From an optimization exercise on the open Yosys and OpenROAD flow, aimed at small area, a short achievable clock period and few clock cycles per item; shortcuts taken in it are not production practice. In this exercise RTL edits were held to simulation tests only and were not proved equivalent to the original. The series may have gaps, and a smaller design here may also do less where the tests do not look.

### design.v
module SME ( clk, reset, chardata, isstring, ispattern, valid, match, match_index);
input clk;
input reset;
input [7:0] chardata;
input isstring;
input ispattern;
output valid;
output match;
output [4:0] match_index;
reg [7:0] strbuf[0:31];
reg [7:0] pattern[0:7];
reg match;
reg valid;
reg valid_temp;
reg match_temp;
reg match_done;
reg star_flag;
reg match_t;
reg [4:0] match_index;
reg [2:0] state;
reg [2:0] n_state;
reg [5:0] string_cnt;			 
reg [5:0] string_cnt_temp;
reg [3:0] pattern_cnt;			 
reg [5:0] star_index;			 
reg [3:0] star_pat;			 
reg [5:0] string_index_temp;		 
reg [5:0] string_index;			
reg [3:0] pattern_index;		
wire [5:0] str_len = string_cnt_temp + 6'd1;
wire [7:0] cur_pat = pattern[pattern_index[2:0]];
wire [7:0] cur_str = strbuf[string_index[4:0]];
wire [7:0] prev_str = strbuf[string_index[4:0] - 5'd1];
wire       in_str  = (string_index < str_len);
wire       pat_end = (pattern_index == pattern_cnt);
reg        step_ok;
parameter IDLE = 3'b000;
parameter STR  = 3'b001;
parameter PAT  = 3'b010;
parameter DEC  = 3'b011;
parameter OUT  = 3'b100;
integer i;
always@(posedge clk or posedge reset) begin
    if(reset) begin
       state <= IDLE; 
    end
    else begin
       state <= n_state;
    end
end
always@(*) begin
    case(state) 
         IDLE: begin
                  if(isstring) n_state = STR;
                  else if (ispattern) n_state = PAT;
                  else n_state = state;             
         end      
         STR: begin
                  if(ispattern) n_state = PAT;
                  else n_state = state;
         end      
         PAT: begin  
                  if(!ispattern) n_state = DEC; 
                  else n_state = state;
         end
         DEC: begin 
                 if(match_done) n_state = OUT;
                 else n_state = state;
         end
         OUT: begin
         		if(!valid_temp) n_state = IDLE;
                 else n_state = state;
         end
         default: n_state = state;
    endcase
end
always @(posedge clk or posedge reset) begin
	if (reset) begin
		string_cnt <= 0;
	end
	else begin
		case(n_state)
			STR: begin
				if (isstring) begin
					string_cnt <= string_cnt + 1;
				end
				else begin
					string_cnt <= string_cnt;
				end
			end
			OUT: begin
					string_cnt <= 0;
				 end 
			default: begin
				string_cnt <= string_cnt;
			end				
		endcase
	end
end
always @(posedge clk or posedge reset) begin
	if (reset) begin
		string_cnt_temp <= 0;
	end
	else if (isstring) begin
	    string_cnt_temp <= string_cnt;
	end
	else begin
		string_cnt_temp <= string_cnt_temp;
	end
end
always @(posedge clk or posedge reset) begin
	if (reset) begin
		pattern_cnt <= 0;
	end
	else begin
		case(n_state)
			PAT: begin
				if (ispattern) begin
					pattern_cnt <= pattern_cnt + 1;
				end
				else begin
					pattern_cnt <= pattern_cnt;
				end
			end
			OUT: pattern_cnt <= 0;
			default: pattern_cnt <= pattern_cnt;
		endcase
	end
end
always @(posedge clk or posedge reset) begin
	if (reset) begin
		for(i = 0; i <8; i=i+1) begin
			pattern[i] <= 8'b0;
		end		
    end
    else begin
    	case(n_state)
    		PAT: begin
    			if (ispattern) begin
    				pattern[pattern_cnt] <= chardata;
    			end
    			else begin
    				pattern[pattern_cnt] <= pattern[pattern_cnt];		
    			end
    		end
    		default: begin
    			for(i = 0; i < 8; i= i + 1) begin
					pattern[i] <= pattern[i];
				end
    		end
    	endcase
    end
end
always @(posedge clk or posedge reset) begin
	if (reset) begin
		for(i = 0; i <32; i=i+1)begin
			strbuf[i] <= 8'b0;
		end
	end
	else begin
		case(n_state)
			STR: begin
    			if (isstring) begin
    				strbuf[string_cnt] <= chardata; 
    			end
    			else begin
    				strbuf[string_cnt] <= strbuf[string_cnt];
    			end
    		end
    		default: begin
    			for(i = 0; i < 32; i = i + 1)begin
					strbuf[i] <= strbuf[i];
				end
    		end
		endcase
	end
end
always @(*) begin
	case (cur_pat)
		8'h5E:   step_ok = (string_index == 0) || (prev_str == 8'h20);
		8'h24:   step_ok = !in_str || (cur_str == 8'h20);
		8'h2E:   step_ok = in_str;
		default: step_ok = in_str && (cur_str == cur_pat);
	endcase
end
always @(posedge clk or posedge reset) begin
	if (reset) begin
		string_index <= 0;
		pattern_index <= 0;
		string_index_temp <= 0;
		star_flag <= 0;
		star_index <= 0;
		star_pat <= 0;
		match_done <= 0;
		match_temp <= 0;
		match_index <= 0;
	end
	else begin
		case(state)
			PAT: begin
				pattern_index <= 0;
				string_index <= 0;
				string_index_temp <= 0;
				star_flag <= 0;
				star_index <= 0;
				star_pat <= 0;
				match_done <= 0;
				match_temp <= 0;
				match_index <= 0;
			end
			DEC: begin
				if (match_done) begin
					pattern_index <= pattern_index;
				end
				else if (pat_end) begin
					match_done <= 1;
					match_temp <= 1;
					match_index <= string_index_temp[4:0];
				end
				else if (cur_pat == 8'h2A) begin
					star_flag <= 1;
					star_pat <= pattern_index;
					star_index <= string_index;
					pattern_index <= pattern_index + 1;
				end
				else if (step_ok) begin
					pattern_index <= pattern_index + 1;
					if (cur_pat != 8'h5E && cur_pat != 8'h24)
						string_index <= string_index + 1;
				end
				else if (star_flag && star_index < str_len) begin
					star_index <= star_index + 1;
					string_index <= star_index + 1;
					pattern_index <= star_pat + 1;
				end
				else if (string_index_temp + 1 >= str_len) begin
					match_done <= 1;
					match_temp <= 0;
				end
				else begin
					string_index_temp <= string_index_temp + 1;
					string_index <= string_index_temp + 1;
					pattern_index <= 0;
					star_flag <= 0;
				end
			end
			default: begin
				string_index <= string_index;
			end
		endcase
	end
end
always @(posedge clk or posedge reset) begin
	if (reset) begin
		match_t  <= 0;
		valid_temp <= 0;
	end
	else begin
		case(state)
			OUT: begin
				valid_temp <= 1;
				match_t <= match_temp;			
			end 
			default: begin
				valid_temp <= 0;
				match_t <= 0;
			end 
		endcase
	end
end
always @(posedge clk or posedge reset) begin
	if (reset) begin
		valid <= 0;
		match <= 0;
	end
	else  begin
		valid <= valid_temp;
		match <= match_t;
	end
end
endmodule
### constraint.sdc
create_clock -name core_clock -period 8.0 [get_ports {clk}]
set_input_delay 1.6000 -clock core_clock [delete_from_list [all_inputs] [get_ports {clk}]]
set_output_delay 1.6000 -clock core_clock [all_outputs]
set_load 0.01 [all_outputs]
### run.sh
#!/bin/bash
# synth_recipe.tcl (not shown) runs the flow's synth.tcl, then flattens the netlist and writes it again
# the make line also repeats each setting of config.mk as NAME=value (left out here)
make -C /OpenROAD-flow-scripts/flow DESIGN_CONFIG=/design/flow/config.mk WORK_HOME=/design/flow/orfs CLKGATE_MAP_FILE= SYNTH_SCRIPT=/design/flow/synth_recipe.tcl finish
### config.mk
export PLATFORM = sky130hd
export DESIGN_NAME = SME
export DESIGN_NICKNAME = SME
export VERILOG_FILES = /design/flow/design.v
export SDC_FILE = /design/flow/constraint.sdc
export NUM_CORES = 4
export LEC_CHECK = 0
export CAP_MARGIN = 20
export CORE_MARGIN = 2
export CORE_UTILIZATION = 40
export SLEW_MARGIN = 20
Run 1, the clock network:
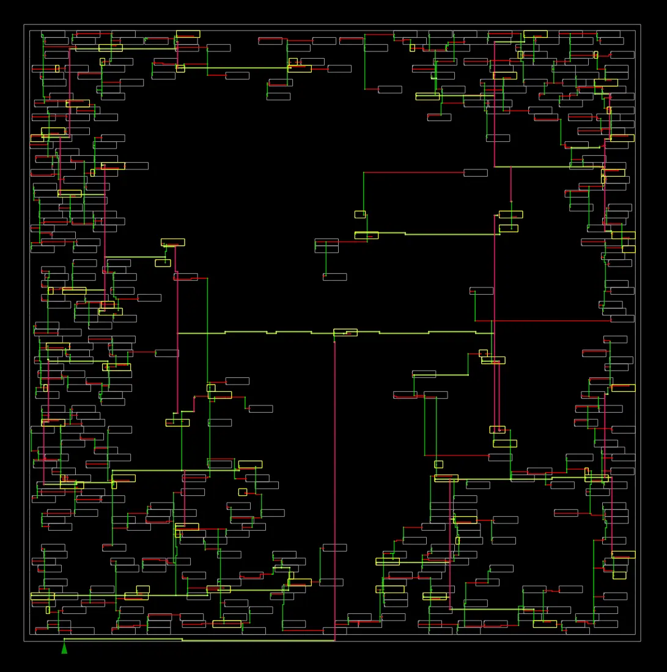
FF+latch count: 377
clk sinks: 377
clock latency (worst-skew pair): 610 ps

Run 1, wire density map:
24 x 24 tiles, from white (low) to dark blue (high), scaled to the fullest tile. Values are wire area over tile area, all layers added.
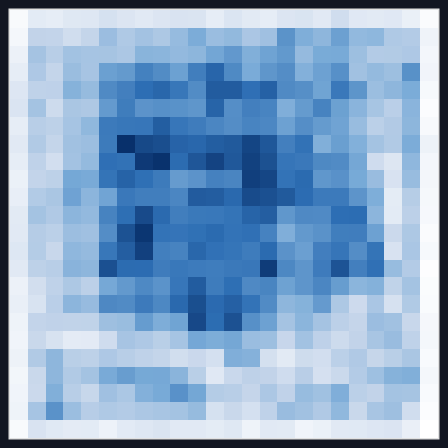
tiles over half the peak	39%
fullest tile	0.90
densest ninth of the die	middle
mean over tiles	0.40

Run 1, wires at chosen ports, followed through buffers:
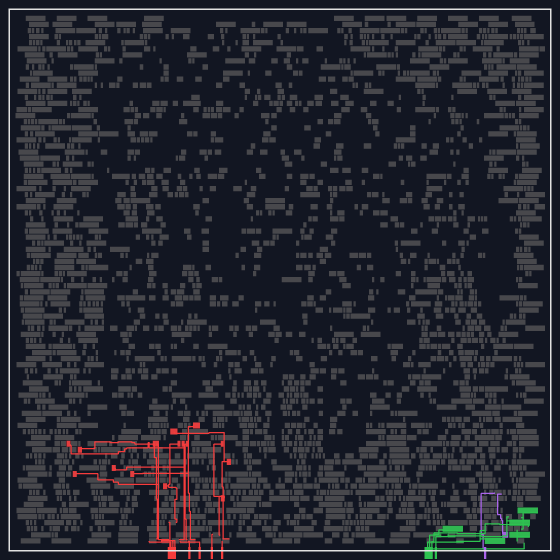
colour	port	bits	direction	edge	end cells	buffers	wire
green	`match_index`	5	output	bottom	5	5	266 µm
purple	`reset`	1	input	bottom	1	1	55.0 µm
red	`chardata`	8	input	bottom	16	8	681 µm

==> results.json, run 1 <==
{
  "avgSynthCellArea_um2": 8.70,
  "rows": 87,
  "drv_slew": 0,
  "cts_root_buffer": "clkbuf_16",
  "cts_tree": "done",
  "fin_ws_ps": 1650,
  "die_area_um2": 58500,
  "syn_to_final_growth_pct": 10.9,
  "ant_nets": 0,
  "antenna_found_initial": 12,
  "hp-class": "flop to flop",
  "core_um2": 56200,
  "post_cts_resized": 0,
  "gp_congestion": 1.13,
  "setup_viol": 0,
  "grt_overflow": 0,
  "wl_per_cell_um": 39.1,
  "dp_slack_ps": 1940,
  "finalHoldViolCount": 0,
  "synth_top_area_share_pct": 41.7,
  "crit_family": "compound AO/OA/AOI/OAI gates",
  "cap_violations": 0,
  "start_util_pct": 40.3,
  "place_inst": 3255,
  "synth_compound_area_share_pct": 27.2,
  "largest_register": "strbuf",
  "synth_area_leader_cell": "dfrtp_1",
  "endpoint_kind": "flop",
  "synth_area_um2": 22600,
  "synthMuxAreaShare_pct": 4.25,
  "largest_register_ffs": 256,
  "max_freq_mhz": 158,
  "place_area_um2": 23600,
  "first_pass_iters": 10,
  "synth_cell_types": 98,
  "ys.flop_type": "dfrtp_1",
  "cts_max_level": 2,
  "synth_edf_count": 0,
  "cp_num_buf_inv": 2,
  "startpoint_type": "flop",
  "drc": 0,
  "crit_fanout": 39,
  "grt_usage_pct": 43.8,
  "routed_wl_um": 131000,
  "cp.arrival_ps": 6850,
  "stdcell_area_um2": 25100,
  "slowest_delay_ps": 1030,
  "tightest_slew_ps": 1260,
  "seq_area_frac_synth_pct": 41.7,
  "grt_pass1_wl_um": 180000,
  "rsz0062_at_grt": "no",
  "utilization_pct": 44.7,
  "skew_ps": 22.7,
  "status": "timing/DRC/antenna clean",
  "final_nets": 2602,
  "synth_xor_area_share_pct": 1.23,
  "ys_ff_latch": 377,
  "detail_route.vias_per_cell": 7.08,
  "die_y_um": 242,
  "drive_gt1_share_pct": 9.39,
  "synthArstFlopShare_pct": 100,
  "crit_required_ps": 8500,
  "fin_tns_setup_ps": 0,
  "critical_path_class": "flop to flop",
  "postCtsSetupBuffers": 0,
  "whs_ps": 348,
  "synth_top_family_by_area": "compound AO/OA/AOI/OAI gates"
}
Testbench counts for the RTL of run 1, summed over its fixed seeds: cycles 461,340, items 8,000.
## run 1: cells in the mapped netlist (all sizes together) (17+ instances only)
cell type and instances:
o22ai 22, a222oi 37, nor2b 19, mux2i 51
buf 52, nor4 22, and3 24, a22o 49
nand3 74, ha 45, a22oi 96, a32oi 21
a221oi 52, o21ai 355, nand4 30, clkbuf 142
nand2 441, nor3 38, dfrtp 377, nor2 162
and2 17, xor2 17, a21oi 89, inv 27
mux2 36
## run 1: layout by cell type, fill, tap and decap left out, drive strengths merged, types with 22 or more instances in the layout
master | synthesis | layout
inv | 27 | 29
nand4 | 30 | 30
mux2 | 36 | 36
dfrtp | 377 | 377
a22oi | 96 | 96
a222oi | 37 | 37
a221oi | 52 | 52
nor3 | 38 | 38
nor4 | 22 | 22
o21ai | 355 | 355
o22ai | 22 | 22
clkbuf | 142 | 57
nor2 | 162 | 162
a21oi | 89 | 89
and3 | 24 | 24
ha | 45 | 45
a22o | 49 | 49
buf | 52 | 77
nand2 | 441 | 441
mux2i | 51 | 51
nand3 | 74 | 74
## run 1: layout make-up
class                   count  area (µm²)  share of cell area [%]
clock buffers              57        1180                    4.70
inverters                  31         120                   0.479
diodes                     10        25.0                  0.0998
well taps                 756         946                    3.77
multi-input cells        1997       12300                    49.2
repair buffers             95         821                    3.27
flip-flops and latches    377        9440                    37.6
clock inverters            21         221                   0.883
## run 1: final timing paths
check                                startpoint                to  slack (ps)  depth (start not counted)
worst max register to register  string_index[1]  pattern_index[2]        1650                         14
min in group asynchronous                 reset    match_index[3]        1340                          2
worst min register to register          match_t             match         350                          0
worst min-delay path                    match_t             match         350                          0
worst max-delay path            string_index[1]  pattern_index[2]        1650                         14
max in group asynchronous                 reset     strbuf[20][2]        5100                          4
## run 1: routing by layer
metal / vias up / global-route usage (%) / share of wire [%]
met5: - / 0 / 0.075
met4: 10 / 20.4 / 5.6
met3: 408 / 18.0 / 13
met2: 1764 / 58.8 / 39
met1: 11860 / 60.8 / 42
li1: 9646 / - / -
==> run 1 -> run 2 <==
==> design.v (replaced) <==
module SME ( clk, reset, chardata, isstring, ispattern, valid, match, match_index);
input clk;
input reset;
input [7:0] chardata;
input isstring;
input ispattern;
output valid;
output match;
output [4:0] match_index;
reg valid;
reg match;
reg [4:0] match_index;
reg  [7:0] c_q;         
reg        lit_q, dot_q, car_q, dol_q, star_q;
reg        str_q, str_q2;
reg        pat_q, pat_q2;
wire in_car  = (chardata == 8'h5E);
wire in_dol  = (chardata == 8'h24);
wire in_dot  = (chardata == 8'h2E);
wire in_star = (chardata == 8'h2A);
always @(posedge clk) begin
	c_q    <= (in_car | in_dol) ? 8'h20 : chardata;
	lit_q  <= !(in_car | in_dol | in_dot | in_star);
	dot_q  <= in_dot;
	car_q  <= in_car;
	dol_q  <= in_dol;
	star_q <= in_star;
end
always @(posedge clk or posedge reset) begin
	if (reset) begin
		str_q  <= 1'b0;
		str_q2 <= 1'b0;
		pat_q  <= 1'b0;
		pat_q2 <= 1'b0;
	end else begin
		str_q  <= isstring;
		str_q2 <= str_q;
		pat_q  <= ispattern;
		pat_q2 <= pat_q;
	end
end
reg [7:0] s [0:31];
reg [5:0] len;           
integer n;
always @(posedge clk) begin
	if (str_q) begin
		for (n = 0; n < 31; n = n + 1)
			s[n] <= s[n+1];
		s[31] <= c_q;
		len <= str_q2 ? len + 6'd1 : 6'd1;
	end
end
wire [5:0] lo = 6'd32 - len;
reg  [31:0] v;
integer j;
always @(*) begin
	for (j = 0; j < 32; j = j + 1)
		v[j] = (j >= lo);
end
reg [31:0] eq;
always @(*) begin
	for (j = 0; j < 32; j = j + 1)
		eq[j] = (s[j] == c_q);
end
reg  [32:0] m;
reg  [4:0]  base;        
reg         starred;
wire        first  = !pat_q2;
wire [32:0] m_eff  = first ? {1'b0, v} : m;
wire [4:0]  b_eff  = first ? len[4:0] : base;
reg [32:0] pre;
always @(*) begin
	pre[0] = m_eff[0];
	for (j = 1; j < 33; j = j + 1)
		pre[j] = pre[j-1] | m_eff[j];
end
reg [4:0] fs;
always @(*) begin
	fs = 5'd0;
	for (j = 31; j >= 0; j = j - 1)
		if (m_eff[j]) fs = j;
end
wire [4:0] cand = fs + b_eff;
reg [32:0] m_nxt;
always @(*) begin
	m_nxt[0] = (car_q & v[0]) |
	           (dol_q & m_eff[0] & eq[0]) |
	           (star_q & pre[0]);
	for (j = 1; j < 32; j = j + 1)
		m_nxt[j] = ((lit_q | dot_q) & m_eff[j-1] & (dot_q | eq[j-1])) |
		           (car_q & v[j] & (!v[j-1] | eq[j-1])) |
		           (dol_q & m_eff[j] & eq[j]) |
		           (star_q & pre[j]);
	m_nxt[32] = ((lit_q | dot_q) & m_eff[31] & (dot_q | eq[31])) |
	            (dol_q & m_eff[32]) |
	            (star_q & pre[32]);
end
always @(posedge clk) begin
	if (pat_q) begin
		m    <= m_nxt;
		base <= (lit_q | dot_q) ? b_eff - 5'd1 : b_eff;
	end
end
always @(posedge clk or posedge reset) begin
	if (reset)
		starred <= 1'b0;
	else
		starred <= pat_q & (starred | star_q);
end
always @(posedge clk) begin
	if (!starred)
		match_index <= cand;
end
always @(posedge clk or posedge reset) begin
	if (reset) begin
		valid <= 1'b0;
	end else begin
		valid <= pat_q2 & !pat_q;
	end
end
always @(posedge clk) begin
	match <= |m;
end
endmodule
==> run 2 against run 1 <==
Compared with the run above: sequential cell count is 52 lower; sequential share of layout area is 15 points higher; via count is 55% lower; worst setup slack better by 910 ps; critical path depth is 3 higher.
==> results.json, run 2 <==
{
  "cp-endpoint": "match_index[4]",
  "tightest_slew_ps": 1040,
  "die_area_um2": 42600,
  "rsz0062_at_grt": "no",
  "wl_per_cell_um": 20.3,
  "critical_path_class": "flop to flop",
  "synth_edf_count": 305,
  "syn_to_final_growth_pct": 11.5,
  "ant_nets": 0,
  "routed_wl_um": 38600,
  "r2r_cells": 17,
  "ys.flop_type": "edfxtp_1",
  "startpoint_type": "flop",
  "grt_pass1_wl_um": 61500,
  "crit_fanout": 25,
  "place_inst": 1830,
  "core_um2": 40600,
  "rr_endpoint": "match_index[4]",
  "fin_tns_setup_ps": 0,
  "post_cts_resized": 0,
  "synthArstFlopShare_pct": 1.85,
  "worstSkewPairLatency_ps": 550,
  "antenna_found_initial": 1,
  "maxSlewHeadroom_pct": 30.8,
  "endpoint_kind": "flop",
  "die_y_um": 206,
  "clock-sinks": 325,
  "multi_input_area_um2": 6320,
  "drive_gt1_share_pct": 8.13,
  "r2r_setup_slack_ps": 2560,
  "ys_top_cells_by_count": "305 x edfxtp_1, 229 x xnor2_1, 81 x nor2_1",
  "hp-class": "flop to flop",
  "cts_tree": "done",
  "synth_cell_types": 89,
  "ys_ff_latch": 325,
  "num_vias": 10771,
  "postCtsSetupBuffers": 0,
  "yosysMostFrequentCell": "edfxtp_1",
  "largest_register": "s",
  "drv_slew": 0,
  "crit_required_ps": 8270,
  "seq_area_frac_synth_pct": 58.6,
  "finalHoldViolCount": 0,
  "r2r-start": "len[0]",
  "antenna_cells": 0,
  "gr-max-usage-layer": "met2",
  "cts_buffer_depth": 3,
  "layout_commonest_cell": "edfxtp_1",
  "whs_ps": 462,
  "first_pass_iters": 5,
  "cp.arrival_ps": 5710,
  "max_freq_mhz": 184,
  "synth_area_um2": 16400,
  "detail_route.vias_per_cell": 5.68,
  "grt_overflow": 0,
  "status": "timing/DRC/antenna clean",
  "final_nets": 1359,
  "avgSynthCellArea_um2": 12.3,
  "layout_common_cells": "305 x edfxtp_1, 229 x xnor2_1, 81 x nor2_1, 76 x nand2_1, 62 x nand4_1",
  "hp-start": "s[10][4]",
  "setup_viol": 0,
  "start_util_pct": 40.3,
  "cap_violations": 0,
  "seqCellArea_um2": 9600
}
Testbench counts for the RTL of run 2, summed over its fixed seeds: cycles 114,566, items 8,000.
[run 2: cell count changes after synthesis, moves of 102 or more]
cell / previous run / this run
clkbuf_1: 141 / 39
xnor2_1: 13 / 229
o21ai_0: 346 / 41
nand2_1: 441 / 76
dfrtp_1: 377 / 6
edfxtp_1: 0 / 305
[run 2: worst min-delay path by stage]
stage,endpoint,cells after the start
after floorplan,s[31][0],0
after global placement,s[18][3],0
after detailed placement,s[18][3],0
after CTS,s[9][4],0
after global routing,s[9][4],0
final,s[9][4],0
[run 2: critical path: stages (launching register included)]
cell and delay, ps:
edfxtp_1 710, inv_1 160, ha_1 540, and2b_1 440
nor3_1 860, o21ai_0 350, a211oi_1 320, o211ai_1 150
a21o_1 200, a21oi_1 230, ha_1 230, inv_1 60
fa_1 390, inv_1 70, a21o_1 100, a21oi_1 70
xnor2_1 140, xnor2_1 140
[run 2: final cells by class]
cell class | instances | area share (%)
well taps | 532 | 3.65
flip-flops and latches | 325 | 52.6
repair buffers | 40 | 1.96
clock buffers | 52 | 5.61
inverters | 30 | 0.617
clock inverters | 15 | 0.884
multi-input cells | 903 | 34.7
[run 2: cell families after synthesis]
logic type      Yosys count  synth area share [%]
compound gates          277                  12.0
xor+xnor                271                  14.5
fa+ha+maj                11                 0.872
buf+inv                 108                  2.77
flops                   325                  58.6
mux                       5                 0.306
simple gates            339                  11.0
[run 2: through the flow]
stage	instance area [µm²]	util, %	worst slack [ps]
finish	18200	44.9	2560
global route	18200	44.9	2230
CTS	18200	44.9	2620
detailed placement	17100	42.0	2640
global placement	17100	42.0	2870
floorplan	16400	-	1680
[run 2: metal layers]
| metal | part of all wire [%] | up-vias |
|---|---|---|
| li1 | - | 4994 |
| met5 | 0.034 | - |
| met4 | 2.9 | 2 |
| met3 | 5.2 | 80 |
| met1 | 44 | 5342 |
| met2 | 48 | 353 |
Run 2, cell area per tile:
21 x 21 tiles, from white (low) to dark blue (high), 0 to 100% covered.
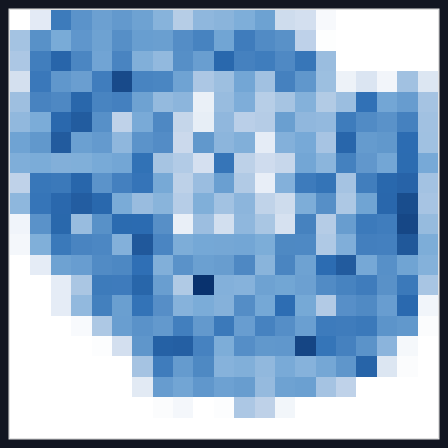
fullest tile	99%
tiles over 75% full	7.7%
mean over tiles	41%

Run 2, wires at chosen ports, followed through buffers:
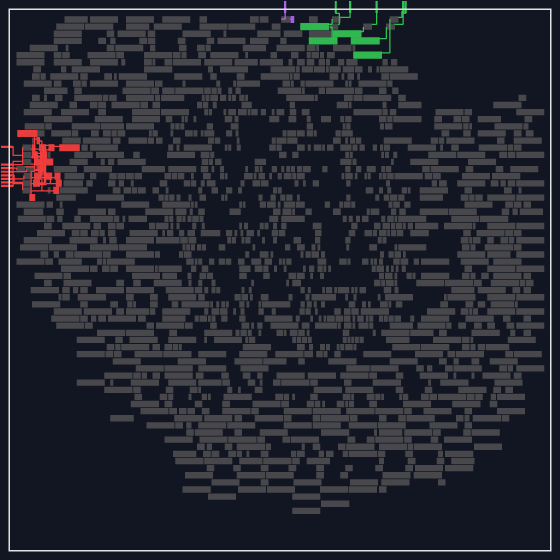
colour	port	bits	direction	edge	end cells	buffers	wire
green	`match_index`	5	output	top	5	5	71.5 µm
purple	`reset`	1	input	top	1	1	5.20 µm
red	`chardata`	8	input	left	19	8	251 µm

Run 2, track usage over the die:
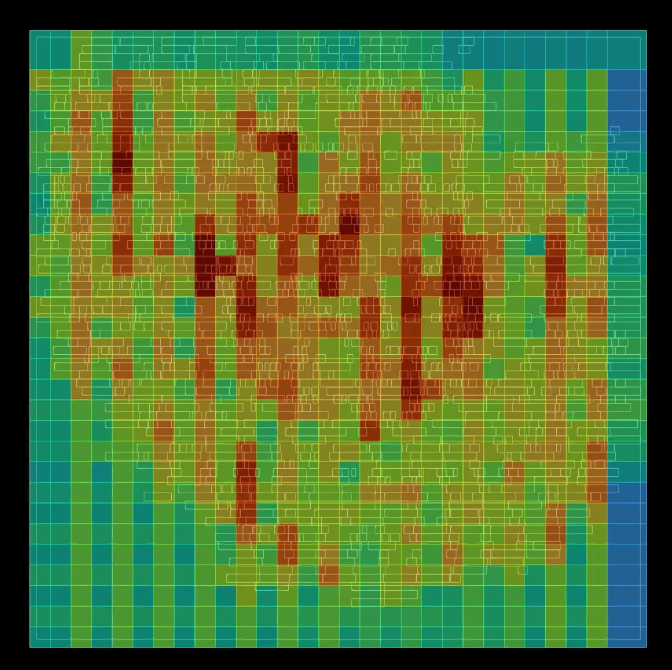
GRT met1 Usage: 24.0%
GRT Total Usage: 18.4%
met3 Use GR: 3.23%
met2 Track Usage GR: 31.0%
Core Util, Final: 44.9%

==> run 2 -> run 3 <==
--- a/design.v
+++ b/design.v
@@ -50,7 +50,8 @@
 		len <= str_q2 ? len + 6'd1 : 6'd1;
 	end
 end
-wire [5:0] lo = 6'd32 - len;
+wire [5:0] len_nxt = str_q ? (str_q2 ? len + 6'd1 : 6'd1) : len;
+wire [5:0] lo = 6'd32 - len_nxt;
 reg  [31:0] v;
 integer j;
 always @(*) begin
@@ -65,40 +66,40 @@
 reg  [32:0] m;
 reg  [4:0]  base;        
 reg         starred;
-wire        first  = !pat_q2;
-wire [32:0] m_eff  = first ? {1'b0, v} : m;
-wire [4:0]  b_eff  = first ? len[4:0] : base;
 reg [32:0] pre;
 always @(*) begin
-	pre[0] = m_eff[0];
+	pre[0] = m[0];
 	for (j = 1; j < 33; j = j + 1)
-		pre[j] = pre[j-1] | m_eff[j];
+		pre[j] = pre[j-1] | m[j];
 end
 reg [4:0] fs;
 always @(*) begin
 	fs = 5'd0;
 	for (j = 31; j >= 0; j = j - 1)
-		if (m_eff[j]) fs = j;
+		if (m[j]) fs = j;
 end
-wire [4:0] cand = fs + b_eff;
+wire [4:0] cand = fs + base;
 reg [32:0] m_nxt;
 always @(*) begin
-	m_nxt[0] = (car_q & v[0]) |
-	           (dol_q & m_eff[0] & eq[0]) |
+	m_nxt[0] = (car_q & m[0]) |
+	           (dol_q & m[0] & eq[0]) |
 	           (star_q & pre[0]);
 	for (j = 1; j < 32; j = j + 1)
-		m_nxt[j] = ((lit_q | dot_q) & m_eff[j-1] & (dot_q | eq[j-1])) |
-		           (car_q & v[j] & (!v[j-1] | eq[j-1])) |
-		           (dol_q & m_eff[j] & eq[j]) |
+		m_nxt[j] = ((lit_q | dot_q) & m[j-1] & (dot_q | eq[j-1])) |
+		           (car_q & m[j] & (!m[j-1] | eq[j-1])) |
+		           (dol_q & m[j] & eq[j]) |
 		           (star_q & pre[j]);
-	m_nxt[32] = ((lit_q | dot_q) & m_eff[31] & (dot_q | eq[31])) |
-	            (dol_q & m_eff[32]) |
+	m_nxt[32] = ((lit_q | dot_q) & m[31] & (dot_q | eq[31])) |
+	            (dol_q & m[32]) |
 	            (star_q & pre[32]);
 end
 always @(posedge clk) begin
 	if (pat_q) begin
 		m    <= m_nxt;
-		base <= (lit_q | dot_q) ? b_eff - 5'd1 : b_eff;
+		base <= (lit_q | dot_q) ? base - 5'd1 : base;
+	end else begin
+		m    <= {1'b0, v};
+		base <= len_nxt[4:0];
 	end
 end
 always @(posedge clk or posedge reset) begin
--- a/config.mk
+++ b/config.mk
@@ -5,7 +5,9 @@
 export SDC_FILE = /design/flow/constraint.sdc
 export NUM_CORES = 4
 export LEC_CHECK = 0
+export ABC_CLOCK_PERIOD_IN_PS = 3000
 export CAP_MARGIN = 20
 export CORE_MARGIN = 2
 export CORE_UTILIZATION = 40
+export SETUP_SLACK_MARGIN = 5
 export SLEW_MARGIN = 20
==> run 3 against run 2 <==
Compared with the run above: still clean on timing, DRC and antenna; die area fell by 6.6%; cell area shrank 5.3%; critical endpoint unchanged; utilization up 0.99 points; first-iteration DRC count fell by 40%; non-clock buffer count up 2.
==> results.json, run 3 <==
{
  "status": "timing/DRC/antenna clean",
  "ys_ff_latch": 325,
  "synthArstFlopShare_pct": 1.85,
  "crit_required_ps": 8250,
  "cts_root_buffer": "clkbuf_16",
  "ys.flop_type": "edfxtp_1",
  "slowest_delay_ps": 360,
  "crit_fanout": 3,
  "drc": 0,
  "fin_ws_ps": 5110,
  "place_area_um2": 16000,
  "final_nets": 1253,
  "drt_iter0_drc": 640,
  "startpoint_type": "flop",
  "routed_wl_um": 33600,
  "grt_pass1_wl_um": 52500,
  "layout_common_cells": "266 x edfxtp_1, 245 x xnor2_1, 68 x o21ai_0, 67 x nand4_1, 55 x nor2_1",
  "endpoint_kind": "flop",
  "largest_register": "s",
  "avgSynthCellArea_um2": 12.5,
  "synth_cell_types": 77,
  "cts_tree": "done",
  "grt_max_degree": 84,
  "dpl.hpwl_um": 21400,
  "drv_slew": 0,
  "cts_buffer_depth": 3,
  "grt_overflow": 0,
  "period_needed_ps": 2890,
  "synth_area_um2": 15300,
  "worstSkewPairLatency_ps": 520,
  "critical_path_class": "flop to flop",
  "path_clk_slew_ps": 60,
  "layout_commonest_cell": "edfxtp_1",
  "wl_per_cell_um": 19.0,
  "fillers": 3394,
  "skew_ps": 17.6,
  "synth_area_leader_cell": "edfxtp_1",
  "antenna_found_initial": 0,
  "finalHoldViolCount": 0,
  "critical_path.slowest_cell": "fa_2",
  "detail_route.vias_per_cell": 5.40,
  "grt_pass1_vias": 9425,
  "cts-buffers-inserted": 35,
  "syn_to_final_growth_pct": 13.2,
  "synth_edf_count": 266,
  "yosysMostFrequentCell": "edfxtp_1",
  "largest_register_ffs": 256,
  "stdcell_area_um2": 17300,
  "whs_ps": 460,
  "tightest_slew_ps": 1150,
  "die_y_um": 199,
  "gp_congestion": 0.885,
  "cp_cell_sequence": "nor2b_1 > o21ai_1 > a21oi_1 > o21ai_1 > a21oi_2 > o221ai_2 > a221oi_2 > ha_2 > inv_1 > fa_2 > inv_1 > a21o_1 > a21oi_2 > xor2_1 > xnor2_1",
  "syn_nets": 1243,
  "ys_top_cells_by_count": "266 x edfxtp_1, 245 x xnor2_1, 73 x o21ai_0",
  "antenna_cells": 0,
  "rows": 71,
  "synthTopCellsByArea": "edfxtp_1 52%, xnor2_1 14%, dfxtp_1 6.9%",
  "first_pass_iters": 9,
  "rsz0062_at_grt": "yes",
  "start_util_pct": 40.5,
  "io_pins": 19,
  "crit_family": "compound AO/OA/AOI/OAI gates",
  "synth_top_area_share_pct": 52.3,
  "hp-class": "flop to flop",
  "cap_violations": 0,
  "port-buffer-count": 18,
  "dp_slack_ps": 4320,
  "clock-sinks": 325,
  "seq_area_frac_synth_pct": 60.2,
  "ys_warn_count": 2,
  "max_freq_mhz": 346,
  "post-route-period-util_pct": 36.1,
  "fin_tns_setup_ps": 0,
  "drive_gt1_share_pct": 10.8,
  "die_x_um": 199,
  "ant_nets": 0,
  "cts_max_level": 2,
  "core_um2": 37700,
  "setup_viol": 0,
  "cp_num_buf_inv": 2,
  "num_vias": 9529,
  "die_area_um2": 39800,
  "maxSlewHeadroom_pct": 23.3,
  "top_regs": "s (256), m (33), c_q (8)",
  "synthCells": 1220,
  "cp.arrival_ps": 3140
}
Testbench counts for the RTL of run 3, summed over its fixed seeds: cycles 114,566, items 8,000.
run 3: logic make-up (layout without fill, tap and decap cells):
logic type	Yosys count	count (layout)	synth area share, %
xor gates and xnor gates	266	266	15.4
adders and majority gates	11	11	0.950
DFF	325	325	60.2
muxes	3	3	0.197
and+or+nand+nor	259	259	9.45
buffers and inverters	109	144	3.11
AOI/OAI and AO/OA	247	247	10.7
run 3: worst paths after layout:
path | cells after the start | slack [ps] | from | to
worst max-delay path | 15 | 5110 | m[31] | match_index[4]
worst min register to register | 0 | 460 | s[16][6] | s[15][6]
worst max register to register | 15 | 5110 | m[31] | match_index[4]
max in group asynchronous | 2 | 6500 | reset | str_q
worst min-delay path | 0 | 460 | s[16][6] | s[15][6]
min in group asynchronous | 2 | 1290 | reset | str_q
run 3: metal layers:
layer	vias to the layer above	routed length (µm)	track usage [%]
met4	0	724	5.02
met5	-	0	0
met3	50	1620	3.21
met1	4703	15200	22.8
li1	4536	-	-
met2	240	16000	27.9
run 3: stage by stage:
| step | utilization, % | std cells |
|---|---|---|
| 6_report | 45.9 | 1766 |
| 5_1_grt | 45.9 | 1766 |
| 3_3_place_gp | 42.5 | 1694 |
| 2_1_floorplan | - | 1220 |
| 3_5_place_dp | 42.5 | 1694 |
| 4_1_cts | 45.6 | 1757 |
run 3: timing repair:
| item | CTS | global route |
|---|---|---|
| gates resized for setup | 22 | 13 |
| endpoints found under the setup margin | 40 | 11 |
| hold buffers | 0 | 0 |
| setup buffers | 1 | 8 |
| gates cloned | 0 | 1 |
| pin swaps | 4 | 11 |
| hold endpoints to repair | 0 | 0 |
run 3: layout make-up:
type                            count  area (µm²)  share of cell area (%)
Sequential cell                   325        9220                    53.3
Multi-Input combinational cell    786        5770                    33.4
Clock buffer                       54        1050                    6.07
Tap cell                          511         639                    3.70
Timing Repair Buffer               42         404                    2.34
Inverter                           40         163                   0.941
Clock inverter                      8        35.0                   0.203
Run 3, track usage over the die:
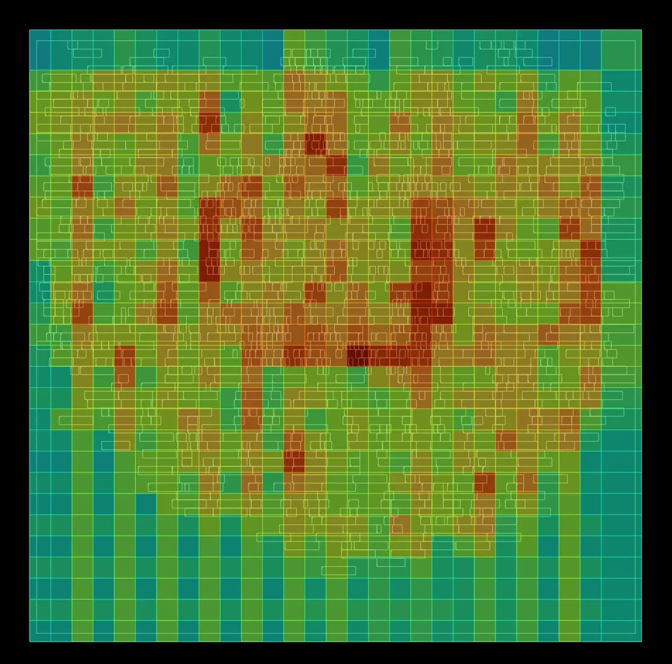
met3 Use GR: 3.21%
GRT Total Usage: 17.0%
met2 Track Usage GR: 27.9%

Run 3, wire density map:
40 x 40 tiles, from white (low) to dark blue (high), scaled to the fullest tile. Values are wire area over tile area, all layers added.
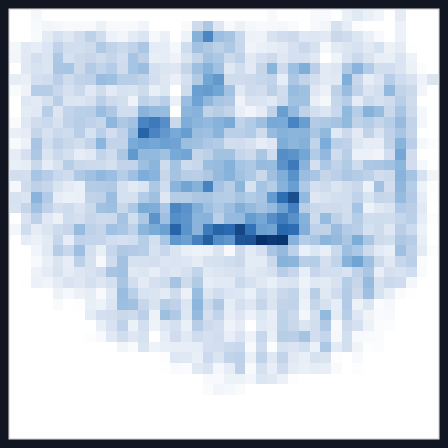
emptiest ninth of the die	bottom left
mean over tiles	0.13
fullest tile	0.73
densest ninth of the die	middle
tiles over half the peak	4.6%

Run 3, cells coloured by class:
Scale bar: 50 µm. Fill, decap, tap and diode cells in grey.
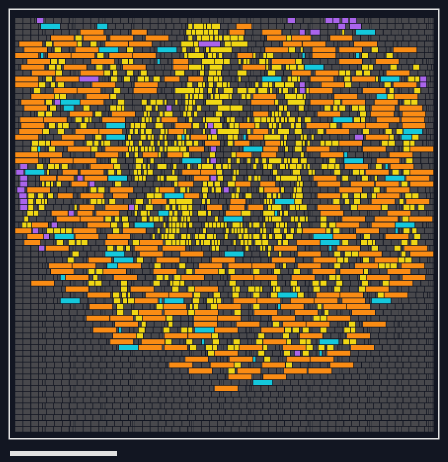
colour	class	cells	share of their area
orange	sequential cells	325	55%
yellow	remaining logic cells	826	36%
cyan	clock drivers and dummy loads	62	6.5%
purple	remaining buffers and delay cells	42	2.4%

==> run 3 -> run 4 <==
--- a/config.mk
+++ b/config.mk
@@ -5,7 +5,6 @@
 export SDC_FILE = /design/flow/constraint.sdc
 export NUM_CORES = 4
 export LEC_CHECK = 0
-export ABC_CLOCK_PERIOD_IN_PS = 3000
 export CAP_MARGIN = 20
 export CORE_MARGIN = 2
 export CORE_UTILIZATION = 40
==> run 4 against run 3 <==
Compared with the run above: still clean; first-iteration DRC count unchanged; hold slack unchanged; worst setup slack unchanged; cell count stayed put; utilization is the same; cell area stayed put; clock-buffer cell count is the same; global-route usage did not move; non-clock buffer count stayed put; synthesized area did not move; routed wire length did not move; largest cell class unchanged.
==> results.json, run 4 <==
{
  "status": "timing/DRC/antenna clean",
  "finalHoldViolCount": 0,
  "antenna_cells": 0,
  "grt_overflow": 0,
  "synth_area_um2": 15300,
  "r2r_setup_slack_ps": 5110,
  "ys_warn_count": 2,
  "critical_path_class": "flop to flop",
  "synthTopCellsByArea": "edfxtp_1 52%, xnor2_1 14%, dfxtp_1 6.9%",
  "grt_pass1_vias": 9425,
  "grt_max_degree": 84,
  "ys_ff_latch": 325,
  "slowest_delay_ps": 360,
  "syn_nets": 1243,
  "rows": 71,
  "start_util_pct": 40.5,
  "path_clk_slew_ps": 60,
  "startpoint_type": "flop",
  "cts_root_buffer": "clkbuf_16",
  "tightest_slew_ps": 1150,
  "largest_register_ffs": 256,
  "fillers": 3394,
  "num_vias": 9529,
  "crit_family": "compound AO/OA/AOI/OAI gates",
  "largest_register": "s",
  "endpoint_kind": "flop",
  "detail_route.vias_per_cell": 5.40,
  "core_um2": 37700,
  "drv_slew": 0,
  "yosysMostFrequentCell": "edfxtp_1",
  "gp_congestion": 0.885,
  "r2r_cells": 15,
  "rr_endpoint": "match_index[4]",
  "startpoint": "m[31]",
  "layout_commonest_cell": "edfxtp_1",
  "top_regs": "s (256), m (33), c_q (8)",
  "period_needed_ps": 2890,
  "drive_gt1_share_pct": 10.8,
  "dpl.hpwl_um": 21400,
  "grt_usage_pct": 17.0,
  "utilization_pct": 45.9,
  "seq_area_frac_synth_pct": 60.2,
  "cp_cell_sequence": "nor2b_1 > o21ai_1 > a21oi_1 > o21ai_1 > a21oi_2 > o221ai_2 > a221oi_2 > ha_2 > inv_1 > fa_2 > inv_1 > a21o_1 > a21oi_2 > xor2_1 > xnor2_1",
  "wl_per_cell_um": 19.0,
  "die_y_um": 199,
  "hp-class": "flop to flop",
  "cap_violations": 0,
  "cts-buffers-inserted": 35,
  "grt_pass1_wl_um": 52500,
  "post-route-period-util_pct": 36.1,
  "cp-endpoint": "match_index[4]",
  "io_pins": 19,
  "ys_top_cells_by_count": "266 x edfxtp_1, 245 x xnor2_1, 73 x o21ai_0",
  "syn_to_final_growth_pct": 13.2,
  "ctsHoldBuffers": 0,
  "routed_wl_um": 33600,
  "synth_area_leader_cell": "edfxtp_1",
  "ys.flop_type": "edfxtp_1",
  "crit_fanout": 3,
  "seqCellArea_um2": 9220,
  "rsz0062_at_grt": "yes",
  "synth_cell_types": 77,
  "cp_num_buf_inv": 2,
  "synth_top_area_share_pct": 52.3,
  "setup_viol": 0,
  "final_nets": 1253
}
## run 4: cell counts in the layout (fill, tap and decap cells not counted)
Identical to the previous run, type by type.
## run 4: what timing repair did
| action | CTS | global route |
|---|---|---|
| pin swaps | 4 | 11 |
| gates resized for setup | 22 | 13 |
| endpoints found under the hold margin | 0 | 0 |
| gates cloned | 0 | 1 |
| buffers inserted | 1 | 8 |
| setup endpoints to repair | 40 | 11 |
## run 4: worst min path at each step
stage | end | cells past startpoint
floorplan | pat_q2 | 0
global placement | valid | 1
detailed placement | valid | 1
CTS | s[15][6] | 0
global route | s[14][7] | 0
finish | s[15][6] | 0
## run 4: final cells by class
class | count | share of cell area (%)
clock buffers | 54 | 6.07
inverters | 40 | 0.941
multi-input cells | 786 | 33.4
well taps | 511 | 3.70
clock inverters | 8 | 0.203
flip-flops and latches | 325 | 53.3
repair buffers | 42 | 2.34
## run 4: layer usage
layer	vias to the layer above	global-route usage, %	part of all wire [%]
met5	-	0	0
met4	0	5.02	2.2
met3	50	3.21	4.8
met2	240	27.9	48
met1	4703	22.8	45
li1	4536	-	-
## run 4: cells by family (layout without fill, tap and decap cells)
group                      count (synthesis)  after routing  share of synthesized area (%)
AOI/OAI and AO/OA                        247            247                           10.7
xor gates and xnor gates                 266            266                           15.4
adders and majority gates                 11             11                          0.950
buffers and inverters                    109            144                           3.11
DFF                                      325            325                           60.2
muxes                                      3              3                          0.197
and+or+nand+nor                          259            259                           9.45
## run 4: metrics by stage
| step | std cells | setup WS, ps |
|---|---|---|
| 3_5_place_dp | 1694 | 4320 |
| 4_1_cts | 1757 | 5000 |
| 3_3_place_gp | 1694 | 4400 |
| 6_report | 1766 | 5110 |
| 2_1_floorplan | 1220 | 4070 |
| 5_1_grt | 1766 | 4980 |
Run 4, wires at chosen ports, followed through buffers:
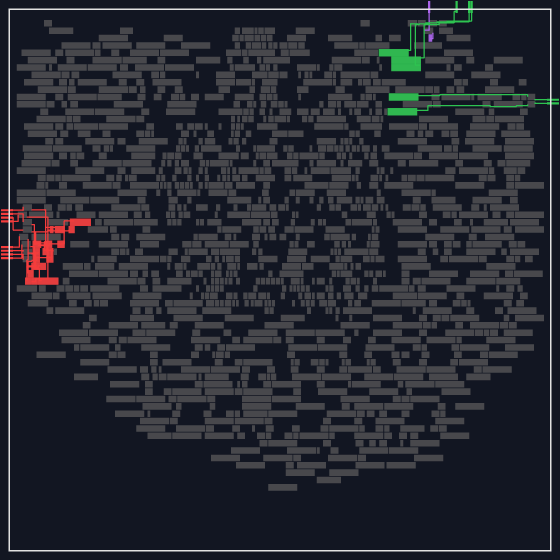
colour	port	bits	direction	edge	end cells	buffers	wire
purple	`reset`	1	input	top	1	1	12.1 µm
green	`match_index`	5	output	3 top, 2 right	5	5	197 µm
red	`chardata`	8	input	left	19	8	257 µm

Run 4, the clock network:
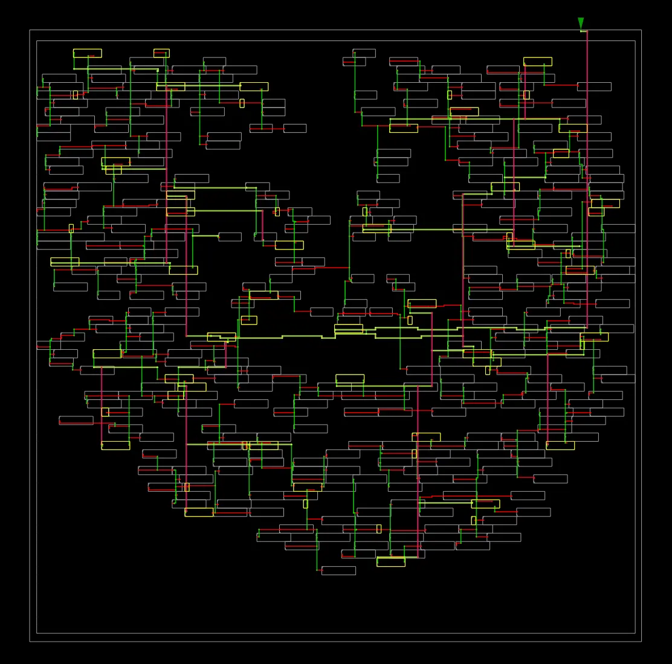
FF+latch count: 325
clkbuf count: 54
clock latency (worst-skew pair): 520 ps
skew final: 17.6 ps

Run 4, cell area per tile:
20 x 20 tiles, from white (low) to dark blue (high), 0 to 100% covered.
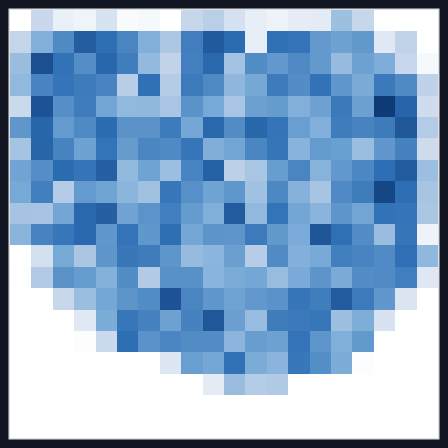
nearly empty tiles	23%
mean over tiles	42%
emptiest ninth of the die	bottom left

==> run 4 -> run 5 <==
--- a/config.mk
+++ b/config.mk
@@ -8,5 +8,7 @@
 export CAP_MARGIN = 20
 export CORE_MARGIN = 2
 export CORE_UTILIZATION = 40
+export CTS_CLUSTER_DIAMETER = 120
+export CTS_CLUSTER_SIZE = 24
 export SETUP_SLACK_MARGIN = 5
 export SLEW_MARGIN = 20
==> run 5 against run 4 <==
Compared with the run above: still clean; via count is 0.97% lower; cell count is 2.2% lower; non-clock buffer count is 6 lower.
==> results.json, run 5 <==
{
  "status": "timing/DRC/antenna clean",
  "avgSynthCellArea_um2": 12.5,
  "drt_iter0_drc": 776,
  "ys_warn_count": 2,
  "post-route-period-util_pct": 36.2,
  "yosysMostFrequentCell": "edfxtp_1",
  "ctsHoldBuffers": 0,
  "syn_nets": 1243,
  "fin_tns_setup_ps": 0,
  "yosys.area_share.simple_pct": 9.45,
  "grt_pass1_wl_um": 51500,
  "largest_register_ffs": 256,
  "dpl.hpwl_um": 21400,
  "synth_edf_count": 266,
  "max_freq_mhz": 345,
  "synth_top_family_by_area": "XOR/XNOR gates",
  "synth_area_um2": 15300,
  "synthCells": 1220,
  "antenna_cells": 0,
  "io_pins": 19,
  "ys.flop_type": "edfxtp_1",
  "gp_congestion": 0.885,
  "path_clk_slew_ps": 100,
  "setup_viol": 0,
  "num_vias": 9437,
  "layout_common_cells": "266 x edfxtp_1, 245 x xnor2_1, 69 x o21ai_0, 67 x nand4_1, 55 x nor2_1",
  "min_path_cells": 1,
  "first_pass_iters": 6,
  "maxSlewHeadroom_pct": 24.1,
  "start_util_pct": 40.5,
  "hp-start": "pat_q2",
  "cts_buffer_depth": 3,
  "startpoint_type": "flop",
  "crit_fanout": 3,
  "cts-buffers-inserted": 17,
  "wl_per_cell_um": 19.1,
  "grt_overflow": 0,
  "cts_max_level": 1,
  "drv_slew": 0
}
==> run 5: cell counts after synthesis <==
Identical to the previous run, type by type.
==> run 5: stage by stage <==
stage               cell area [µm²]  util (%)  std cells  hold WS (ps)  setup WS (ps)
CTS                           16600      44.0       1724           468           5010
global placement              16000      42.5       1694           449           4400
finish                        16600      44.1       1727           468           5100
global route                  16600      44.1       1727           473           4950
detailed placement            16000      42.5       1694           446           4320
floorplan                     15400         -       1220           352           4070
==> run 5: worst max-delay path by stage <==
stage / startpoint / to / slack (ps) / cells after the start
6_report: m[31] / match_index[4] / 5100 / 15
5_1_grt: m[31] / match_index[4] / 4950 / 15
4_1_cts: valid / valid / 5010 / 1
3_5_place_dp: str_q / m[14] / 4320 / 9
3_3_place_gp: str_q / m[4] / 4400 / 9
2_1_floorplan: str_q / m[18] / 4070 / 9
==> run 5: area by class of cell <==
cell class	count	area, µm²
clock buffers	28	467
clock inverters	1	16.3
fillers	3455	21000
inverters	40	163
multi-input cells	786	5770
flip-flops and latches	325	9220
well taps	511	639
repair buffers	36	355
==> run 5: per-layer routing <==
layer | up-vias | global-route usage, % | wire [µm]
met2 | 236 | 27.6 | 16000
met1 | 4691 | 22.6 | 15000
li1 | 4474 | - | -
met4 | 0 | 4.06 | 721
met5 | - | 0 | 0
met3 | 36 | 2.14 | 1380
==> run 5: critical path: stages, from the launching register on <==
cell	delay (ps)
dfxtp_2	350
nor2b_1	120
o21ai_0	80
a21oi_1	160
o21ai_1	100
a21oi_2	220
o221ai_2	170
a221oi_2	290
ha_2	220
inv_1	50
fa_2	350
inv_1	60
a21o_1	110
a21oi_1	70
xor2_1	150
xnor2_1	130
==> run 5: logic make-up after synthesis <==
kind of cell	Yosys count
DFF	325
xor gates and xnor gates	266
and+or+nand+nor	259
AOI/OAI and AO/OA	247
buffers and inverters	109
adders and majority gates	11
muxes	3
==> run 5: repair_timing <==
action                     4_1_cts  5_1_grt
cloned                           0        1
buffers inserted                 1        2
pin swaps                        2        5
setup endpoints to repair       41       11
gates resized for setup         21       10
Run 5, cells coloured by class:
Scale bar: 50 µm. Fill, decap, tap and diode cells in grey.
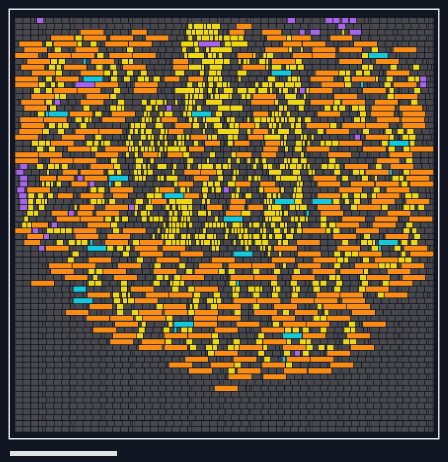
colour	class	cells	share of their area
cyan	clock drivers and dummy loads	29	3.0%
yellow	remaining logic cells	826	37%
orange	sequential cells	325	58%
purple	remaining buffers and delay cells	36	2.2%

Run 5, the clock network:
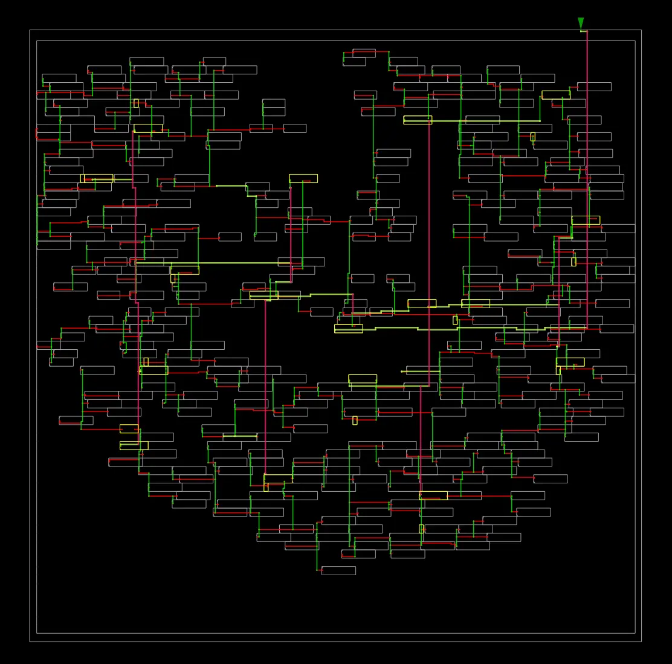
clock latency (worst-skew pair): 510 ps
clk sinks: 325

Run 5, cell area per tile:
20 x 20 tiles, from white (low) to dark blue (high), 0 to 100% covered.
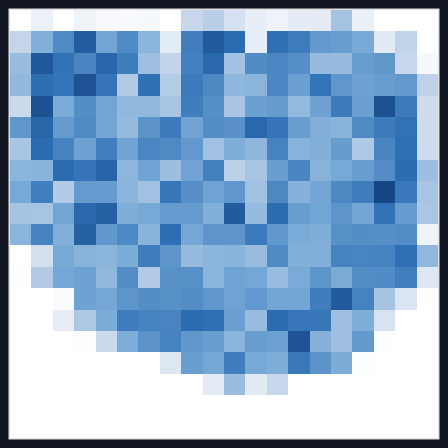
tiles over 75% full	6.5%
nearly empty tiles	23%
fullest tile	91%
mean over tiles	40%
emptiest ninth of the die	bottom left

==> run 5 -> run 6 <==
--- a/config.mk
+++ b/config.mk
@@ -7,7 +7,7 @@
 export LEC_CHECK = 0
 export CAP_MARGIN = 20
 export CORE_MARGIN = 2
-export CORE_UTILIZATION = 40
+export CORE_UTILIZATION = 60
 export CTS_CLUSTER_DIAMETER = 120
 export CTS_CLUSTER_SIZE = 24
 export SETUP_SLACK_MARGIN = 5
==> run 6 against run 5 <==
Compared with the run above: still clean; cell count fell by 10%; fmax fell by 2.0%; critical path depth fell by 5; synthesized cell count did not move; die area fell by 33%; utilization rose by 21 points; sequential share of layout area rose by 0.74 points; critical endpoint unchanged.
==> results.json, run 6 <==
{
  "hp-class": "flop to flop",
  "rr_endpoint": "match_index[4]",
  "skew_ps": 24.2,
  "die_x_um": 164,
  "clock-sinks": 325,
  "hp-start": "s[19][3]",
  "grt_max_degree": 85,
  "port-buffer-count": 18,
  "layout_commonest_cell": "edfxtp_1",
  "crit_required_ps": 8260,
  "synth_area_leader_cell": "edfxtp_1",
  "crit_fanout": 5,
  "rows": 58,
  "top_regs": "s (256), m (33), c_q (8)",
  "synthArstFlopShare_pct": 1.85,
  "drv_slew": 0,
  "avgSynthCellArea_um2": 12.5,
  "cap_violations": 0,
  "hold_end": "s[18][3]",
  "largest_register_ffs": 256,
  "grt_pass1_vias": 9160,
  "ys_ff_latch": 325,
  "largest_register": "s",
  "cts_max_level": 1,
  "max_freq_mhz": 338,
  "cts_root_buffer": "clkbuf_16",
  "ant_nets": 0,
  "synth_cell_types": 77,
  "critical_path.slowest_cell": "nor4_1",
  "dp_slack_ps": 4710,
  "rsz0062_at_grt": "yes",
  "slowest_delay_ps": 540,
  "synthTopCellsByArea": "edfxtp_1 52%, xnor2_1 14%, dfxtp_1 6.9%",
  "syn_to_final_growth_pct": 7.46,
  "first_pass_iters": 6,
  "cts-buffers-inserted": 17,
  "start_util_pct": 60.8,
  "endpoint_kind": "flop",
  "die_area_um2": 26700,
  "antenna_found_initial": 0,
  "gp_congestion": 0.904,
  "synth_edf_count": 266,
  "cp.arrival_ps": 3220,
  "ys_warn_count": 2,
  "utilization_pct": 65.4,
  "synthCells": 1220,
  "grt_overflow": 0,
  "fillers": 1871,
  "grt_usage_pct": 24.7,
  "antenna_cells": 0,
  "syn_nets": 1243,
  "critical_path_class": "flop to flop",
  "status": "timing/DRC/antenna clean",
  "drive_gt1_share_pct": 8.44,
  "cts_tree": "done",
  "drt_iter0_drc": 1027,
  "drc": 0,
  "fin_ws_ps": 5040,
  "detail_route.vias_per_cell": 6.08,
  "synth_area_um2": 15300,
  "layout_common_cells": "266 x edfxtp_1, 245 x xnor2_1, 68 x o21ai_0, 67 x nand4_1, 55 x nor2_1",
  "startpoint_type": "flop"
}
==> run 6: cell counts after synthesis <==
Identical to the previous run, type by type.
==> run 6: worst max path at each step <==
stage | endpoint | cells past startpoint
global route | match_index[4] | 15
finish | match_index[4] | 10
global placement | c_q[2] | 6
detailed placement | c_q[2] | 6
floorplan | m[18] | 9
CTS | match_index[4] | 15
==> run 6: final cells by class <==
type | count | area, µm² | area share (%)
Sequential cell | 325 | 9220 | 56.2
Inverter | 40 | 163 | 0.991
Tap cell | 330 | 413 | 2.52
Clock inverter | 2 | 25.0 | 0.152
Multi-Input combinational cell | 786 | 5750 | 35.1
Clock buffer | 28 | 467 | 2.84
Timing Repair Buffer | 40 | 373 | 2.27
==> run 6: routing by layer <==
metal / vias to the layer above / share of wire (%) / track usage [%]
met5: - / 0 / 0
met4: 0 / 1.5 / 4.90
met3: 37 / 5.3 / 3.53
met2: 265 / 49 / 41.8
met1: 4642 / 44 / 34.5
li1: 4480 / - / -
==> run 6: cells by family (layout without fill, tap and decap cells) <==
group | after synthesis | in the layout | synth area share (%)
fa+ha+maj | 11 | 11 | 0.950
buf+inv | 109 | 110 | 3.11
compound gates | 247 | 247 | 10.7
flops | 325 | 325 | 60.2
mux | 3 | 3 | 0.197
simple gates | 259 | 259 | 9.45
xor+xnor | 266 | 266 | 15.4
==> run 6: critical path, delay by kind of cell, from the launching register on <==
family,cells,cell delay [ps]
fa+ha+maj,1,300
flops,1,370
compound gates,5,1120
simple gates,2,650
xor+xnor,2,270
==> run 6: per-stage QoR <==
step	instance area (µm²)
global placement	15800
CTS	16300
detailed placement	15800
global route	16400
finish	16400
floorplan	15400
==> run 6: timing repair <==
action | CTS | global route
buffers inserted | 1 | 4
gates resized for setup | 7 | 16
hold buffers | 0 | 0
endpoints found under the setup margin | 31 | 13
pin swaps | 0 | 6
Run 6, wire density map:
33 x 33 tiles, from white (low) to dark blue (high), scaled to the fullest tile. Values are wire area over tile area, all layers added.
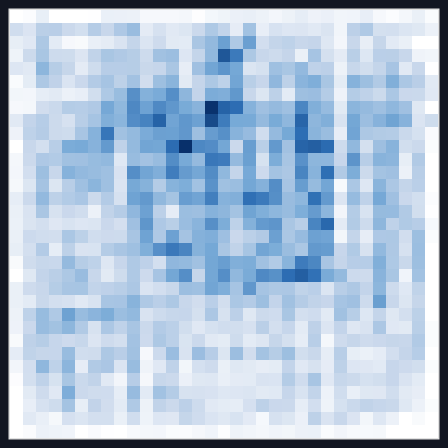
fullest tile	0.68
tiles over half the peak	11%
mean over tiles	0.19
emptiest ninth of the die	bottom right
nearly empty tiles	3.9%

Run 6, cells coloured by class:
Scale bar: 50 µm. Fill, decap, tap and diode cells in grey.
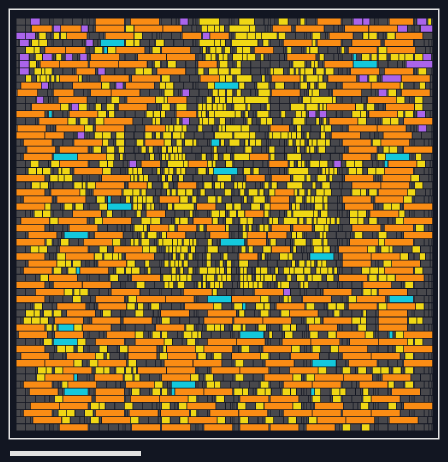
colour	class	cells	share of their area
purple	remaining buffers and delay cells	40	2.3%
cyan	clock drivers and dummy loads	30	3.1%
orange	sequential cells	325	58%
yellow	remaining logic cells	826	37%

Run 6, wires at chosen ports, followed through buffers:
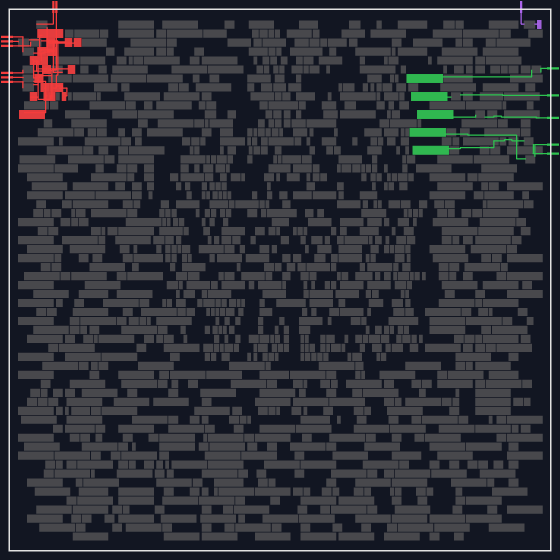
colour	port	bits	direction	edge	end cells	buffers	wire
purple	`reset`	1	input	top	1	1	6.00 µm
green	`match_index`	5	output	right	5	5	164 µm
red	`chardata`	8	input	6 left, 2 top	19	8	224 µm

==> run 6 -> run 7 <==
==> flow/run.sh (new file) <==
#!/bin/bash
set -euo pipefail
bash standard.sh SETUP_SLACK_MARGIN=5.4 finish > make_finish.log 2>&1
==> standard.sh (new file) <==
#!/bin/bash
# synth_recipe.tcl (not shown) runs the flow's synth.tcl, then flattens the netlist and writes it again
# the make line also repeats each setting of config.mk as NAME=value (left out here)
make -C /OpenROAD-flow-scripts/flow DESIGN_CONFIG=/design/flow/config.mk WORK_HOME=/design/flow/orfs CLKGATE_MAP_FILE= SYNTH_SCRIPT=/design/flow/synth_recipe.tcl "${@:-finish}"
--- a/config.mk
+++ b/config.mk
@@ -7,8 +7,7 @@
 export LEC_CHECK = 0
 export CAP_MARGIN = 20
 export CORE_MARGIN = 2
-export CORE_UTILIZATION = 60
+export CORE_UTILIZATION = 40
 export CTS_CLUSTER_DIAMETER = 120
 export CTS_CLUSTER_SIZE = 24
-export SETUP_SLACK_MARGIN = 5
 export SLEW_MARGIN = 20
removed: run.sh
==> run 7 against run 6 <==
Compared with the run above: clock-buffer cell count unchanged; clock skew up 1.6 ps; sequential share of layout area decreased by 1.3 points; global-route usage decreased by 7.9 points; utilization down 21 points; cell count rose by 12%; routed wire length increased by 3.0%.
==> results.json, run 7 <==
{
  "antenna_cells": 0,
  "hp-class": "flop to flop",
  "tightest_slew_ps": 937,
  "whs_ps": 460,
  "r2r-start": "m[31]",
  "top_regs": "s (256), m (33), c_q (8)",
  "drv_slew": 0,
  "start_util_pct": 40.5,
  "synthCells": 1220,
  "synth_area_leader_cell": "edfxtp_1",
  "r2r_cells": 15,
  "r2r_setup_slack_ps": 5160,
  "cp.arrival_ps": 3090,
  "synth_top_area_share_pct": 52.3,
  "cap_violations": 0,
  "avgSynthCellArea_um2": 12.5,
  "status": "timing/DRC/antenna clean",
  "antenna_found_initial": 0,
  "io_pins": 19,
  "die_area_um2": 39800,
  "ant_nets": 0,
  "ctsHoldBuffers": 0,
  "seq_area_frac_synth_pct": 60.2,
  "cts_max_level": 1,
  "die_x_um": 199,
  "ys.flop_type": "edfxtp_1",
  "synthTopCellsByArea": "edfxtp_1 52%, xnor2_1 14%, dfxtp_1 6.9%",
  "drc": 0,
  "period_needed_ps": 2840,
  "synth_edf_count": 266,
  "gp_congestion": 0.865,
  "detail_route.vias_per_cell": 5.50,
  "startpoint_type": "flop",
  "cts_root_buffer": "clkbuf_16",
  "layout_common_cells": "266 x edfxtp_1, 244 x xnor2_1, 68 x o21ai_0, 67 x nand4_1, 53 x nor2_1",
  "ys_ff_latch": 325,
  "yosysMostFrequentCell": "edfxtp_1",
  "max_freq_mhz": 353,
  "port-buffer-count": 18,
  "drt_iter0_drc": 728,
  "cts_tree": "done",
  "layout_commonest_cell": "edfxtp_1",
  "skew_ps": 25.8,
  "routed_wl_um": 33700,
  "cts_buffer_depth": 3,
  "num_vias": 9554,
  "synth_area_um2": 15300,
  "critical_path_class": "flop to flop",
  "fin_tns_setup_ps": 0,
  "first_pass_iters": 5,
  "grt_pass1_wl_um": 52500,
  "synth_cell_types": 77,
  "syn_to_final_growth_pct": 10.1,
  "crit_required_ps": 8250,
  "maxSlewHeadroom_pct": 37.4,
  "largest_register": "s",
  "rows": 71,
  "setup_viol": 0,
  "die_y_um": 199,
  "grt_usage_pct": 16.8,
  "grt_overflow": 0,
  "final_nets": 1239,
  "rr_endpoint": "match_index[4]",
  "grt_pass1_vias": 9411,
  "synthArstFlopShare_pct": 1.85,
  "core_um2": 37700,
  "syn_nets": 1243,
  "hold_end": "s[22][0]",
  "min_path_cells": 0,
  "hp-start": "s[23][0]",
  "dpl.hpwl_um": 21600,
  "rsz0062_at_grt": "yes",
  "cts-buffers-inserted": 17,
  "worstSkewPairLatency_ps": 530,
  "utilization_pct": 44.6,
  "largest_register_ffs": 256,
  "wl_per_cell_um": 19.4,
  "ys_top_cells_by_count": "266 x edfxtp_1, 245 x xnor2_1, 73 x o21ai_0",
  "finalHoldViolCount": 0,
  "crit_fanout": 3,
  "grt_max_degree": 72,
  "drive_gt1_share_pct": 11.7,
  "clock-sinks": 325,
  "endpoint_kind": "flop",
  "post-route-period-util_pct": 35.5,
  "path_clk_slew_ps": 110,
  "ys_warn_count": 2
}
==> run 7: cell counts after synthesis <==
Identical to the previous run, type by type.
==> run 7: final cells by class <==
| cell class | instances | area (µm²) |
|---|---|---|
| clock inverter | 2 | 25.0 |
| sequential | 325 | 9230 |
| fill | 3517 | 20900 |
| timing repair buffer | 45 | 403 |
| multi-input combinational | 787 | 5880 |
| tap | 511 | 639 |
| clock buffer | 28 | 467 |
| inverter | 40 | 163 |
==> run 7: through the flow <==
step	std cells	setup slack, ps	cell area (µm²)
6_report	1738	5160	16800
5_1_grt	1738	5000	16800
4_1_cts	1733	5160	16700
3_5_place_dp	1694	4790	16000
3_3_place_gp	1694	4850	16000
2_1_floorplan	1220	4070	15400
==> run 7: logic make-up after synthesis <==
kind of cell    synth area share [%]
compound gates                  10.7
xor+xnor                        15.4
fa+ha+maj                      0.950
buf+inv                         3.11
flops                           60.2
mux                            0.197
simple gates                    9.45
==> run 7: metal layers <==
layer / track usage [%] / share of wire, %
met1: 23.2 / 46
met5: 0 / 0
met4: 4.22 / 2.0
met2: 28.5 / 49
met3: 1.79 / 3.3
==> run 7: timing repair <==
item	CTS	global route
gates cloned	1	0
setup endpoints to repair	118	39
buffers inserted	8	5
pin swaps	15	19
resized for setup	54	28
==> run 7: how the worst max path moves through the flow <==
stage	endpoint	cells after the start	from
finish	match_index[4]	15	m[31]
global route	match_index[4]	15	m[31]
CTS	match_index[4]	15	m[31]
detailed placement	m[4]	8	str_q
global placement	c_q[2]	6	chardata[4]
floorplan	m[18]	9	str_q
==> run 7: worst max-delay path: stages (launching register included) <==
cell and delay (ps):
dfxtp_2 370, nor2b_4 150, o21ai_2 60, a21oi_2 150, o21ai_2 70, a21oi_2 200
o221ai_2 160, a221oi_2 280, ha_2 230, inv_2 40, fa_2 340, inv_2 50
a21o_1 110, a21oi_2 60, xor2_1 160, xnor2_1 120
Run 7, wire density map:
40 x 40 tiles, from white (low) to dark blue (high), scaled to the fullest tile. Values are wire area over tile area, all layers added.
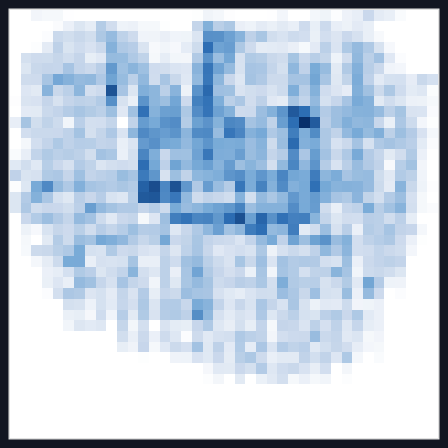
fullest tile	0.62
tiles over half the peak	8.4%
mean over tiles	0.13
nearly empty tiles	29%
densest ninth of the die	middle

Run 7, wires at chosen ports, followed through buffers:
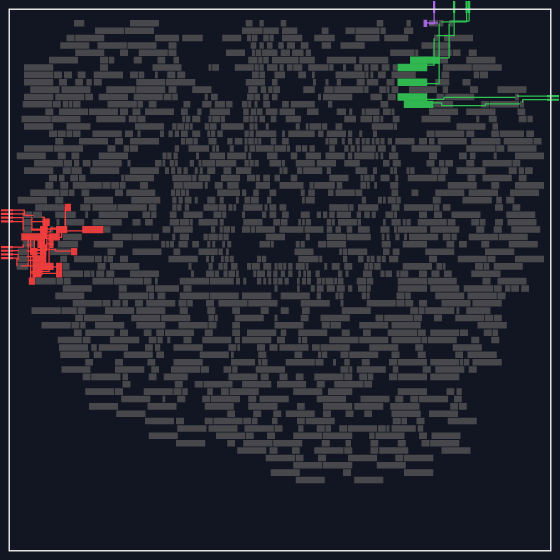
colour	port	bits	direction	edge	end cells	buffers	wire
green	`match_index`	5	output	3 top, 2 right	5	5	186 µm
purple	`reset`	1	input	top	1	1	11.8 µm
red	`chardata`	8	input	left	19	8	289 µm

Run 7, cell area per tile:
20 x 20 tiles, from white (low) to dark blue (high), 0 to 100% covered.
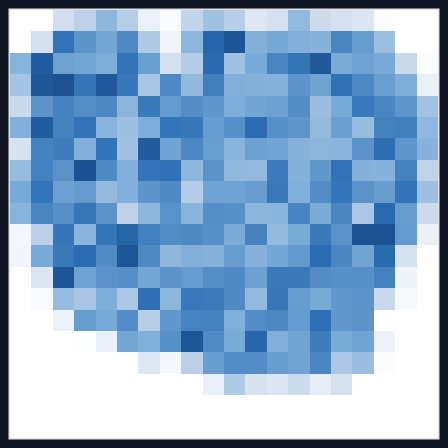
tiles over 75% full	6.2%
nearly empty tiles	22%
mean over tiles	41%
fullest tile	87%
emptiest ninth of the die	bottom left

==> run 7 -> run 8 <==
==> flow/run.sh (replaced) <==
#!/bin/bash
set -euo pipefail
bash standard.sh SETUP_SLACK_MARGIN=5.3 finish > make_finish.log 2>&1
==> run 8 against run 7 <==
Compared with the run above: still clean on timing, DRC and antenna; hold slack improved by 6.0 ps; sequential share of layout area barely moved; via count down 0.58%; synthesized cell count is the same; worst setup slack lost 67 ps.
==> results.json, run 8 <==
{
  "seq_area_frac_synth_pct": 60.2,
  "startpoint_type": "flop",
  "drv_slew": 0,
  "synthCells": 1220,
  "drive_gt1_share_pct": 10.9,
  "avgSynthCellArea_um2": 12.5,
  "startpoint": "m[31]",
  "status": "timing/DRC/antenna clean",
  "cts_root_buffer": "clkbuf_16",
  "synthTopCellsByArea": "edfxtp_1 52%, xnor2_1 14%, dfxtp_1 6.9%",
  "fin_cells": 1741,
  "ys.flop_type": "edfxtp_1",
  "hp-class": "flop to flop",
  "grt_max_degree": 84,
  "port-buffer-count": 18,
  "critical_path_class": "flop to flop",
  "endpoint_kind": "flop",
  "tightest_slew_ps": 1140,
  "grt_overflow": 0,
  "largest_register": "s",
  "synth_area_um2": 15300,
  "whs_ps": 466,
  "final_nets": 1243,
  "die_y_um": 199,
  "place_area_um2": 16000,
  "ys_top_cells_by_count": "266 x edfxtp_1, 245 x xnor2_1, 73 x o21ai_0",
  "cap_violations": 0,
  "antenna_found_initial": 0,
  "cts_buffer_depth": 3,
  "finalHoldViolCount": 0,
  "met1_length_um": 15100,
  "clock-sinks": 325,
  "place_inst": 1694,
  "synth_top_area_share_pct": 52.3,
  "ant_nets": 0,
  "setup_viol": 0,
  "rsz0062_at_grt": "yes",
  "synth_compound_area_share_pct": 10.7,
  "num_vias": 9499,
  "crit_fanout": 3,
  "synth_edf_count": 266,
  "fillers": 3455,
  "wl_per_cell_um": 19.2,
  "synthMuxAreaShare_pct": 0.197,
  "grt_pass1_vias": 9235,
  "first_pass_iters": 7,
  "layout_common_cells": "266 x edfxtp_1, 244 x xnor2_1, 68 x o21ai_0, 67 x nand4_1, 54 x nor2_1",
  "worstSkewPairLatency_ps": 520,
  "fin_ws_ps": 5100,
  "rows": 71,
  "synth_xor_area_share_pct": 15.4,
  "ys_warn_count": 2,
  "dpl.hpwl_um": 21400,
  "synth_top_family_by_area": "XOR/XNOR gates",
  "drc": 0,
  "core_um2": 37700,
  "post-route-period-util_pct": 36.3,
  "die_x_um": 199,
  "period_needed_ps": 2900,
  "stdcell_area_um2": 16800,
  "cts_tree": "done",
  "synthArstFlopShare_pct": 1.85,
  "synth_area_leader_cell": "edfxtp_1",
  "gp_congestion": 0.885,
  "met2_length_um": 16200,
  "top_layer": "met4",
  "start_util_pct": 40.5
}
==> run 8: what timing repair did <==
action	in CTS	in global routing
gates resized for setup	62	6
gates cloned	1	0
pin swaps	15	16
setup endpoints to repair	116	17
buffers inserted	7	10
hold buffers	0	0
==> run 8: layer usage <==
layer | track usage (%) | vias to the layer above
met2 | 28.4 | 215
met4 | 3.57 | 0
met5 | 0 | -
li1 | - | 4500
met1 | 23.0 | 4747
met3 | 1.97 | 37
==> run 8: critical path, stage by stage, from the launching register on <==
cell and delay (ps):
dfxtp_2 370, nor2b_1 130, o21ai_1 80, a21oi_1 170
o21ai_1 100, a21oi_2 220, o221ai_2 170, a221oi_2 290
ha_2 230, inv_2 40, fa_2 340, inv_2 50
a21o_1 120, a21oi_2 60, xor2_1 140, xnor2_1 130
==> run 8: metrics by stage <==
step           util, %
2_1_floorplan        -
3_3_place_gp      42.5
3_5_place_dp      42.5
4_1_cts           44.3
5_1_grt           44.6
6_report          44.6
==> run 8: area by class of cell <==
cell class	instances	area [µm²]	area share [%]
Sequential cell	325	9220	54.9
Clock inverter	1	16.3	0.0969
Tap cell	511	639	3.81
Timing Repair Buffer	50	458	2.73
Inverter	40	163	0.969
Multi-Input combinational cell	786	5820	34.7
Clock buffer	28	467	2.78
==> run 8: path summary, 6_finish.rpt <==
kind | end | slack (ps) | cells past startpoint
max | match_index[4] | 5100 | 15
min | s[15][6] | 470 | 0
max reg2reg | match_index[4] | 5100 | 15
min reg2reg | s[15][6] | 470 | 0
max in group asynchronous | str_q | 6510 | 2
min in group asynchronous | str_q | 1280 | 2
==> run 8: cells by family after synthesis <==
kind of cell	after synthesis
buffers and inverters	109
DFF	325
muxes	3
adders and majority gates	11
xor gates and xnor gates	266
AOI/OAI and AO/OA	247
and+or+nand+nor	259
Run 8, the clock network:
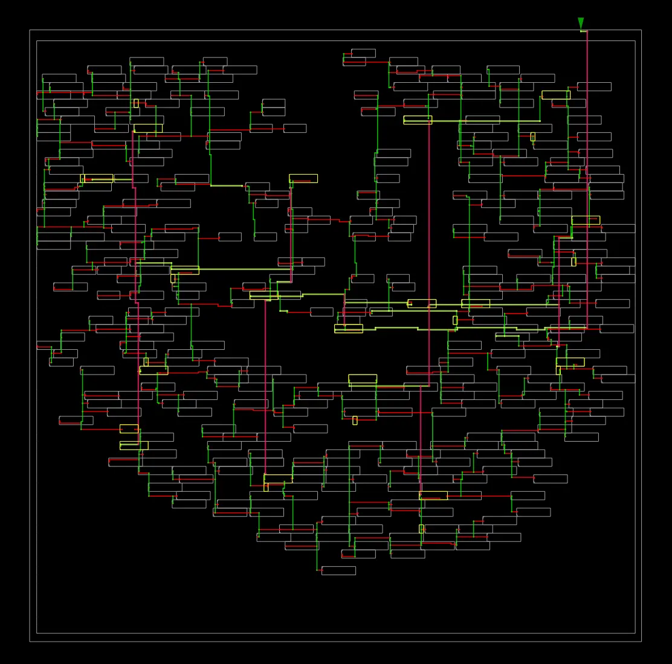
clkbuf count: 28
clock buffer count from CTS: 17
skew final: 19.5 ps

Run 8, track usage over the die:
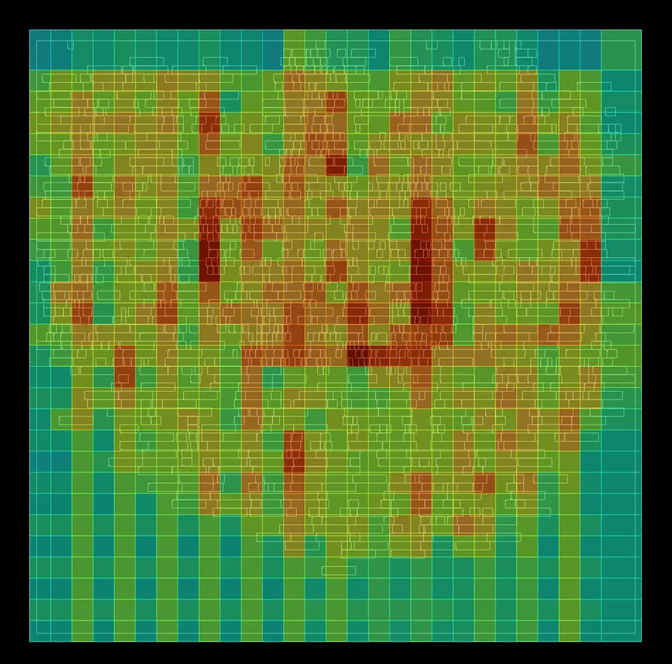
met3 Use GR: 1.97%
global route hottest layer: met2

Run 8, cell area per tile:
20 x 20 tiles, from white (low) to dark blue (high), 0 to 100% covered.
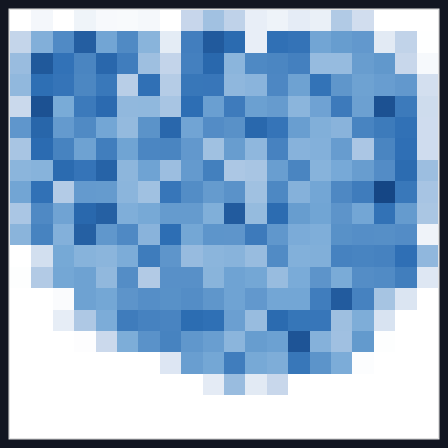
mean over tiles	41%
fullest tile	91%
emptiest ninth of the die	bottom left
nearly empty tiles	23%
tiles over 75% full	7.0%

==> run 8 -> run 9 <==
==> run.sh (new file) <==
#!/bin/bash
# synth_recipe.tcl (not shown) runs the flow's synth.tcl, then flattens the netlist and writes it again
# the make line also repeats each setting of config.mk as NAME=value (left out here)
make -C /OpenROAD-flow-scripts/flow DESIGN_CONFIG=/design/flow/config.mk WORK_HOME=/design/flow/orfs CLKGATE_MAP_FILE= SYNTH_SCRIPT=/design/flow/synth_recipe.tcl finish
--- a/config.mk
+++ b/config.mk
@@ -8,6 +8,8 @@
 export CAP_MARGIN = 20
 export CORE_MARGIN = 2
 export CORE_UTILIZATION = 40
-export CTS_CLUSTER_DIAMETER = 120
-export CTS_CLUSTER_SIZE = 24
+export CTS_BUF_LIST = sky130_fd_sc_hd__clkbuf_8
+export CTS_CLUSTER_DIAMETER = 100
+export CTS_CLUSTER_SIZE = 16
+export SETUP_SLACK_MARGIN = 5
 export SLEW_MARGIN = 20
removed: flow/run.sh
removed: standard.sh
==> run 9 against run 8 <==
Compared with the run above: still clean; non-clock buffer count shrank 14; worst setup slack worse by 9.0 ps; routed wire length fell by 1.5%; sequential cell count did not move; hold slack lost 11 ps; register-to-register slack barely moved; critical path depth is 14 lower; sequential share of layout area grew 0.69 points; synthesized cell count unchanged; critical path type is now flop to primary output.
==> results.json, run 9 <==
{
  "path_clk_slew_ps": 100,
  "rows": 71,
  "top_regs": "s (256), m (33), c_q (8)",
  "detail_route.vias_per_cell": 5.41,
  "clock-sinks": 325,
  "layout_common_cells": "266 x edfxtp_1, 245 x xnor2_1, 69 x o21ai_0, 67 x nand4_1, 55 x nor2_1",
  "synthCells": 1220,
  "syn_to_final_growth_pct": 8.50,
  "cp.arrival_ps": 1310,
  "crit_family": "flip-flops",
  "cp-endpoint": "match_index[1]",
  "synth_area_leader_cell": "edfxtp_1",
  "synth_top_family_by_area": "XOR/XNOR gates",
  "synth_fa_ha_area_share_pct": 0.950,
  "wl_per_cell_um": 18.9,
  "critical_path.slowest_cell": "edfxtp_1",
  "grt_pass1_wl_um": 51800,
  "cts_buffer_depth": 3,
  "period_needed_ps": 2910,
  "yosysMostFrequentCell": "edfxtp_1",
  "layout_commonest_cell": "edfxtp_1",
  "rr_endpoint": "match_index[4]",
  "ys.flop_type": "edfxtp_1",
  "core_um2": 37700,
  "drv_slew": 0,
  "finalHoldViolCount": 0,
  "drive_gt1_share_pct": 8.77,
  "synthMuxAreaShare_pct": 0.197,
  "grt_pass1_vias": 9287,
  "die_x_um": 199,
  "largest_register": "s",
  "setup_viol": 0,
  "status": "timing/DRC/antenna clean",
  "synth_compound_area_share_pct": 10.7,
  "synthArstFlopShare_pct": 1.85,
  "startpoint_type": "flop",
  "dpl.hpwl_um": 21400,
  "avgSynthCellArea_um2": 12.5,
  "gp_congestion": 0.885,
  "cp_num_buf_inv": 1,
  "synth_top_area_share_pct": 52.3,
  "start_util_pct": 40.5,
  "synthTopCellsByArea": "edfxtp_1 52%, xnor2_1 14%, dfxtp_1 6.9%",
  "synth_xor_area_share_pct": 15.4,
  "cp_cell_sequence": "dlygate4sd2_1",
  "drc": 0
}
-- run 9: final cells by class --
cell class	instances	area [µm²]	share of cell area [%]
clock buffers	25	344	2.08
flip-flops and latches	325	9220	55.6
multi-input cells	786	5770	34.8
repair buffers	36	352	2.12
clock inverters	19	83.8	0.506
well taps	511	639	3.86
inverters	40	163	0.982
-- run 9: cell families after synthesis --
logic type,count (synthesis)
buf+inv,109
xor+xnor,266
simple gates,259
fa+ha+maj,11
mux,3
flops,325
compound gates,247
-- run 9: worst min path at each step --
stage	start	to	slack [ps]
finish	s[21][3]	s[20][3]	460
global route	s[21][3]	s[20][3]	450
CTS	s[21][3]	s[20][3]	460
detailed placement	pat_q2	valid	450
global placement	pat_q2	valid	450
floorplan	pat_q	pat_q2	350
-- run 9: what timing repair did --
item | CTS | global route
hold buffers | 0 | 0
pin swaps | 2 | 6
setup buffers | 1 | 2
endpoints found under the setup margin | 42 | 10
gates resized for setup | 22 | 9
gates cloned | 0 | 1
hold endpoints to repair | 0 | 0
-- run 9: metrics by stage --
step	instances	util (%)	hold WS (ps)
final	1742	44.0	455
after CTS	1739	43.8	460
after detailed placement	1694	42.5	446
after global placement	1694	42.5	449
after floorplan	1220	-	352
after global routing	1742	44.0	454
-- run 9: routing by layer --
layer  global-route usage [%]  up-vias  routed length [µm]
li1                         -     4487                   -
met1                     22.8     4687               15100
met2                     27.7      209               15900
met3                     2.72       37                1350
met4                     3.18        0                 516
met5                        0        -                   0
Run 9, wire density map:
40 x 40 tiles, from white (low) to dark blue (high), scaled to the fullest tile. Values are wire area over tile area, all layers added.
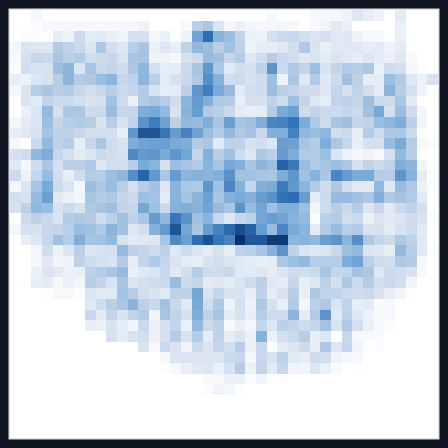
tiles over half the peak	6.4%
nearly empty tiles	28%
mean over tiles	0.13
emptiest ninth of the die	bottom left
densest ninth of the die	middle

Run 9, cell area per tile:
20 x 20 tiles, from white (low) to dark blue (high), 0 to 100% covered.
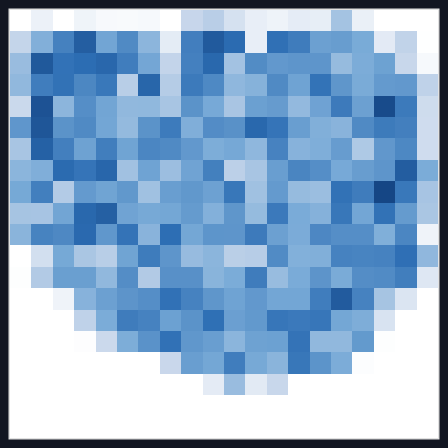
tiles over 75% full	5.5%
mean over tiles	40%
emptiest ninth of the die	bottom left
nearly empty tiles	23%

Run 9, track usage over the die:
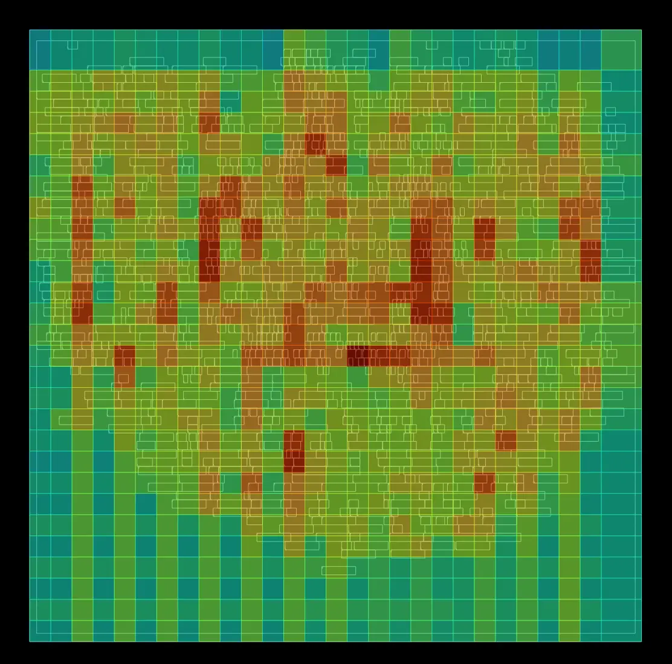
GRT met1 Usage: 22.8%
GRT Total Usage: 16.6%
met2 Track Usage GR: 27.7%

==> run 9 -> run 10 <==
--- a/design.v
+++ b/design.v
@@ -11,7 +11,7 @@
 reg match;
 reg [4:0] match_index;
 reg  [7:0] c_q;         
-reg        lit_q, dot_q, car_q, dol_q, star_q;
+reg        dot_q, car_q, dol_q, star_q;
 reg        str_q, str_q2;
 reg        pat_q, pat_q2;
 wire in_car  = (chardata == 8'h5E);
@@ -20,7 +20,6 @@
 wire in_star = (chardata == 8'h2A);
 always @(posedge clk) begin
 	c_q    <= (in_car | in_dol) ? 8'h20 : chardata;
-	lit_q  <= !(in_car | in_dol | in_dot | in_star);
 	dot_q  <= in_dot;
 	car_q  <= in_car;
 	dol_q  <= in_dol;
@@ -39,19 +38,20 @@
 		pat_q2 <= pat_q;
 	end
 end
+wire lit_q = !(dot_q | car_q | dol_q | star_q);
 reg [7:0] s [0:31];
-reg [5:0] len;           
+reg [4:0] len;           
 integer n;
 always @(posedge clk) begin
 	if (str_q) begin
 		for (n = 0; n < 31; n = n + 1)
 			s[n] <= s[n+1];
 		s[31] <= c_q;
-		len <= str_q2 ? len + 6'd1 : 6'd1;
+		len <= str_q2 ? len + 5'd1 : 5'd1;
 	end
 end
-wire [5:0] len_nxt = str_q ? (str_q2 ? len + 6'd1 : 6'd1) : len;
-wire [5:0] lo = 6'd32 - len_nxt;
+wire [4:0] len_nxt = str_q ? (str_q2 ? len + 5'd1 : 5'd1) : len;
+wire [4:0] lo = 5'd0 - len_nxt;      
 reg  [31:0] v;
 integer j;
 always @(*) begin
@@ -99,7 +99,7 @@
 		base <= (lit_q | dot_q) ? base - 5'd1 : base;
 	end else begin
 		m    <= {1'b0, v};
-		base <= len_nxt[4:0];
+		base <= len_nxt;
 	end
 end
 always @(posedge clk or posedge reset) begin
--- a/config.mk
+++ b/config.mk
@@ -8,8 +8,7 @@
 export CAP_MARGIN = 20
 export CORE_MARGIN = 2
 export CORE_UTILIZATION = 40
-export CTS_BUF_LIST = sky130_fd_sc_hd__clkbuf_8
-export CTS_CLUSTER_DIAMETER = 100
-export CTS_CLUSTER_SIZE = 16
+export CTS_CLUSTER_DIAMETER = 120
+export CTS_CLUSTER_SIZE = 24
 export SETUP_SLACK_MARGIN = 5
 export SLEW_MARGIN = 20
==> run 10 against run 9 <==
Compared with the run above: still clean; sequential share of layout area grew 1.0 points; utilization grew 0.26 points; critical path depth grew 11; fmax shrank 2.2%; cell count shrank 6.3%; synthesized area shrank 2.4%; die area shrank 2.4%; synthesized cell count shrank 4.6%; clock skew shrank 6.0 ps.
==> results.json, run 10 <==
{
  "synthCells": 1164,
  "syn_nets": 1186,
  "largest_register": "s",
  "place_inst": 1601,
  "seq_area_frac_synth_pct": 61.5,
  "drv_slew": 0,
  "r2r_cells": 12,
  "avgSynthCellArea_um2": 12.8,
  "layout_commonest_cell": "edfxtp_1",
  "clock-sinks": 323,
  "setup_viol": 0,
  "cts_buffer_depth": 3,
  "post-route-period-util_pct": 37.2,
  "cts_tree": "done",
  "period_needed_ps": 2980,
  "drt_iter0_drc": 620,
  "status": "timing/DRC/antenna clean",
  "cp-endpoint": "match_index[4]",
  "synth_area_leader_cell": "edfxtp_1",
  "wl_per_cell_um": 18.9,
  "first_pass_iters": 5,
  "synth_edf_count": 266,
  "fin_cells": 1633,
  "fillers": 3332,
  "rsz0062_at_grt": "yes",
  "startpoint_type": "flop",
  "r2r-start": "m[30]",
  "worstSkewPairLatency_ps": 530,
  "detail_route.vias_per_cell": 5.40,
  "maxSlewHeadroom_pct": 38.2,
  "ant_nets": 0,
  "startpoint": "m[30]",
  "crit_fanout": 5,
  "hold_end": "s[20][3]",
  "cp_cell_sequence": "nor2_1 > o311ai_2 > a311oi_1 > o31ai_1 > a21oi_1 > or4_4 > fa_2 > inv_1 > a21o_1 > a21oi_1 > xor2_1 > xnor2_1",
  "die_area_um2": 38800,
  "r2r_setup_slack_ps": 5020,
  "ctsHoldBuffers": 0,
  "core_um2": 36600,
  "grt_overflow": 0,
  "rows": 70,
  "synth_cell_types": 71,
  "drive_gt1_share_pct": 7.64,
  "ys_top_cells_by_count": "266 x edfxtp_1, 262 x xnor2_1, 66 x nand4_1",
  "antenna_found_initial": 0,
  "routed_wl_um": 30900,
  "tightest_slew_ps": 927,
  "ys_warn_count": 2,
  "synthArstFlopShare_pct": 1.86,
  "die_y_um": 197,
  "grt_max_degree": 86
}
Testbench counts for the RTL of run 10, summed over its fixed seeds: cycles 114,566, items 8,000.
==> run 10: cell types whose count changed after synthesis, sizes merged, moves of 9 or more <==
| cell | change |
|---|---|
| a21oi | -9 |
| a222oi | -10 |
| o211a | +14 |
| o211ai | +15 |
| o21ai | -25 |
| o22ai | -12 |
| o31ai | -18 |
| o32a | +10 |
| xnor2 | +16 |
| xor2 | -15 |
==> run 10: routing by layer <==
| layer | GRT usage [%] | routed length (µm) | vias up |
|---|---|---|---|
| met4 | 4.26 | 706 | 0 |
| met3 | 2.24 | 1090 | 42 |
| met5 | 0 | 0 | - |
| met1 | 21.3 | 14000 | 4383 |
| met2 | 27.6 | 15100 | 168 |
| li1 | - | - | 4223 |
==> run 10: critical path, delay by kind of cell, from the launching register on <==
| family | cells | cell delay [ps] |
|---|---|---|
| compound gates | 6 | 1000 |
| xor+xnor | 2 | 280 |
| fa+ha+maj | 1 | 380 |
| buf+inv | 1 | 60 |
| flops | 1 | 370 |
| simple gates | 2 | 620 |
==> run 10: kinds of logic (layout without fill, tap and decap cells) <==
kind of cell / after synthesis / after routing / synth area share, %
flip-flops: 323 / 323 / 61.5
XOR/XNOR: 267 / 267 / 15.7
AND/OR/NAND/NOR: 258 / 258 / 9.61
AO/OA/AOI/OAI: 199 / 199 / 9.17
buffers and inverters: 103 / 104 / 2.85
adder cells (fa/ha/maj): 10 / 10 / 0.890
multiplexers: 4 / 4 / 0.277
==> run 10: through the flow <==
stage | setup slack [ps] | cell area, µm² | util [%] | hold slack [ps]
floorplan | 3990 | 15100 | - | 349
global placement | 4910 | 15700 | 42.8 | 450
detailed placement | 4900 | 15700 | 42.8 | 450
CTS | 4950 | 16200 | 44.2 | 465
global route | 4860 | 16200 | 44.3 | 480
finish | 5020 | 16200 | 44.3 | 464
==> run 10: area by class of cell <==
type	count	area share [%]
repair buffers	36	1.94
clock inverters	2	0.154
inverters	38	0.911
multi-input cells	738	33.9
well taps	468	3.61
clock buffers	28	2.88
flip-flops and latches	323	56.6
Run 10, track usage over the die:
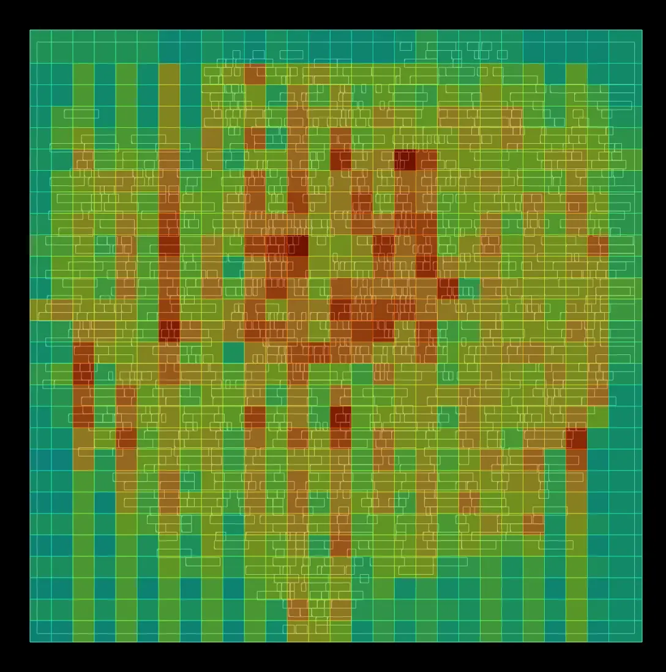
met3 Use GR: 2.24%
GRT Total Usage: 16.0%
met2 Track Usage GR: 27.6%
Core Util, Final: 44.3%

Run 10, wires at chosen ports, followed through buffers:
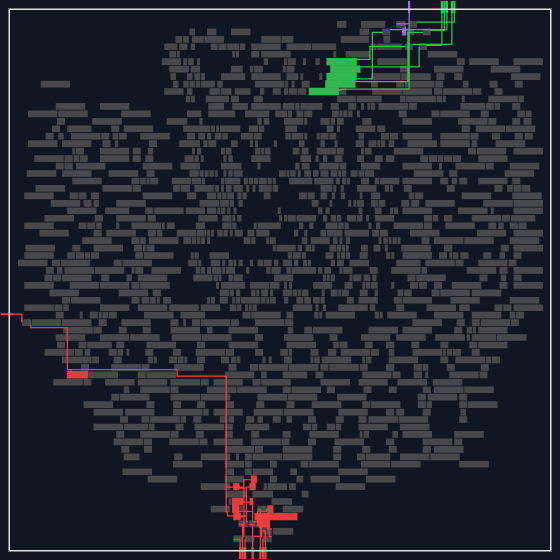
colour	port	bits	direction	edge	end cells	buffers	wire
red	`chardata`	8	input	7 bottom, 1 left	15	8	341 µm
green	`match_index`	5	output	top	5	5	275 µm
purple	`reset`	1	input	top	1	1	12.2 µm

Run 10, cell area per tile:
20 x 20 tiles, from white (low) to dark blue (high), 0 to 100% covered.
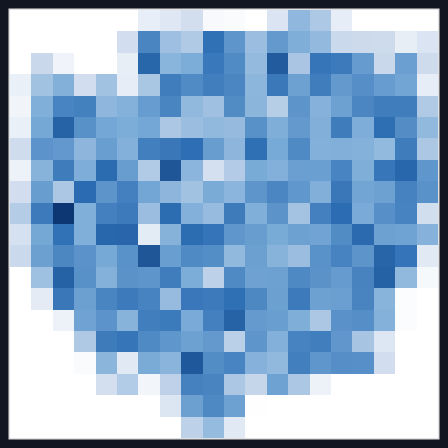
tiles over 75% full	5.2%
fullest tile	97%
emptiest ninth of the die	bottom left
nearly empty tiles	20%

==> run 10 -> run 11 <==
--- a/config.mk
+++ b/config.mk
@@ -12,3 +12,4 @@
 export CTS_CLUSTER_SIZE = 24
 export SETUP_SLACK_MARGIN = 5
 export SLEW_MARGIN = 20
+export TNS_END_PERCENT = 5
==> run 11 against run 10 <==
Compared with the run above: synthesized cell count is the same; worst setup slack lost 11 ps; critical path type is now flop to primary output; sequential cell count is the same; sequential share of layout area shrank 0.10 points; utilization grew 0.12 points; register-to-register slack gained 30 ps; highest routed layer unchanged; routed wire length is essentially flat; fmax shrank 0.37%; still clean; global-route usage is essentially flat.
==> results.json, run 11 <==
{
  "ys.flop_type": "edfxtp_1",
  "setup_viol": 0,
  "grt_use_met2_pct": 28.8,
  "critical_path_class": "flop to primary output",
  "seqCellArea_um2": 9180,
  "yosysMostFrequentCell": "edfxtp_1",
  "core_um2": 36600,
  "grt_util_met1_pct": 21.1,
  "grt_pass1_wl_um": 49800,
  "ant_nets": 0,
  "cts_root_buffer": "clkbuf_16",
  "syn_to_final_growth_pct": 9.02,
  "place_area_um2": 15600,
  "ys_top_cells_by_count": "266 x edfxtp_1, 262 x xnor2_1, 66 x nand4_1",
  "synth_area_leader_cell": "edfxtp_1",
  "ys_ff_latch": 323,
  "dpl.hpwl_um": 20000,
  "ys_warn_count": 2,
  "post-route-period-util_pct": 37.4,
  "largest_register_ffs": 256,
  "io_pins": 19,
  "cts_tree": "done",
  "syn_nets": 1186,
  "endpoint_kind": "primary output",
  "synthCells": 1164,
  "avgSynthCellArea_um2": 12.8,
  "fillers": 3314,
  "gp_congestion": 0.877,
  "place_inst": 1601,
  "startpoint_type": "flop",
  "cp_num_buf_inv": 1,
  "synth_fa_ha_area_share_pct": 0.890,
  "seq_area_frac_synth_pct": 61.5,
  "grt_use_met3_pct": 1.88,
  "hp-class": "flop to flop",
  "whs_ps": 457,
  "finalHoldViolCount": 0,
  "synth_compound_area_share_pct": 9.17,
  "clock-sinks": 323,
  "period_needed_ps": 2990,
  "yosys.area_share.simple_pct": 9.61,
  "cp_cell_sequence": "clkdlybuf4s50_1",
  "max_freq_mhz": 334,
  "cp.arrival_ps": 1390,
  "cts-buffers-inserted": 17,
  "final_nets": 1181,
  "synth_top_family_by_area": "XOR/XNOR gates",
  "die_y_um": 197,
  "drt_iter0_drc": 531,
  "multi_input_area_um2": 5460,
  "status": "timing/DRC/antenna clean",
  "top_regs": "s (256), m (33), c_q (8)",
  "synthMuxAreaShare_pct": 0.277,
  "synth_top_area_share_pct": 53.6,
  "skew_ps": 26.0,
  "layout_commonest_cell": "edfxtp_1",
  "drv_slew": 0,
  "cap_violations": 0,
  "gr-max-usage-layer": "met2",
  "wl_per_cell_um": 18.8,
  "crit_fanout": 1,
  "hp-start": "s[20][4]",
  "rr_endpoint": "m[2]",
  "dp_slack_ps": 4320,
  "tightest_slew_ps": 1050,
  "layout_common_cells": "266 x edfxtp_1, 261 x xnor2_1, 66 x nand4_1, 55 x nand2_1, 54 x nor2_1",
  "r2r-start": "str_q",
  "grt_max_degree": 84,
  "stdcell_area_um2": 16200,
  "crit_family": "buffers and inverters",
  "hold_end": "s[19][4]",
  "grt_pass1_vias": 8909,
  "drive_gt1_share_pct": 7.95,
  "critical_path.slowest_cell": "clkdlybuf4s50_1",
  "fin_cells": 1638,
  "rows": 70,
  "utilization_pct": 44.4,
  "routed_wl_um": 30800,
  "r2r_cells": 7,
  "grt_overflow": 0,
  "cts_max_level": 1,
  "synth_area_um2": 14900,
  "drc": 0,
  "synthArstFlopShare_pct": 1.86,
  "min_path_cells": 0,
  "synth_xor_area_share_pct": 15.7,
  "first_pass_iters": 8
}
run 11: timing repair:
item,in CTS,in global routing
pin swaps,3,5
endpoints found under the setup margin,38,28
buffers inserted,3,4
hold buffers,0,0
gates resized for setup,9,12
run 11: worst max-delay path by stage:
| stage | from | endpoint | slack [ps] | cells after the start |
|---|---|---|---|---|
| final | match_index[4] | match_index[4] | 5010 | 1 |
| after global routing | m[30] | match_index[4] | 4920 | 12 |
| after CTS | m[30] | match_index[4] | 4880 | 12 |
| after detailed placement | str_q | m[12] | 4320 | 9 |
| after global placement | str_q | m[12] | 4410 | 9 |
| after floorplan | str_q | m[12] | 3990 | 9 |
run 11: cell type report:
class	count	area share, %
clock buffer	28	2.87
clock inverter	2	0.154
inverter	38	0.893
multi-input combinational	738	33.6
sequential	323	56.5
tap	468	3.60
timing repair buffer	41	2.34
run 11: kinds of logic (layout without fill, tap and decap cells):
family,count (synthesis),count (layout)
AO/OA/AOI/OAI,199,199
XOR/XNOR,267,267
adder cells (fa/ha/maj),10,10
buffers and inverters,103,109
flip-flops,323,323
multiplexers,4,4
AND/OR/NAND/NOR,258,258
run 11: per-layer routing:
layer,vias up,routed length (µm)
met2,140,15600
li1,4228,-
met1,4394,13800
met4,0,556
met3,36,929
met5,-,0
Run 11, the clock network:
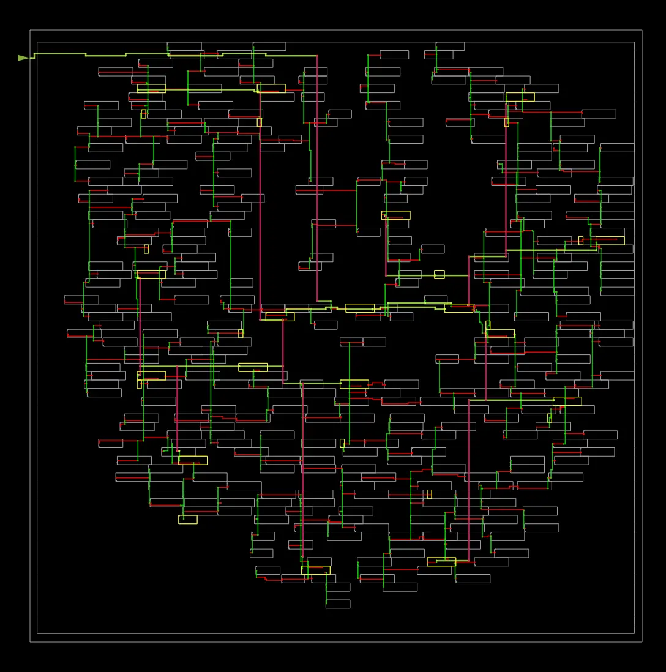
FF+latch count: 323
clock latency (worst-skew pair): 530 ps

Run 11, wire density map:
39 x 39 tiles, from white (low) to dark blue (high), scaled to the fullest tile. Values are wire area over tile area, all layers added.
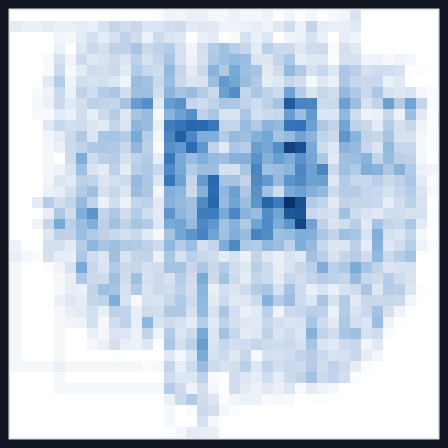
fullest tile	0.62
mean over tiles	0.12
densest ninth of the die	middle

Run 11, cell area per tile:
20 x 20 tiles, from white (low) to dark blue (high), 0 to 100% covered.
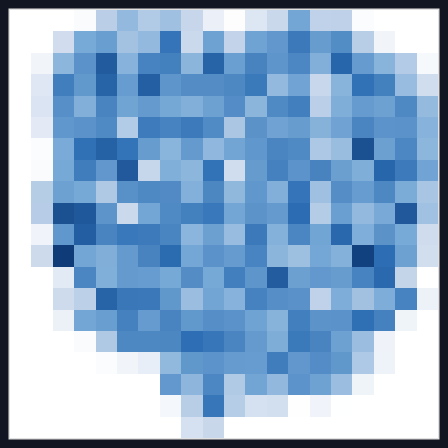
mean over tiles	40%
nearly empty tiles	21%
fullest tile	95%
tiles over 75% full	5.5%
emptiest ninth of the die	bottom left

==> run 11 -> run 12 <==
==> flow/run.sh (new file) <==
#!/bin/bash
set -euo pipefail
bash standard.sh SETUP_SLACK_MARGIN=6.0 finish > make_finish.log 2>&1
==> standard.sh (new file) <==
#!/bin/bash
# synth_recipe.tcl (not shown) runs the flow's synth.tcl, then flattens the netlist and writes it again
# the make line also repeats each setting of config.mk as NAME=value (left out here)
make -C /OpenROAD-flow-scripts/flow DESIGN_CONFIG=/design/flow/config.mk WORK_HOME=/design/flow/orfs CLKGATE_MAP_FILE= SYNTH_SCRIPT=/design/flow/synth_recipe.tcl "${@:-finish}"
--- a/config.mk
+++ b/config.mk
@@ -10,6 +10,5 @@
 export CORE_UTILIZATION = 40
 export CTS_CLUSTER_DIAMETER = 120
 export CTS_CLUSTER_SIZE = 24
-export SETUP_SLACK_MARGIN = 5
 export SLEW_MARGIN = 20
 export TNS_END_PERCENT = 5
removed: run.sh
==> run 12 against run 11 <==
Compared with the run above: worst setup slack better by 250 ps; highest routed layer unchanged; register-to-register slack improved by 210 ps; cell area rose by 2.3%; cell count increased by 1.4%; synthesized cell count did not move; critical endpoint is now match_index[4]; critical path depth is 9 higher.
==> results.json, run 12 <==
{
  "whs_ps": 464,
  "clock-sinks": 323,
  "cp_cell_sequence": "or2_2 > a211oi_2 > nor3_1 > or4_4 > fa_2 > inv_2 > a21o_1 > a21oi_1 > xor2_1 > xnor2_1",
  "synth_area_um2": 14900,
  "drt_iter0_drc": 603,
  "io_pins": 19,
  "start_util_pct": 40.7,
  "tightest_slew_ps": 1060,
  "crit_family": "simple AND/OR/NAND/NOR gates",
  "crit_required_ps": 8270,
  "place_inst": 1601,
  "synth_cell_types": 71,
  "first_pass_iters": 5,
  "hp-class": "flop to flop",
  "endpoint_kind": "flop",
  "cp_num_buf_inv": 1,
  "ys_top_cells_by_count": "266 x edfxtp_1, 262 x xnor2_1, 66 x nand4_1",
  "seq_area_frac_synth_pct": 61.5,
  "max_freq_mhz": 365,
  "fin_cells": 1661,
  "grt_overflow": 0,
  "maxSlewHeadroom_pct": 29.3,
  "syn_to_final_growth_pct": 11.5,
  "critical_path_class": "flop to flop",
  "ys_warn_count": 2,
  "avgSynthCellArea_um2": 12.8,
  "layout_common_cells": "266 x edfxtp_1, 261 x xnor2_1, 66 x nand4_1, 53 x nor2_1, 52 x nand2_1",
  "detail_route.vias_per_cell": 5.45,
  "skew_ps": 27.9,
  "num_vias": 9059,
  "drc": 0,
  "die_area_um2": 38800,
  "layout_commonest_cell": "edfxtp_1",
  "port-buffer-count": 18,
  "synth_area_leader_cell": "edfxtp_1",
  "cap_violations": 0,
  "dpl.hpwl_um": 19800,
  "drv_slew": 0,
  "crit_fanout": 6,
  "rows": 70,
  "cts_max_level": 1,
  "status": "timing/DRC/antenna clean",
  "top_regs": "s (256), m (33), c_q (8)",
  "yosysMostFrequentCell": "edfxtp_1",
  "syn_nets": 1186,
  "slowest_delay_ps": 510,
  "die_y_um": 197,
  "grt_pass1_vias": 9164,
  "post-route-period-util_pct": 34.3,
  "gp_congestion": 0.825,
  "stdcell_area_um2": 16600,
  "critical_path.slowest_cell": "or4_4",
  "cts_buffer_depth": 3,
  "ys_ff_latch": 323,
  "largest_register_ffs": 256,
  "grt_pass1_wl_um": 50400,
  "final_nets": 1205,
  "rsz0062_at_grt": "yes",
  "worstSkewPairLatency_ps": 520,
  "setup_viol": 0,
  "period_needed_ps": 2740,
  "dp_slack_ps": 4760,
  "synthCells": 1164,
  "synthTopCellsByArea": "edfxtp_1 54%, xnor2_1 15%, dfxtp_1 6.9%",
  "grt_max_degree": 85,
  "ys.flop_type": "edfxtp_1"
}
[run 12: cell count changes in the layout (fill, tap and decap cells not counted), moves of 6 or more]
| cell | delta |
|---|---|
| dfxtp_1 | -7 |
| clkdlybuf4s50_1 | -7 |
| dfxtp_2 | +6 |
| buf_2 | +6 |
| buf_6 | +8 |
| buf_4 | +15 |
[run 12: area by class of cell]
class,instances,area [µm²]
fillers,3262,20000
clock buffers,28,467
multi-input cells,738,5640
well taps,468,586
repair buffers,65,566
clock inverters,1,16.3
inverters,38,150
flip-flops and latches,323,9200
[run 12: path summary, 6_finish.rpt]
path / startpoint / depth (start not counted) / slack, ps / to
setup / recovery: m[8] / 10 / 5260 / match_index[4]
hold / removal: s[18][6] / 0 / 460 / s[17][6]
setup reg to reg: m[8] / 10 / 5260 / match_index[4]
hold reg to reg: s[18][6] / 0 / 460 / s[17][6]
max in group asynchronous: reset / 2 / 6520 / str_q
min in group asynchronous: reset / 2 / 1270 / pat_q
[run 12: through the flow]
stage | util (%)
6_report | 45.4
5_1_grt | 45.4
4_1_cts | 45.2
3_5_place_dp | 42.6
3_3_place_gp | 42.6
2_1_floorplan | -
[run 12: layer usage]
layer  part of all wire [%]  vias up  global-route usage [%]
li1                       -     4278                       -
met3                    3.6       53                    2.17
met1                     44     4566                    21.1
met2                     50      162                    28.6
met4                    2.5        0                    4.51
met5                      0        -                       0
[run 12: timing repair]
action	4_1_cts	5_1_grt
hold buffers	0	0
setup endpoints to repair	229	229
resized for setup	87	21
pin swaps	24	6
buffers inserted	30	1
[run 12: cells by family (layout without fill, tap and decap cells)]
family | Yosys count | count (layout) | share of synthesized area [%]
AOI/OAI and AO/OA | 199 | 199 | 9.17
xor gates and xnor gates | 267 | 267 | 15.7
adders and majority gates | 10 | 10 | 0.890
buffers and inverters | 103 | 132 | 2.85
DFF | 323 | 323 | 61.5
muxes | 4 | 4 | 0.277
and+or+nand+nor | 258 | 258 | 9.61
Run 12, wire density map:
39 x 39 tiles, from white (low) to dark blue (high), scaled to the fullest tile. Values are wire area over tile area, all layers added.
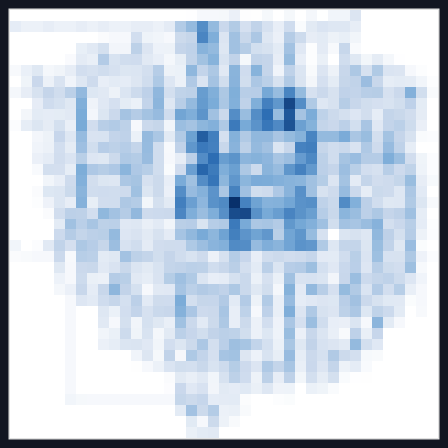
tiles over half the peak	5.7%
densest ninth of the die	middle
fullest tile	0.67
mean over tiles	0.13

Run 12, cell area per tile:
20 x 20 tiles, from white (low) to dark blue (high), 0 to 100% covered.
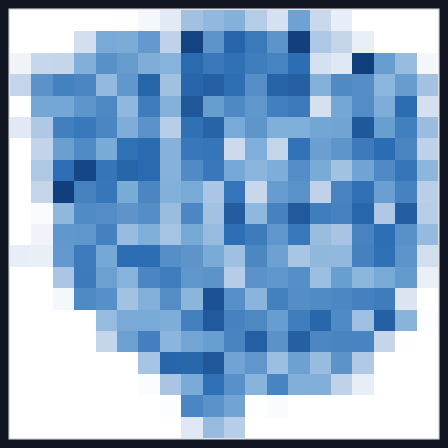
emptiest ninth of the die	bottom left
fullest tile	95%
mean over tiles	41%

Run 12, track usage over the die:
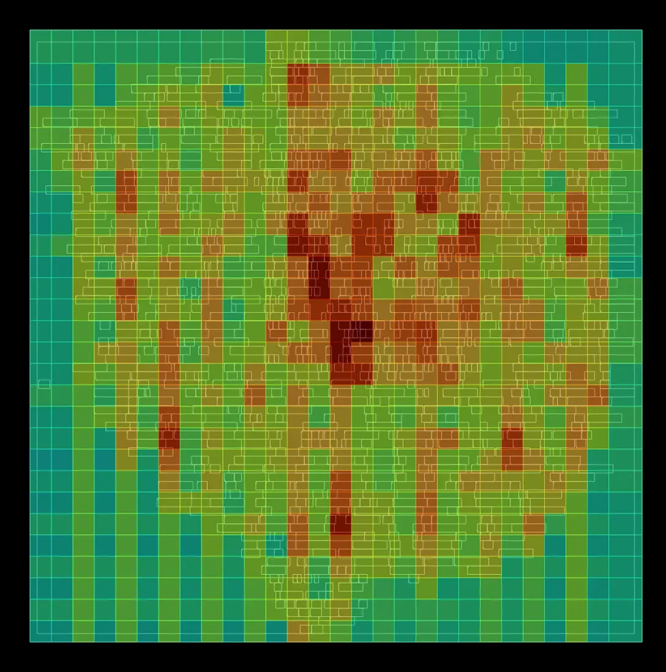
Avg WL per Cell: 18.9 µm
GRT Total Usage: 16.3%
GRT met1 Usage: 21.1%
met2 Track Usage GR: 28.6%
met3 Use GR: 2.17%

==> run 12 -> run 13 <==
==> flow/run.sh (replaced) <==
#!/bin/bash
set -euo pipefail
bash standard.sh SETUP_SLACK_MARGIN=6.3 finish > make_finish.log 2>&1
==> run 13 against run 12 <==
Compared with the run above: critical endpoint is now match_index[4]; non-clock buffer count is 4 higher; utilization is 0.35 points higher; register-to-register slack worse by 80 ps; hold slack worse by 6.8 ps; fmax is 2.9% lower; highest routed layer unchanged.
==> results.json, run 13 <==
{
  "cp.arrival_ps": 1230,
  "fin_cells": 1667,
  "synth_area_leader_cell": "edfxtp_1",
  "rsz0062_at_grt": "yes",
  "ys_top_cells_by_count": "266 x edfxtp_1, 262 x xnor2_1, 66 x nand4_1",
  "max_freq_mhz": 354,
  "place_inst": 1601,
  "grt_overflow": 0,
  "die_x_um": 197,
  "endpoint_kind": "primary output",
  "grt_pass1_wl_um": 50600,
  "fin_tns_setup_ps": 0,
  "critical_path.slowest_cell": "edfxtp_1",
  "ys_warn_count": 2,
  "skew_ps": 30.0,
  "ys_ff_latch": 323,
  "r2r_setup_slack_ps": 5180,
  "slowest_delay_ps": 410,
  "cp_cell_sequence": "dlygate4sd2_1",
  "cts_max_level": 1,
  "io_pins": 19,
  "hp-class": "flop to flop",
  "antenna_cells": 0,
  "drive_gt1_share_pct": 12.1,
  "status": "timing/DRC/antenna clean",
  "grt_max_degree": 81,
  "syn_nets": 1186,
  "num_vias": 9092,
  "cp_num_buf_inv": 1,
  "clock-sinks": 323,
  "layout_common_cells": "266 x edfxtp_1, 261 x xnor2_1, 66 x nand4_1, 53 x nand2_1, 52 x nor2_1",
  "routed_wl_um": 32800,
  "core_um2": 36600,
  "maxSlewHeadroom_pct": 51.0,
  "crit_required_ps": 6400,
  "wl_per_cell_um": 19.7,
  "cts_root_buffer": "clkbuf_16",
  "synth_cell_types": 71,
  "top_regs": "s (256), m (33), c_q (8)",
  "grt_pass1_vias": 8871,
  "ctsHoldBuffers": 0,
  "whs_ps": 457,
  "synth_edf_count": 266,
  "finalHoldViolCount": 0,
  "ys.flop_type": "edfxtp_1",
  "path_clk_slew_ps": 100,
  "cts-buffers-inserted": 17,
  "port-buffer-count": 18,
  "detail_route.vias_per_cell": 5.45,
  "start_util_pct": 40.7,
  "setup_viol": 0,
  "tightest_slew_ps": 734,
  "final_nets": 1210,
  "dpl.hpwl_um": 20300,
  "synth_area_um2": 14900,
  "cap_violations": 0,
  "cts_buffer_depth": 3,
  "yosysMostFrequentCell": "edfxtp_1",
  "synthCells": 1164,
  "period_needed_ps": 2830,
  "synthArstFlopShare_pct": 1.86,
  "seq_area_frac_synth_pct": 61.5,
  "critical_path_class": "flop to primary output",
  "die_y_um": 197,
  "ant_nets": 0,
  "antenna_found_initial": 0,
  "crit_family": "flip-flops",
  "crit_fanout": 1,
  "drv_slew": 0,
  "largest_register": "s",
  "synthTopCellsByArea": "edfxtp_1 54%, xnor2_1 15%, dfxtp_1 6.9%",
  "cts_tree": "done",
  "synth_top_area_share_pct": 53.6,
  "first_pass_iters": 5,
  "syn_to_final_growth_pct": 12.4,
  "post-route-period-util_pct": 35.3,
  "gp_congestion": 0.810,
  "drt_iter0_drc": 701,
  "worstSkewPairLatency_ps": 530,
  "avgSynthCellArea_um2": 12.8
}
## run 13: cell counts after synthesis
Identical to the previous run, type by type.
## run 13: metrics by stage
step	util (%)	instance area [µm²]	setup slack (ps)
final	45.7	16700	5170
after global routing	45.7	16700	5090
after CTS	44.4	16200	5030
after detailed placement	42.6	15600	4820
after global placement	42.6	15600	4850
after floorplan	-	15000	3990
## run 13: final timing paths
path,from,to,cells after the start
setup reg to reg,m[8],match_index[4],10
min in group asynchronous,reset,str_q2,2
setup / recovery,match_index[4],match_index[4],1
hold reg to reg,s[22][7],s[21][7],0
hold / removal,s[22][7],s[21][7],0
max in group asynchronous,reset,str_q,2
## run 13: timing repair
action | CTS | global route
setup endpoints to repair | 281 | 141
pin swaps | 11 | 20
resized for setup | 24 | 63
setup buffers | 5 | 29
cloned | 1 | 1
## run 13: final cells by class
type / instances / area [µm²]
well taps: 468 / 586
fillers: 3264 / 19900
clock inverters: 2 / 25.0
flip-flops and latches: 323 / 9200
repair buffers: 69 / 684
clock buffers: 28 / 477
multi-input cells: 739 / 5630
inverters: 38 / 150
## run 13: cell families (layout without fill, tap and decap cells)
kind of cell	count (synthesis)	in the layout	share of synthesized area [%]
adder cells (fa/ha/maj)	10	10	0.890
flip-flops	323	323	61.5
buffers and inverters	103	137	2.85
XOR/XNOR	267	268	15.7
AO/OA/AOI/OAI	199	199	9.17
AND/OR/NAND/NOR	258	258	9.61
multiplexers	4	4	0.277
## run 13: routing by layer
layer / track usage, % / routed length, µm
met2: 28.8 / 16100
met4: 3.37 / 699
met1: 22.6 / 14900
met3: 1.67 / 1140
met5: 0 / 0
Run 13, track usage over the die:
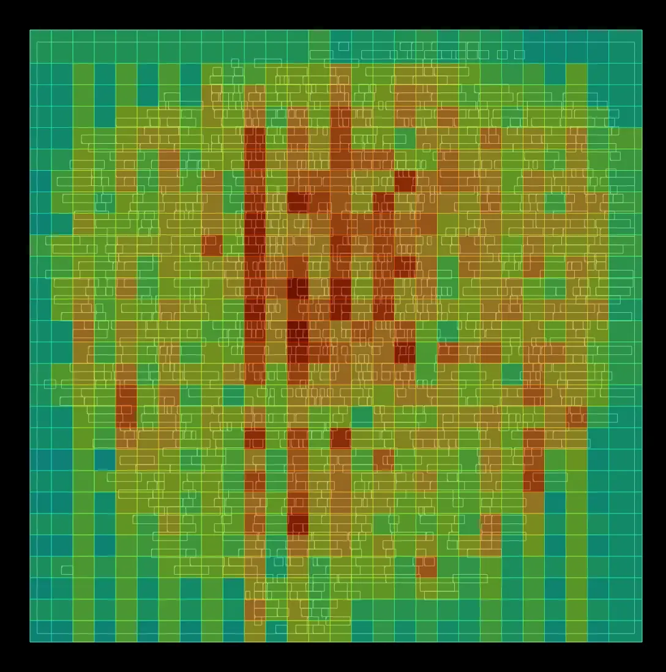
met2 Track Usage GR: 28.8%
GRT Total Usage: 16.6%
met3 Use GR: 1.67%
Core Util, Final: 45.7%

Run 13, wires at chosen ports, followed through buffers:
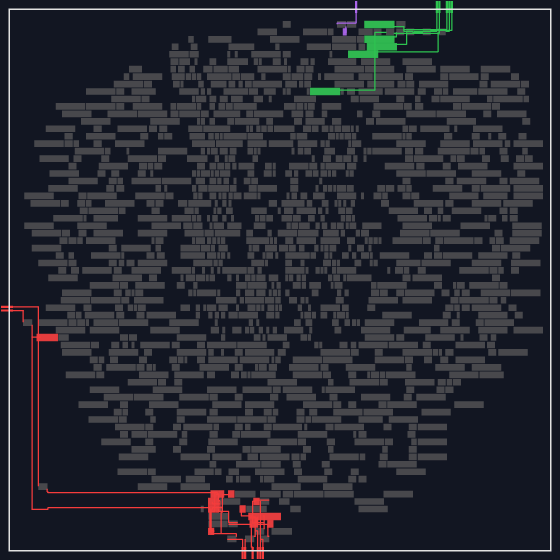
colour	port	bits	direction	edge	end cells	buffers	wire
purple	`reset`	1	input	top	1	1	14.5 µm
red	`chardata`	8	input	6 bottom, 2 left	15	8	480 µm
green	`match_index`	5	output	top	5	5	179 µm

Run 13, cells coloured by class:
Scale bar: 50 µm. Fill, decap, tap and diode cells in grey.
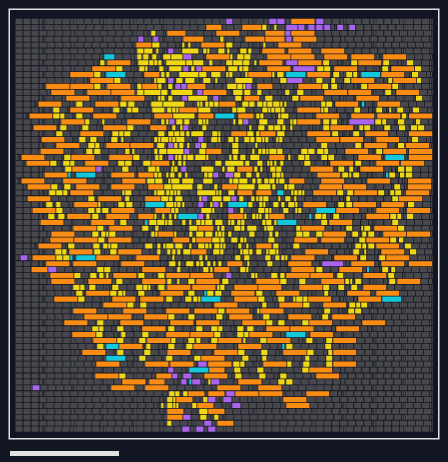
colour	class	cells	share of their area
orange	sequential cells	323	57%
yellow	remaining logic cells	777	36%
cyan	clock drivers and dummy loads	30	3.1%
purple	remaining buffers and delay cells	69	4.2%


==> gallery <==
Cells coloured by class.
Scale bar: 50 µm. Fill, decap, tap and diode cells in grey.
panel A
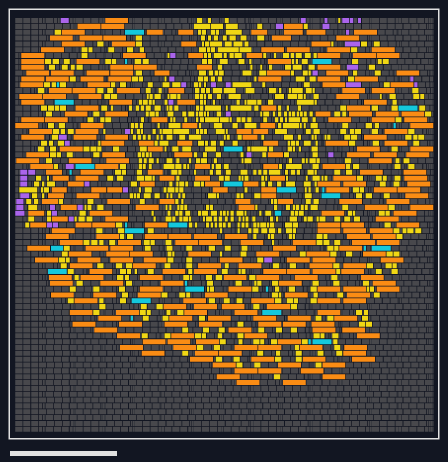
panel B
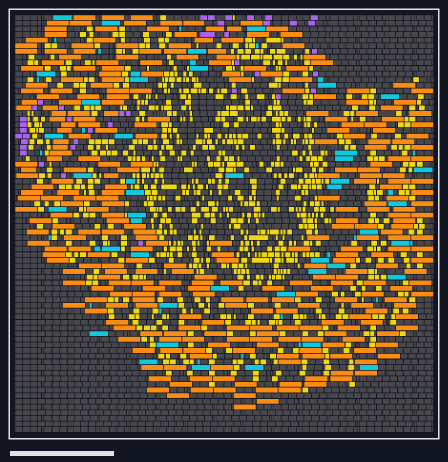
panel C
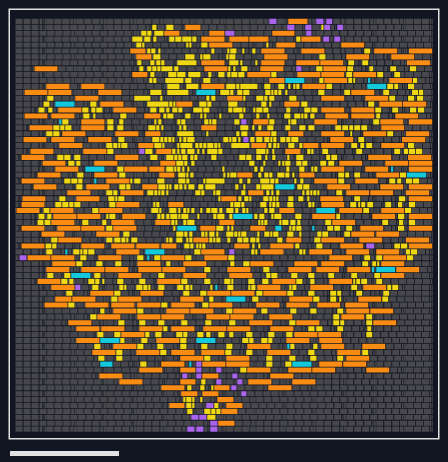
panel D
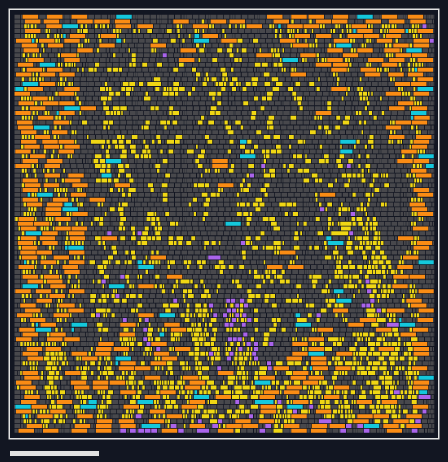
Of these, most sequential cells: panel D
For run 1, see panel D.
For run 10, see panel C.
For run 2, see panel B.
For run 7, see panel A.

Key to panel A:
colour	class	cells	share of their area
orange	sequential cells	325	57%
cyan	clock drivers and dummy loads	30	3.0%
yellow	remaining logic cells	827	37%
purple	remaining buffers and delay cells	45	2.5%


==> notes/layouts.md <==
Pictures saved along the way, in no particular order.

Cell area per tile.
image #1
16 x 16 tiles, from white (low) to dark blue (high), 0 to 100% covered.
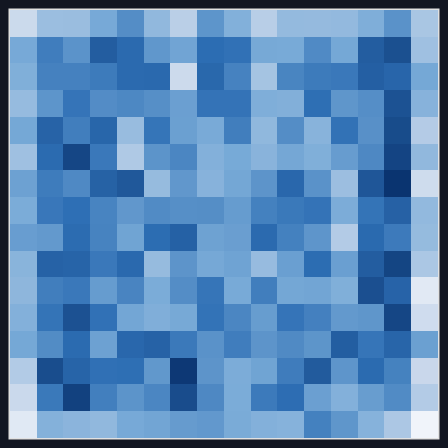
image #2
20 x 20 tiles, from white (low) to dark blue (high), 0 to 100% covered.
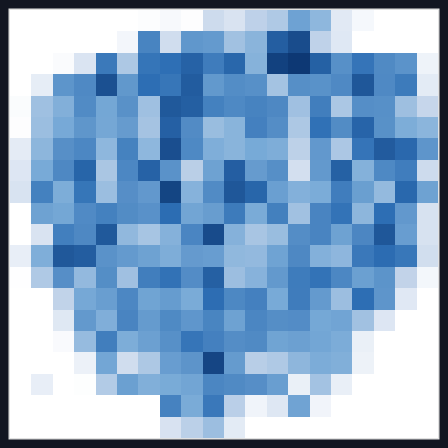
image #3
24 x 24 tiles, from white (low) to dark blue (high), 0 to 100% covered.
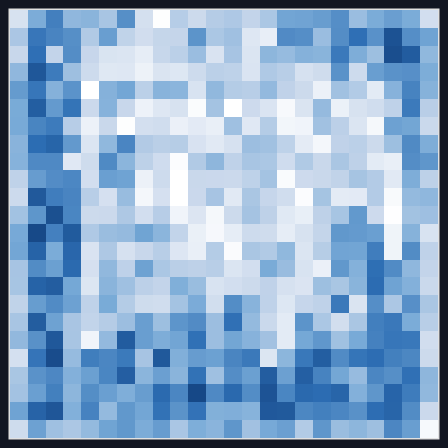
image #2: run 13
image #3: run 1
image #1: run 6
Of these, highest utilization: image #1

[afterwards: timing with drivers on the ports]
Ports are ideal in the flow. The routed layouts listed here were re-timed in OpenROAD.
Step 1 sets driving cells, clkbuf_16 on the clock port and buf_2 on the other inputs (assumed; they add their load-dependent delay and slew).
Step 2 moves the port delays by t, midway between the first and last clock arrival at a register: inputs arrive t later, outputs are due t later. That takes back most of the time a late clock gives input paths.
Slacks: no drivers / after step 1 / after step 2; pairs: no drivers / after step 1.
run | t (ns) | slack for setup (ns) | worst setup path after step 2 | slew at the worst register clock pin (ns) | cell pins on the clock port's net
run 1 | 0.651 | 1.654 / 1.654 / 1.654 | register to register | 0.08 / 0.08 | 1
run 2 | 0.591 | 2.563 / 2.563 / 2.563 | register to register | 0.06 / 0.06 | 1
run 3 | 0.571 | 5.110 / 5.110 / 4.698 | input to register | 0.06 / 0.06 | 1
run 4 | 0.571 | 5.110 / 5.110 / 4.698 | input to register | 0.06 / 0.06 | 1
run 5 | 0.559 | 5.105 / 5.100 / 4.701 | input to register | 0.10 / 0.10 | 1
run 6 | 0.563 | 5.044 / 5.044 / 4.688 | input to register | 0.11 / 0.11 | 1
run 7 | 0.568 | 5.163 / 5.163 / 4.927 | input to register | 0.11 / 0.11 | 1
run 8 | 0.560 | 5.096 / 5.096 / 4.849 | input to register | 0.10 / 0.10 | 1
run 9 | 0.628 | 5.087 / 5.038 / 4.700 | input to register | 0.11 / 0.11 | 1
run 10 | 0.573 | 5.021 / 5.021 / 4.950 | input to register | 0.10 / 0.10 | 1
run 11 | 0.568 | 5.010 / 4.959 / 4.890 | input to register | 0.10 / 0.10 | 1
run 12 | 0.565 | 5.257 / 5.256 / 4.959 | input to register | 0.11 / 0.11 | 1
run 13 | 0.567 | 5.174 / 5.122 / 4.875 | input to register | 0.11 / 0.11 | 1
After both steps every run listed still meets setup and hold.
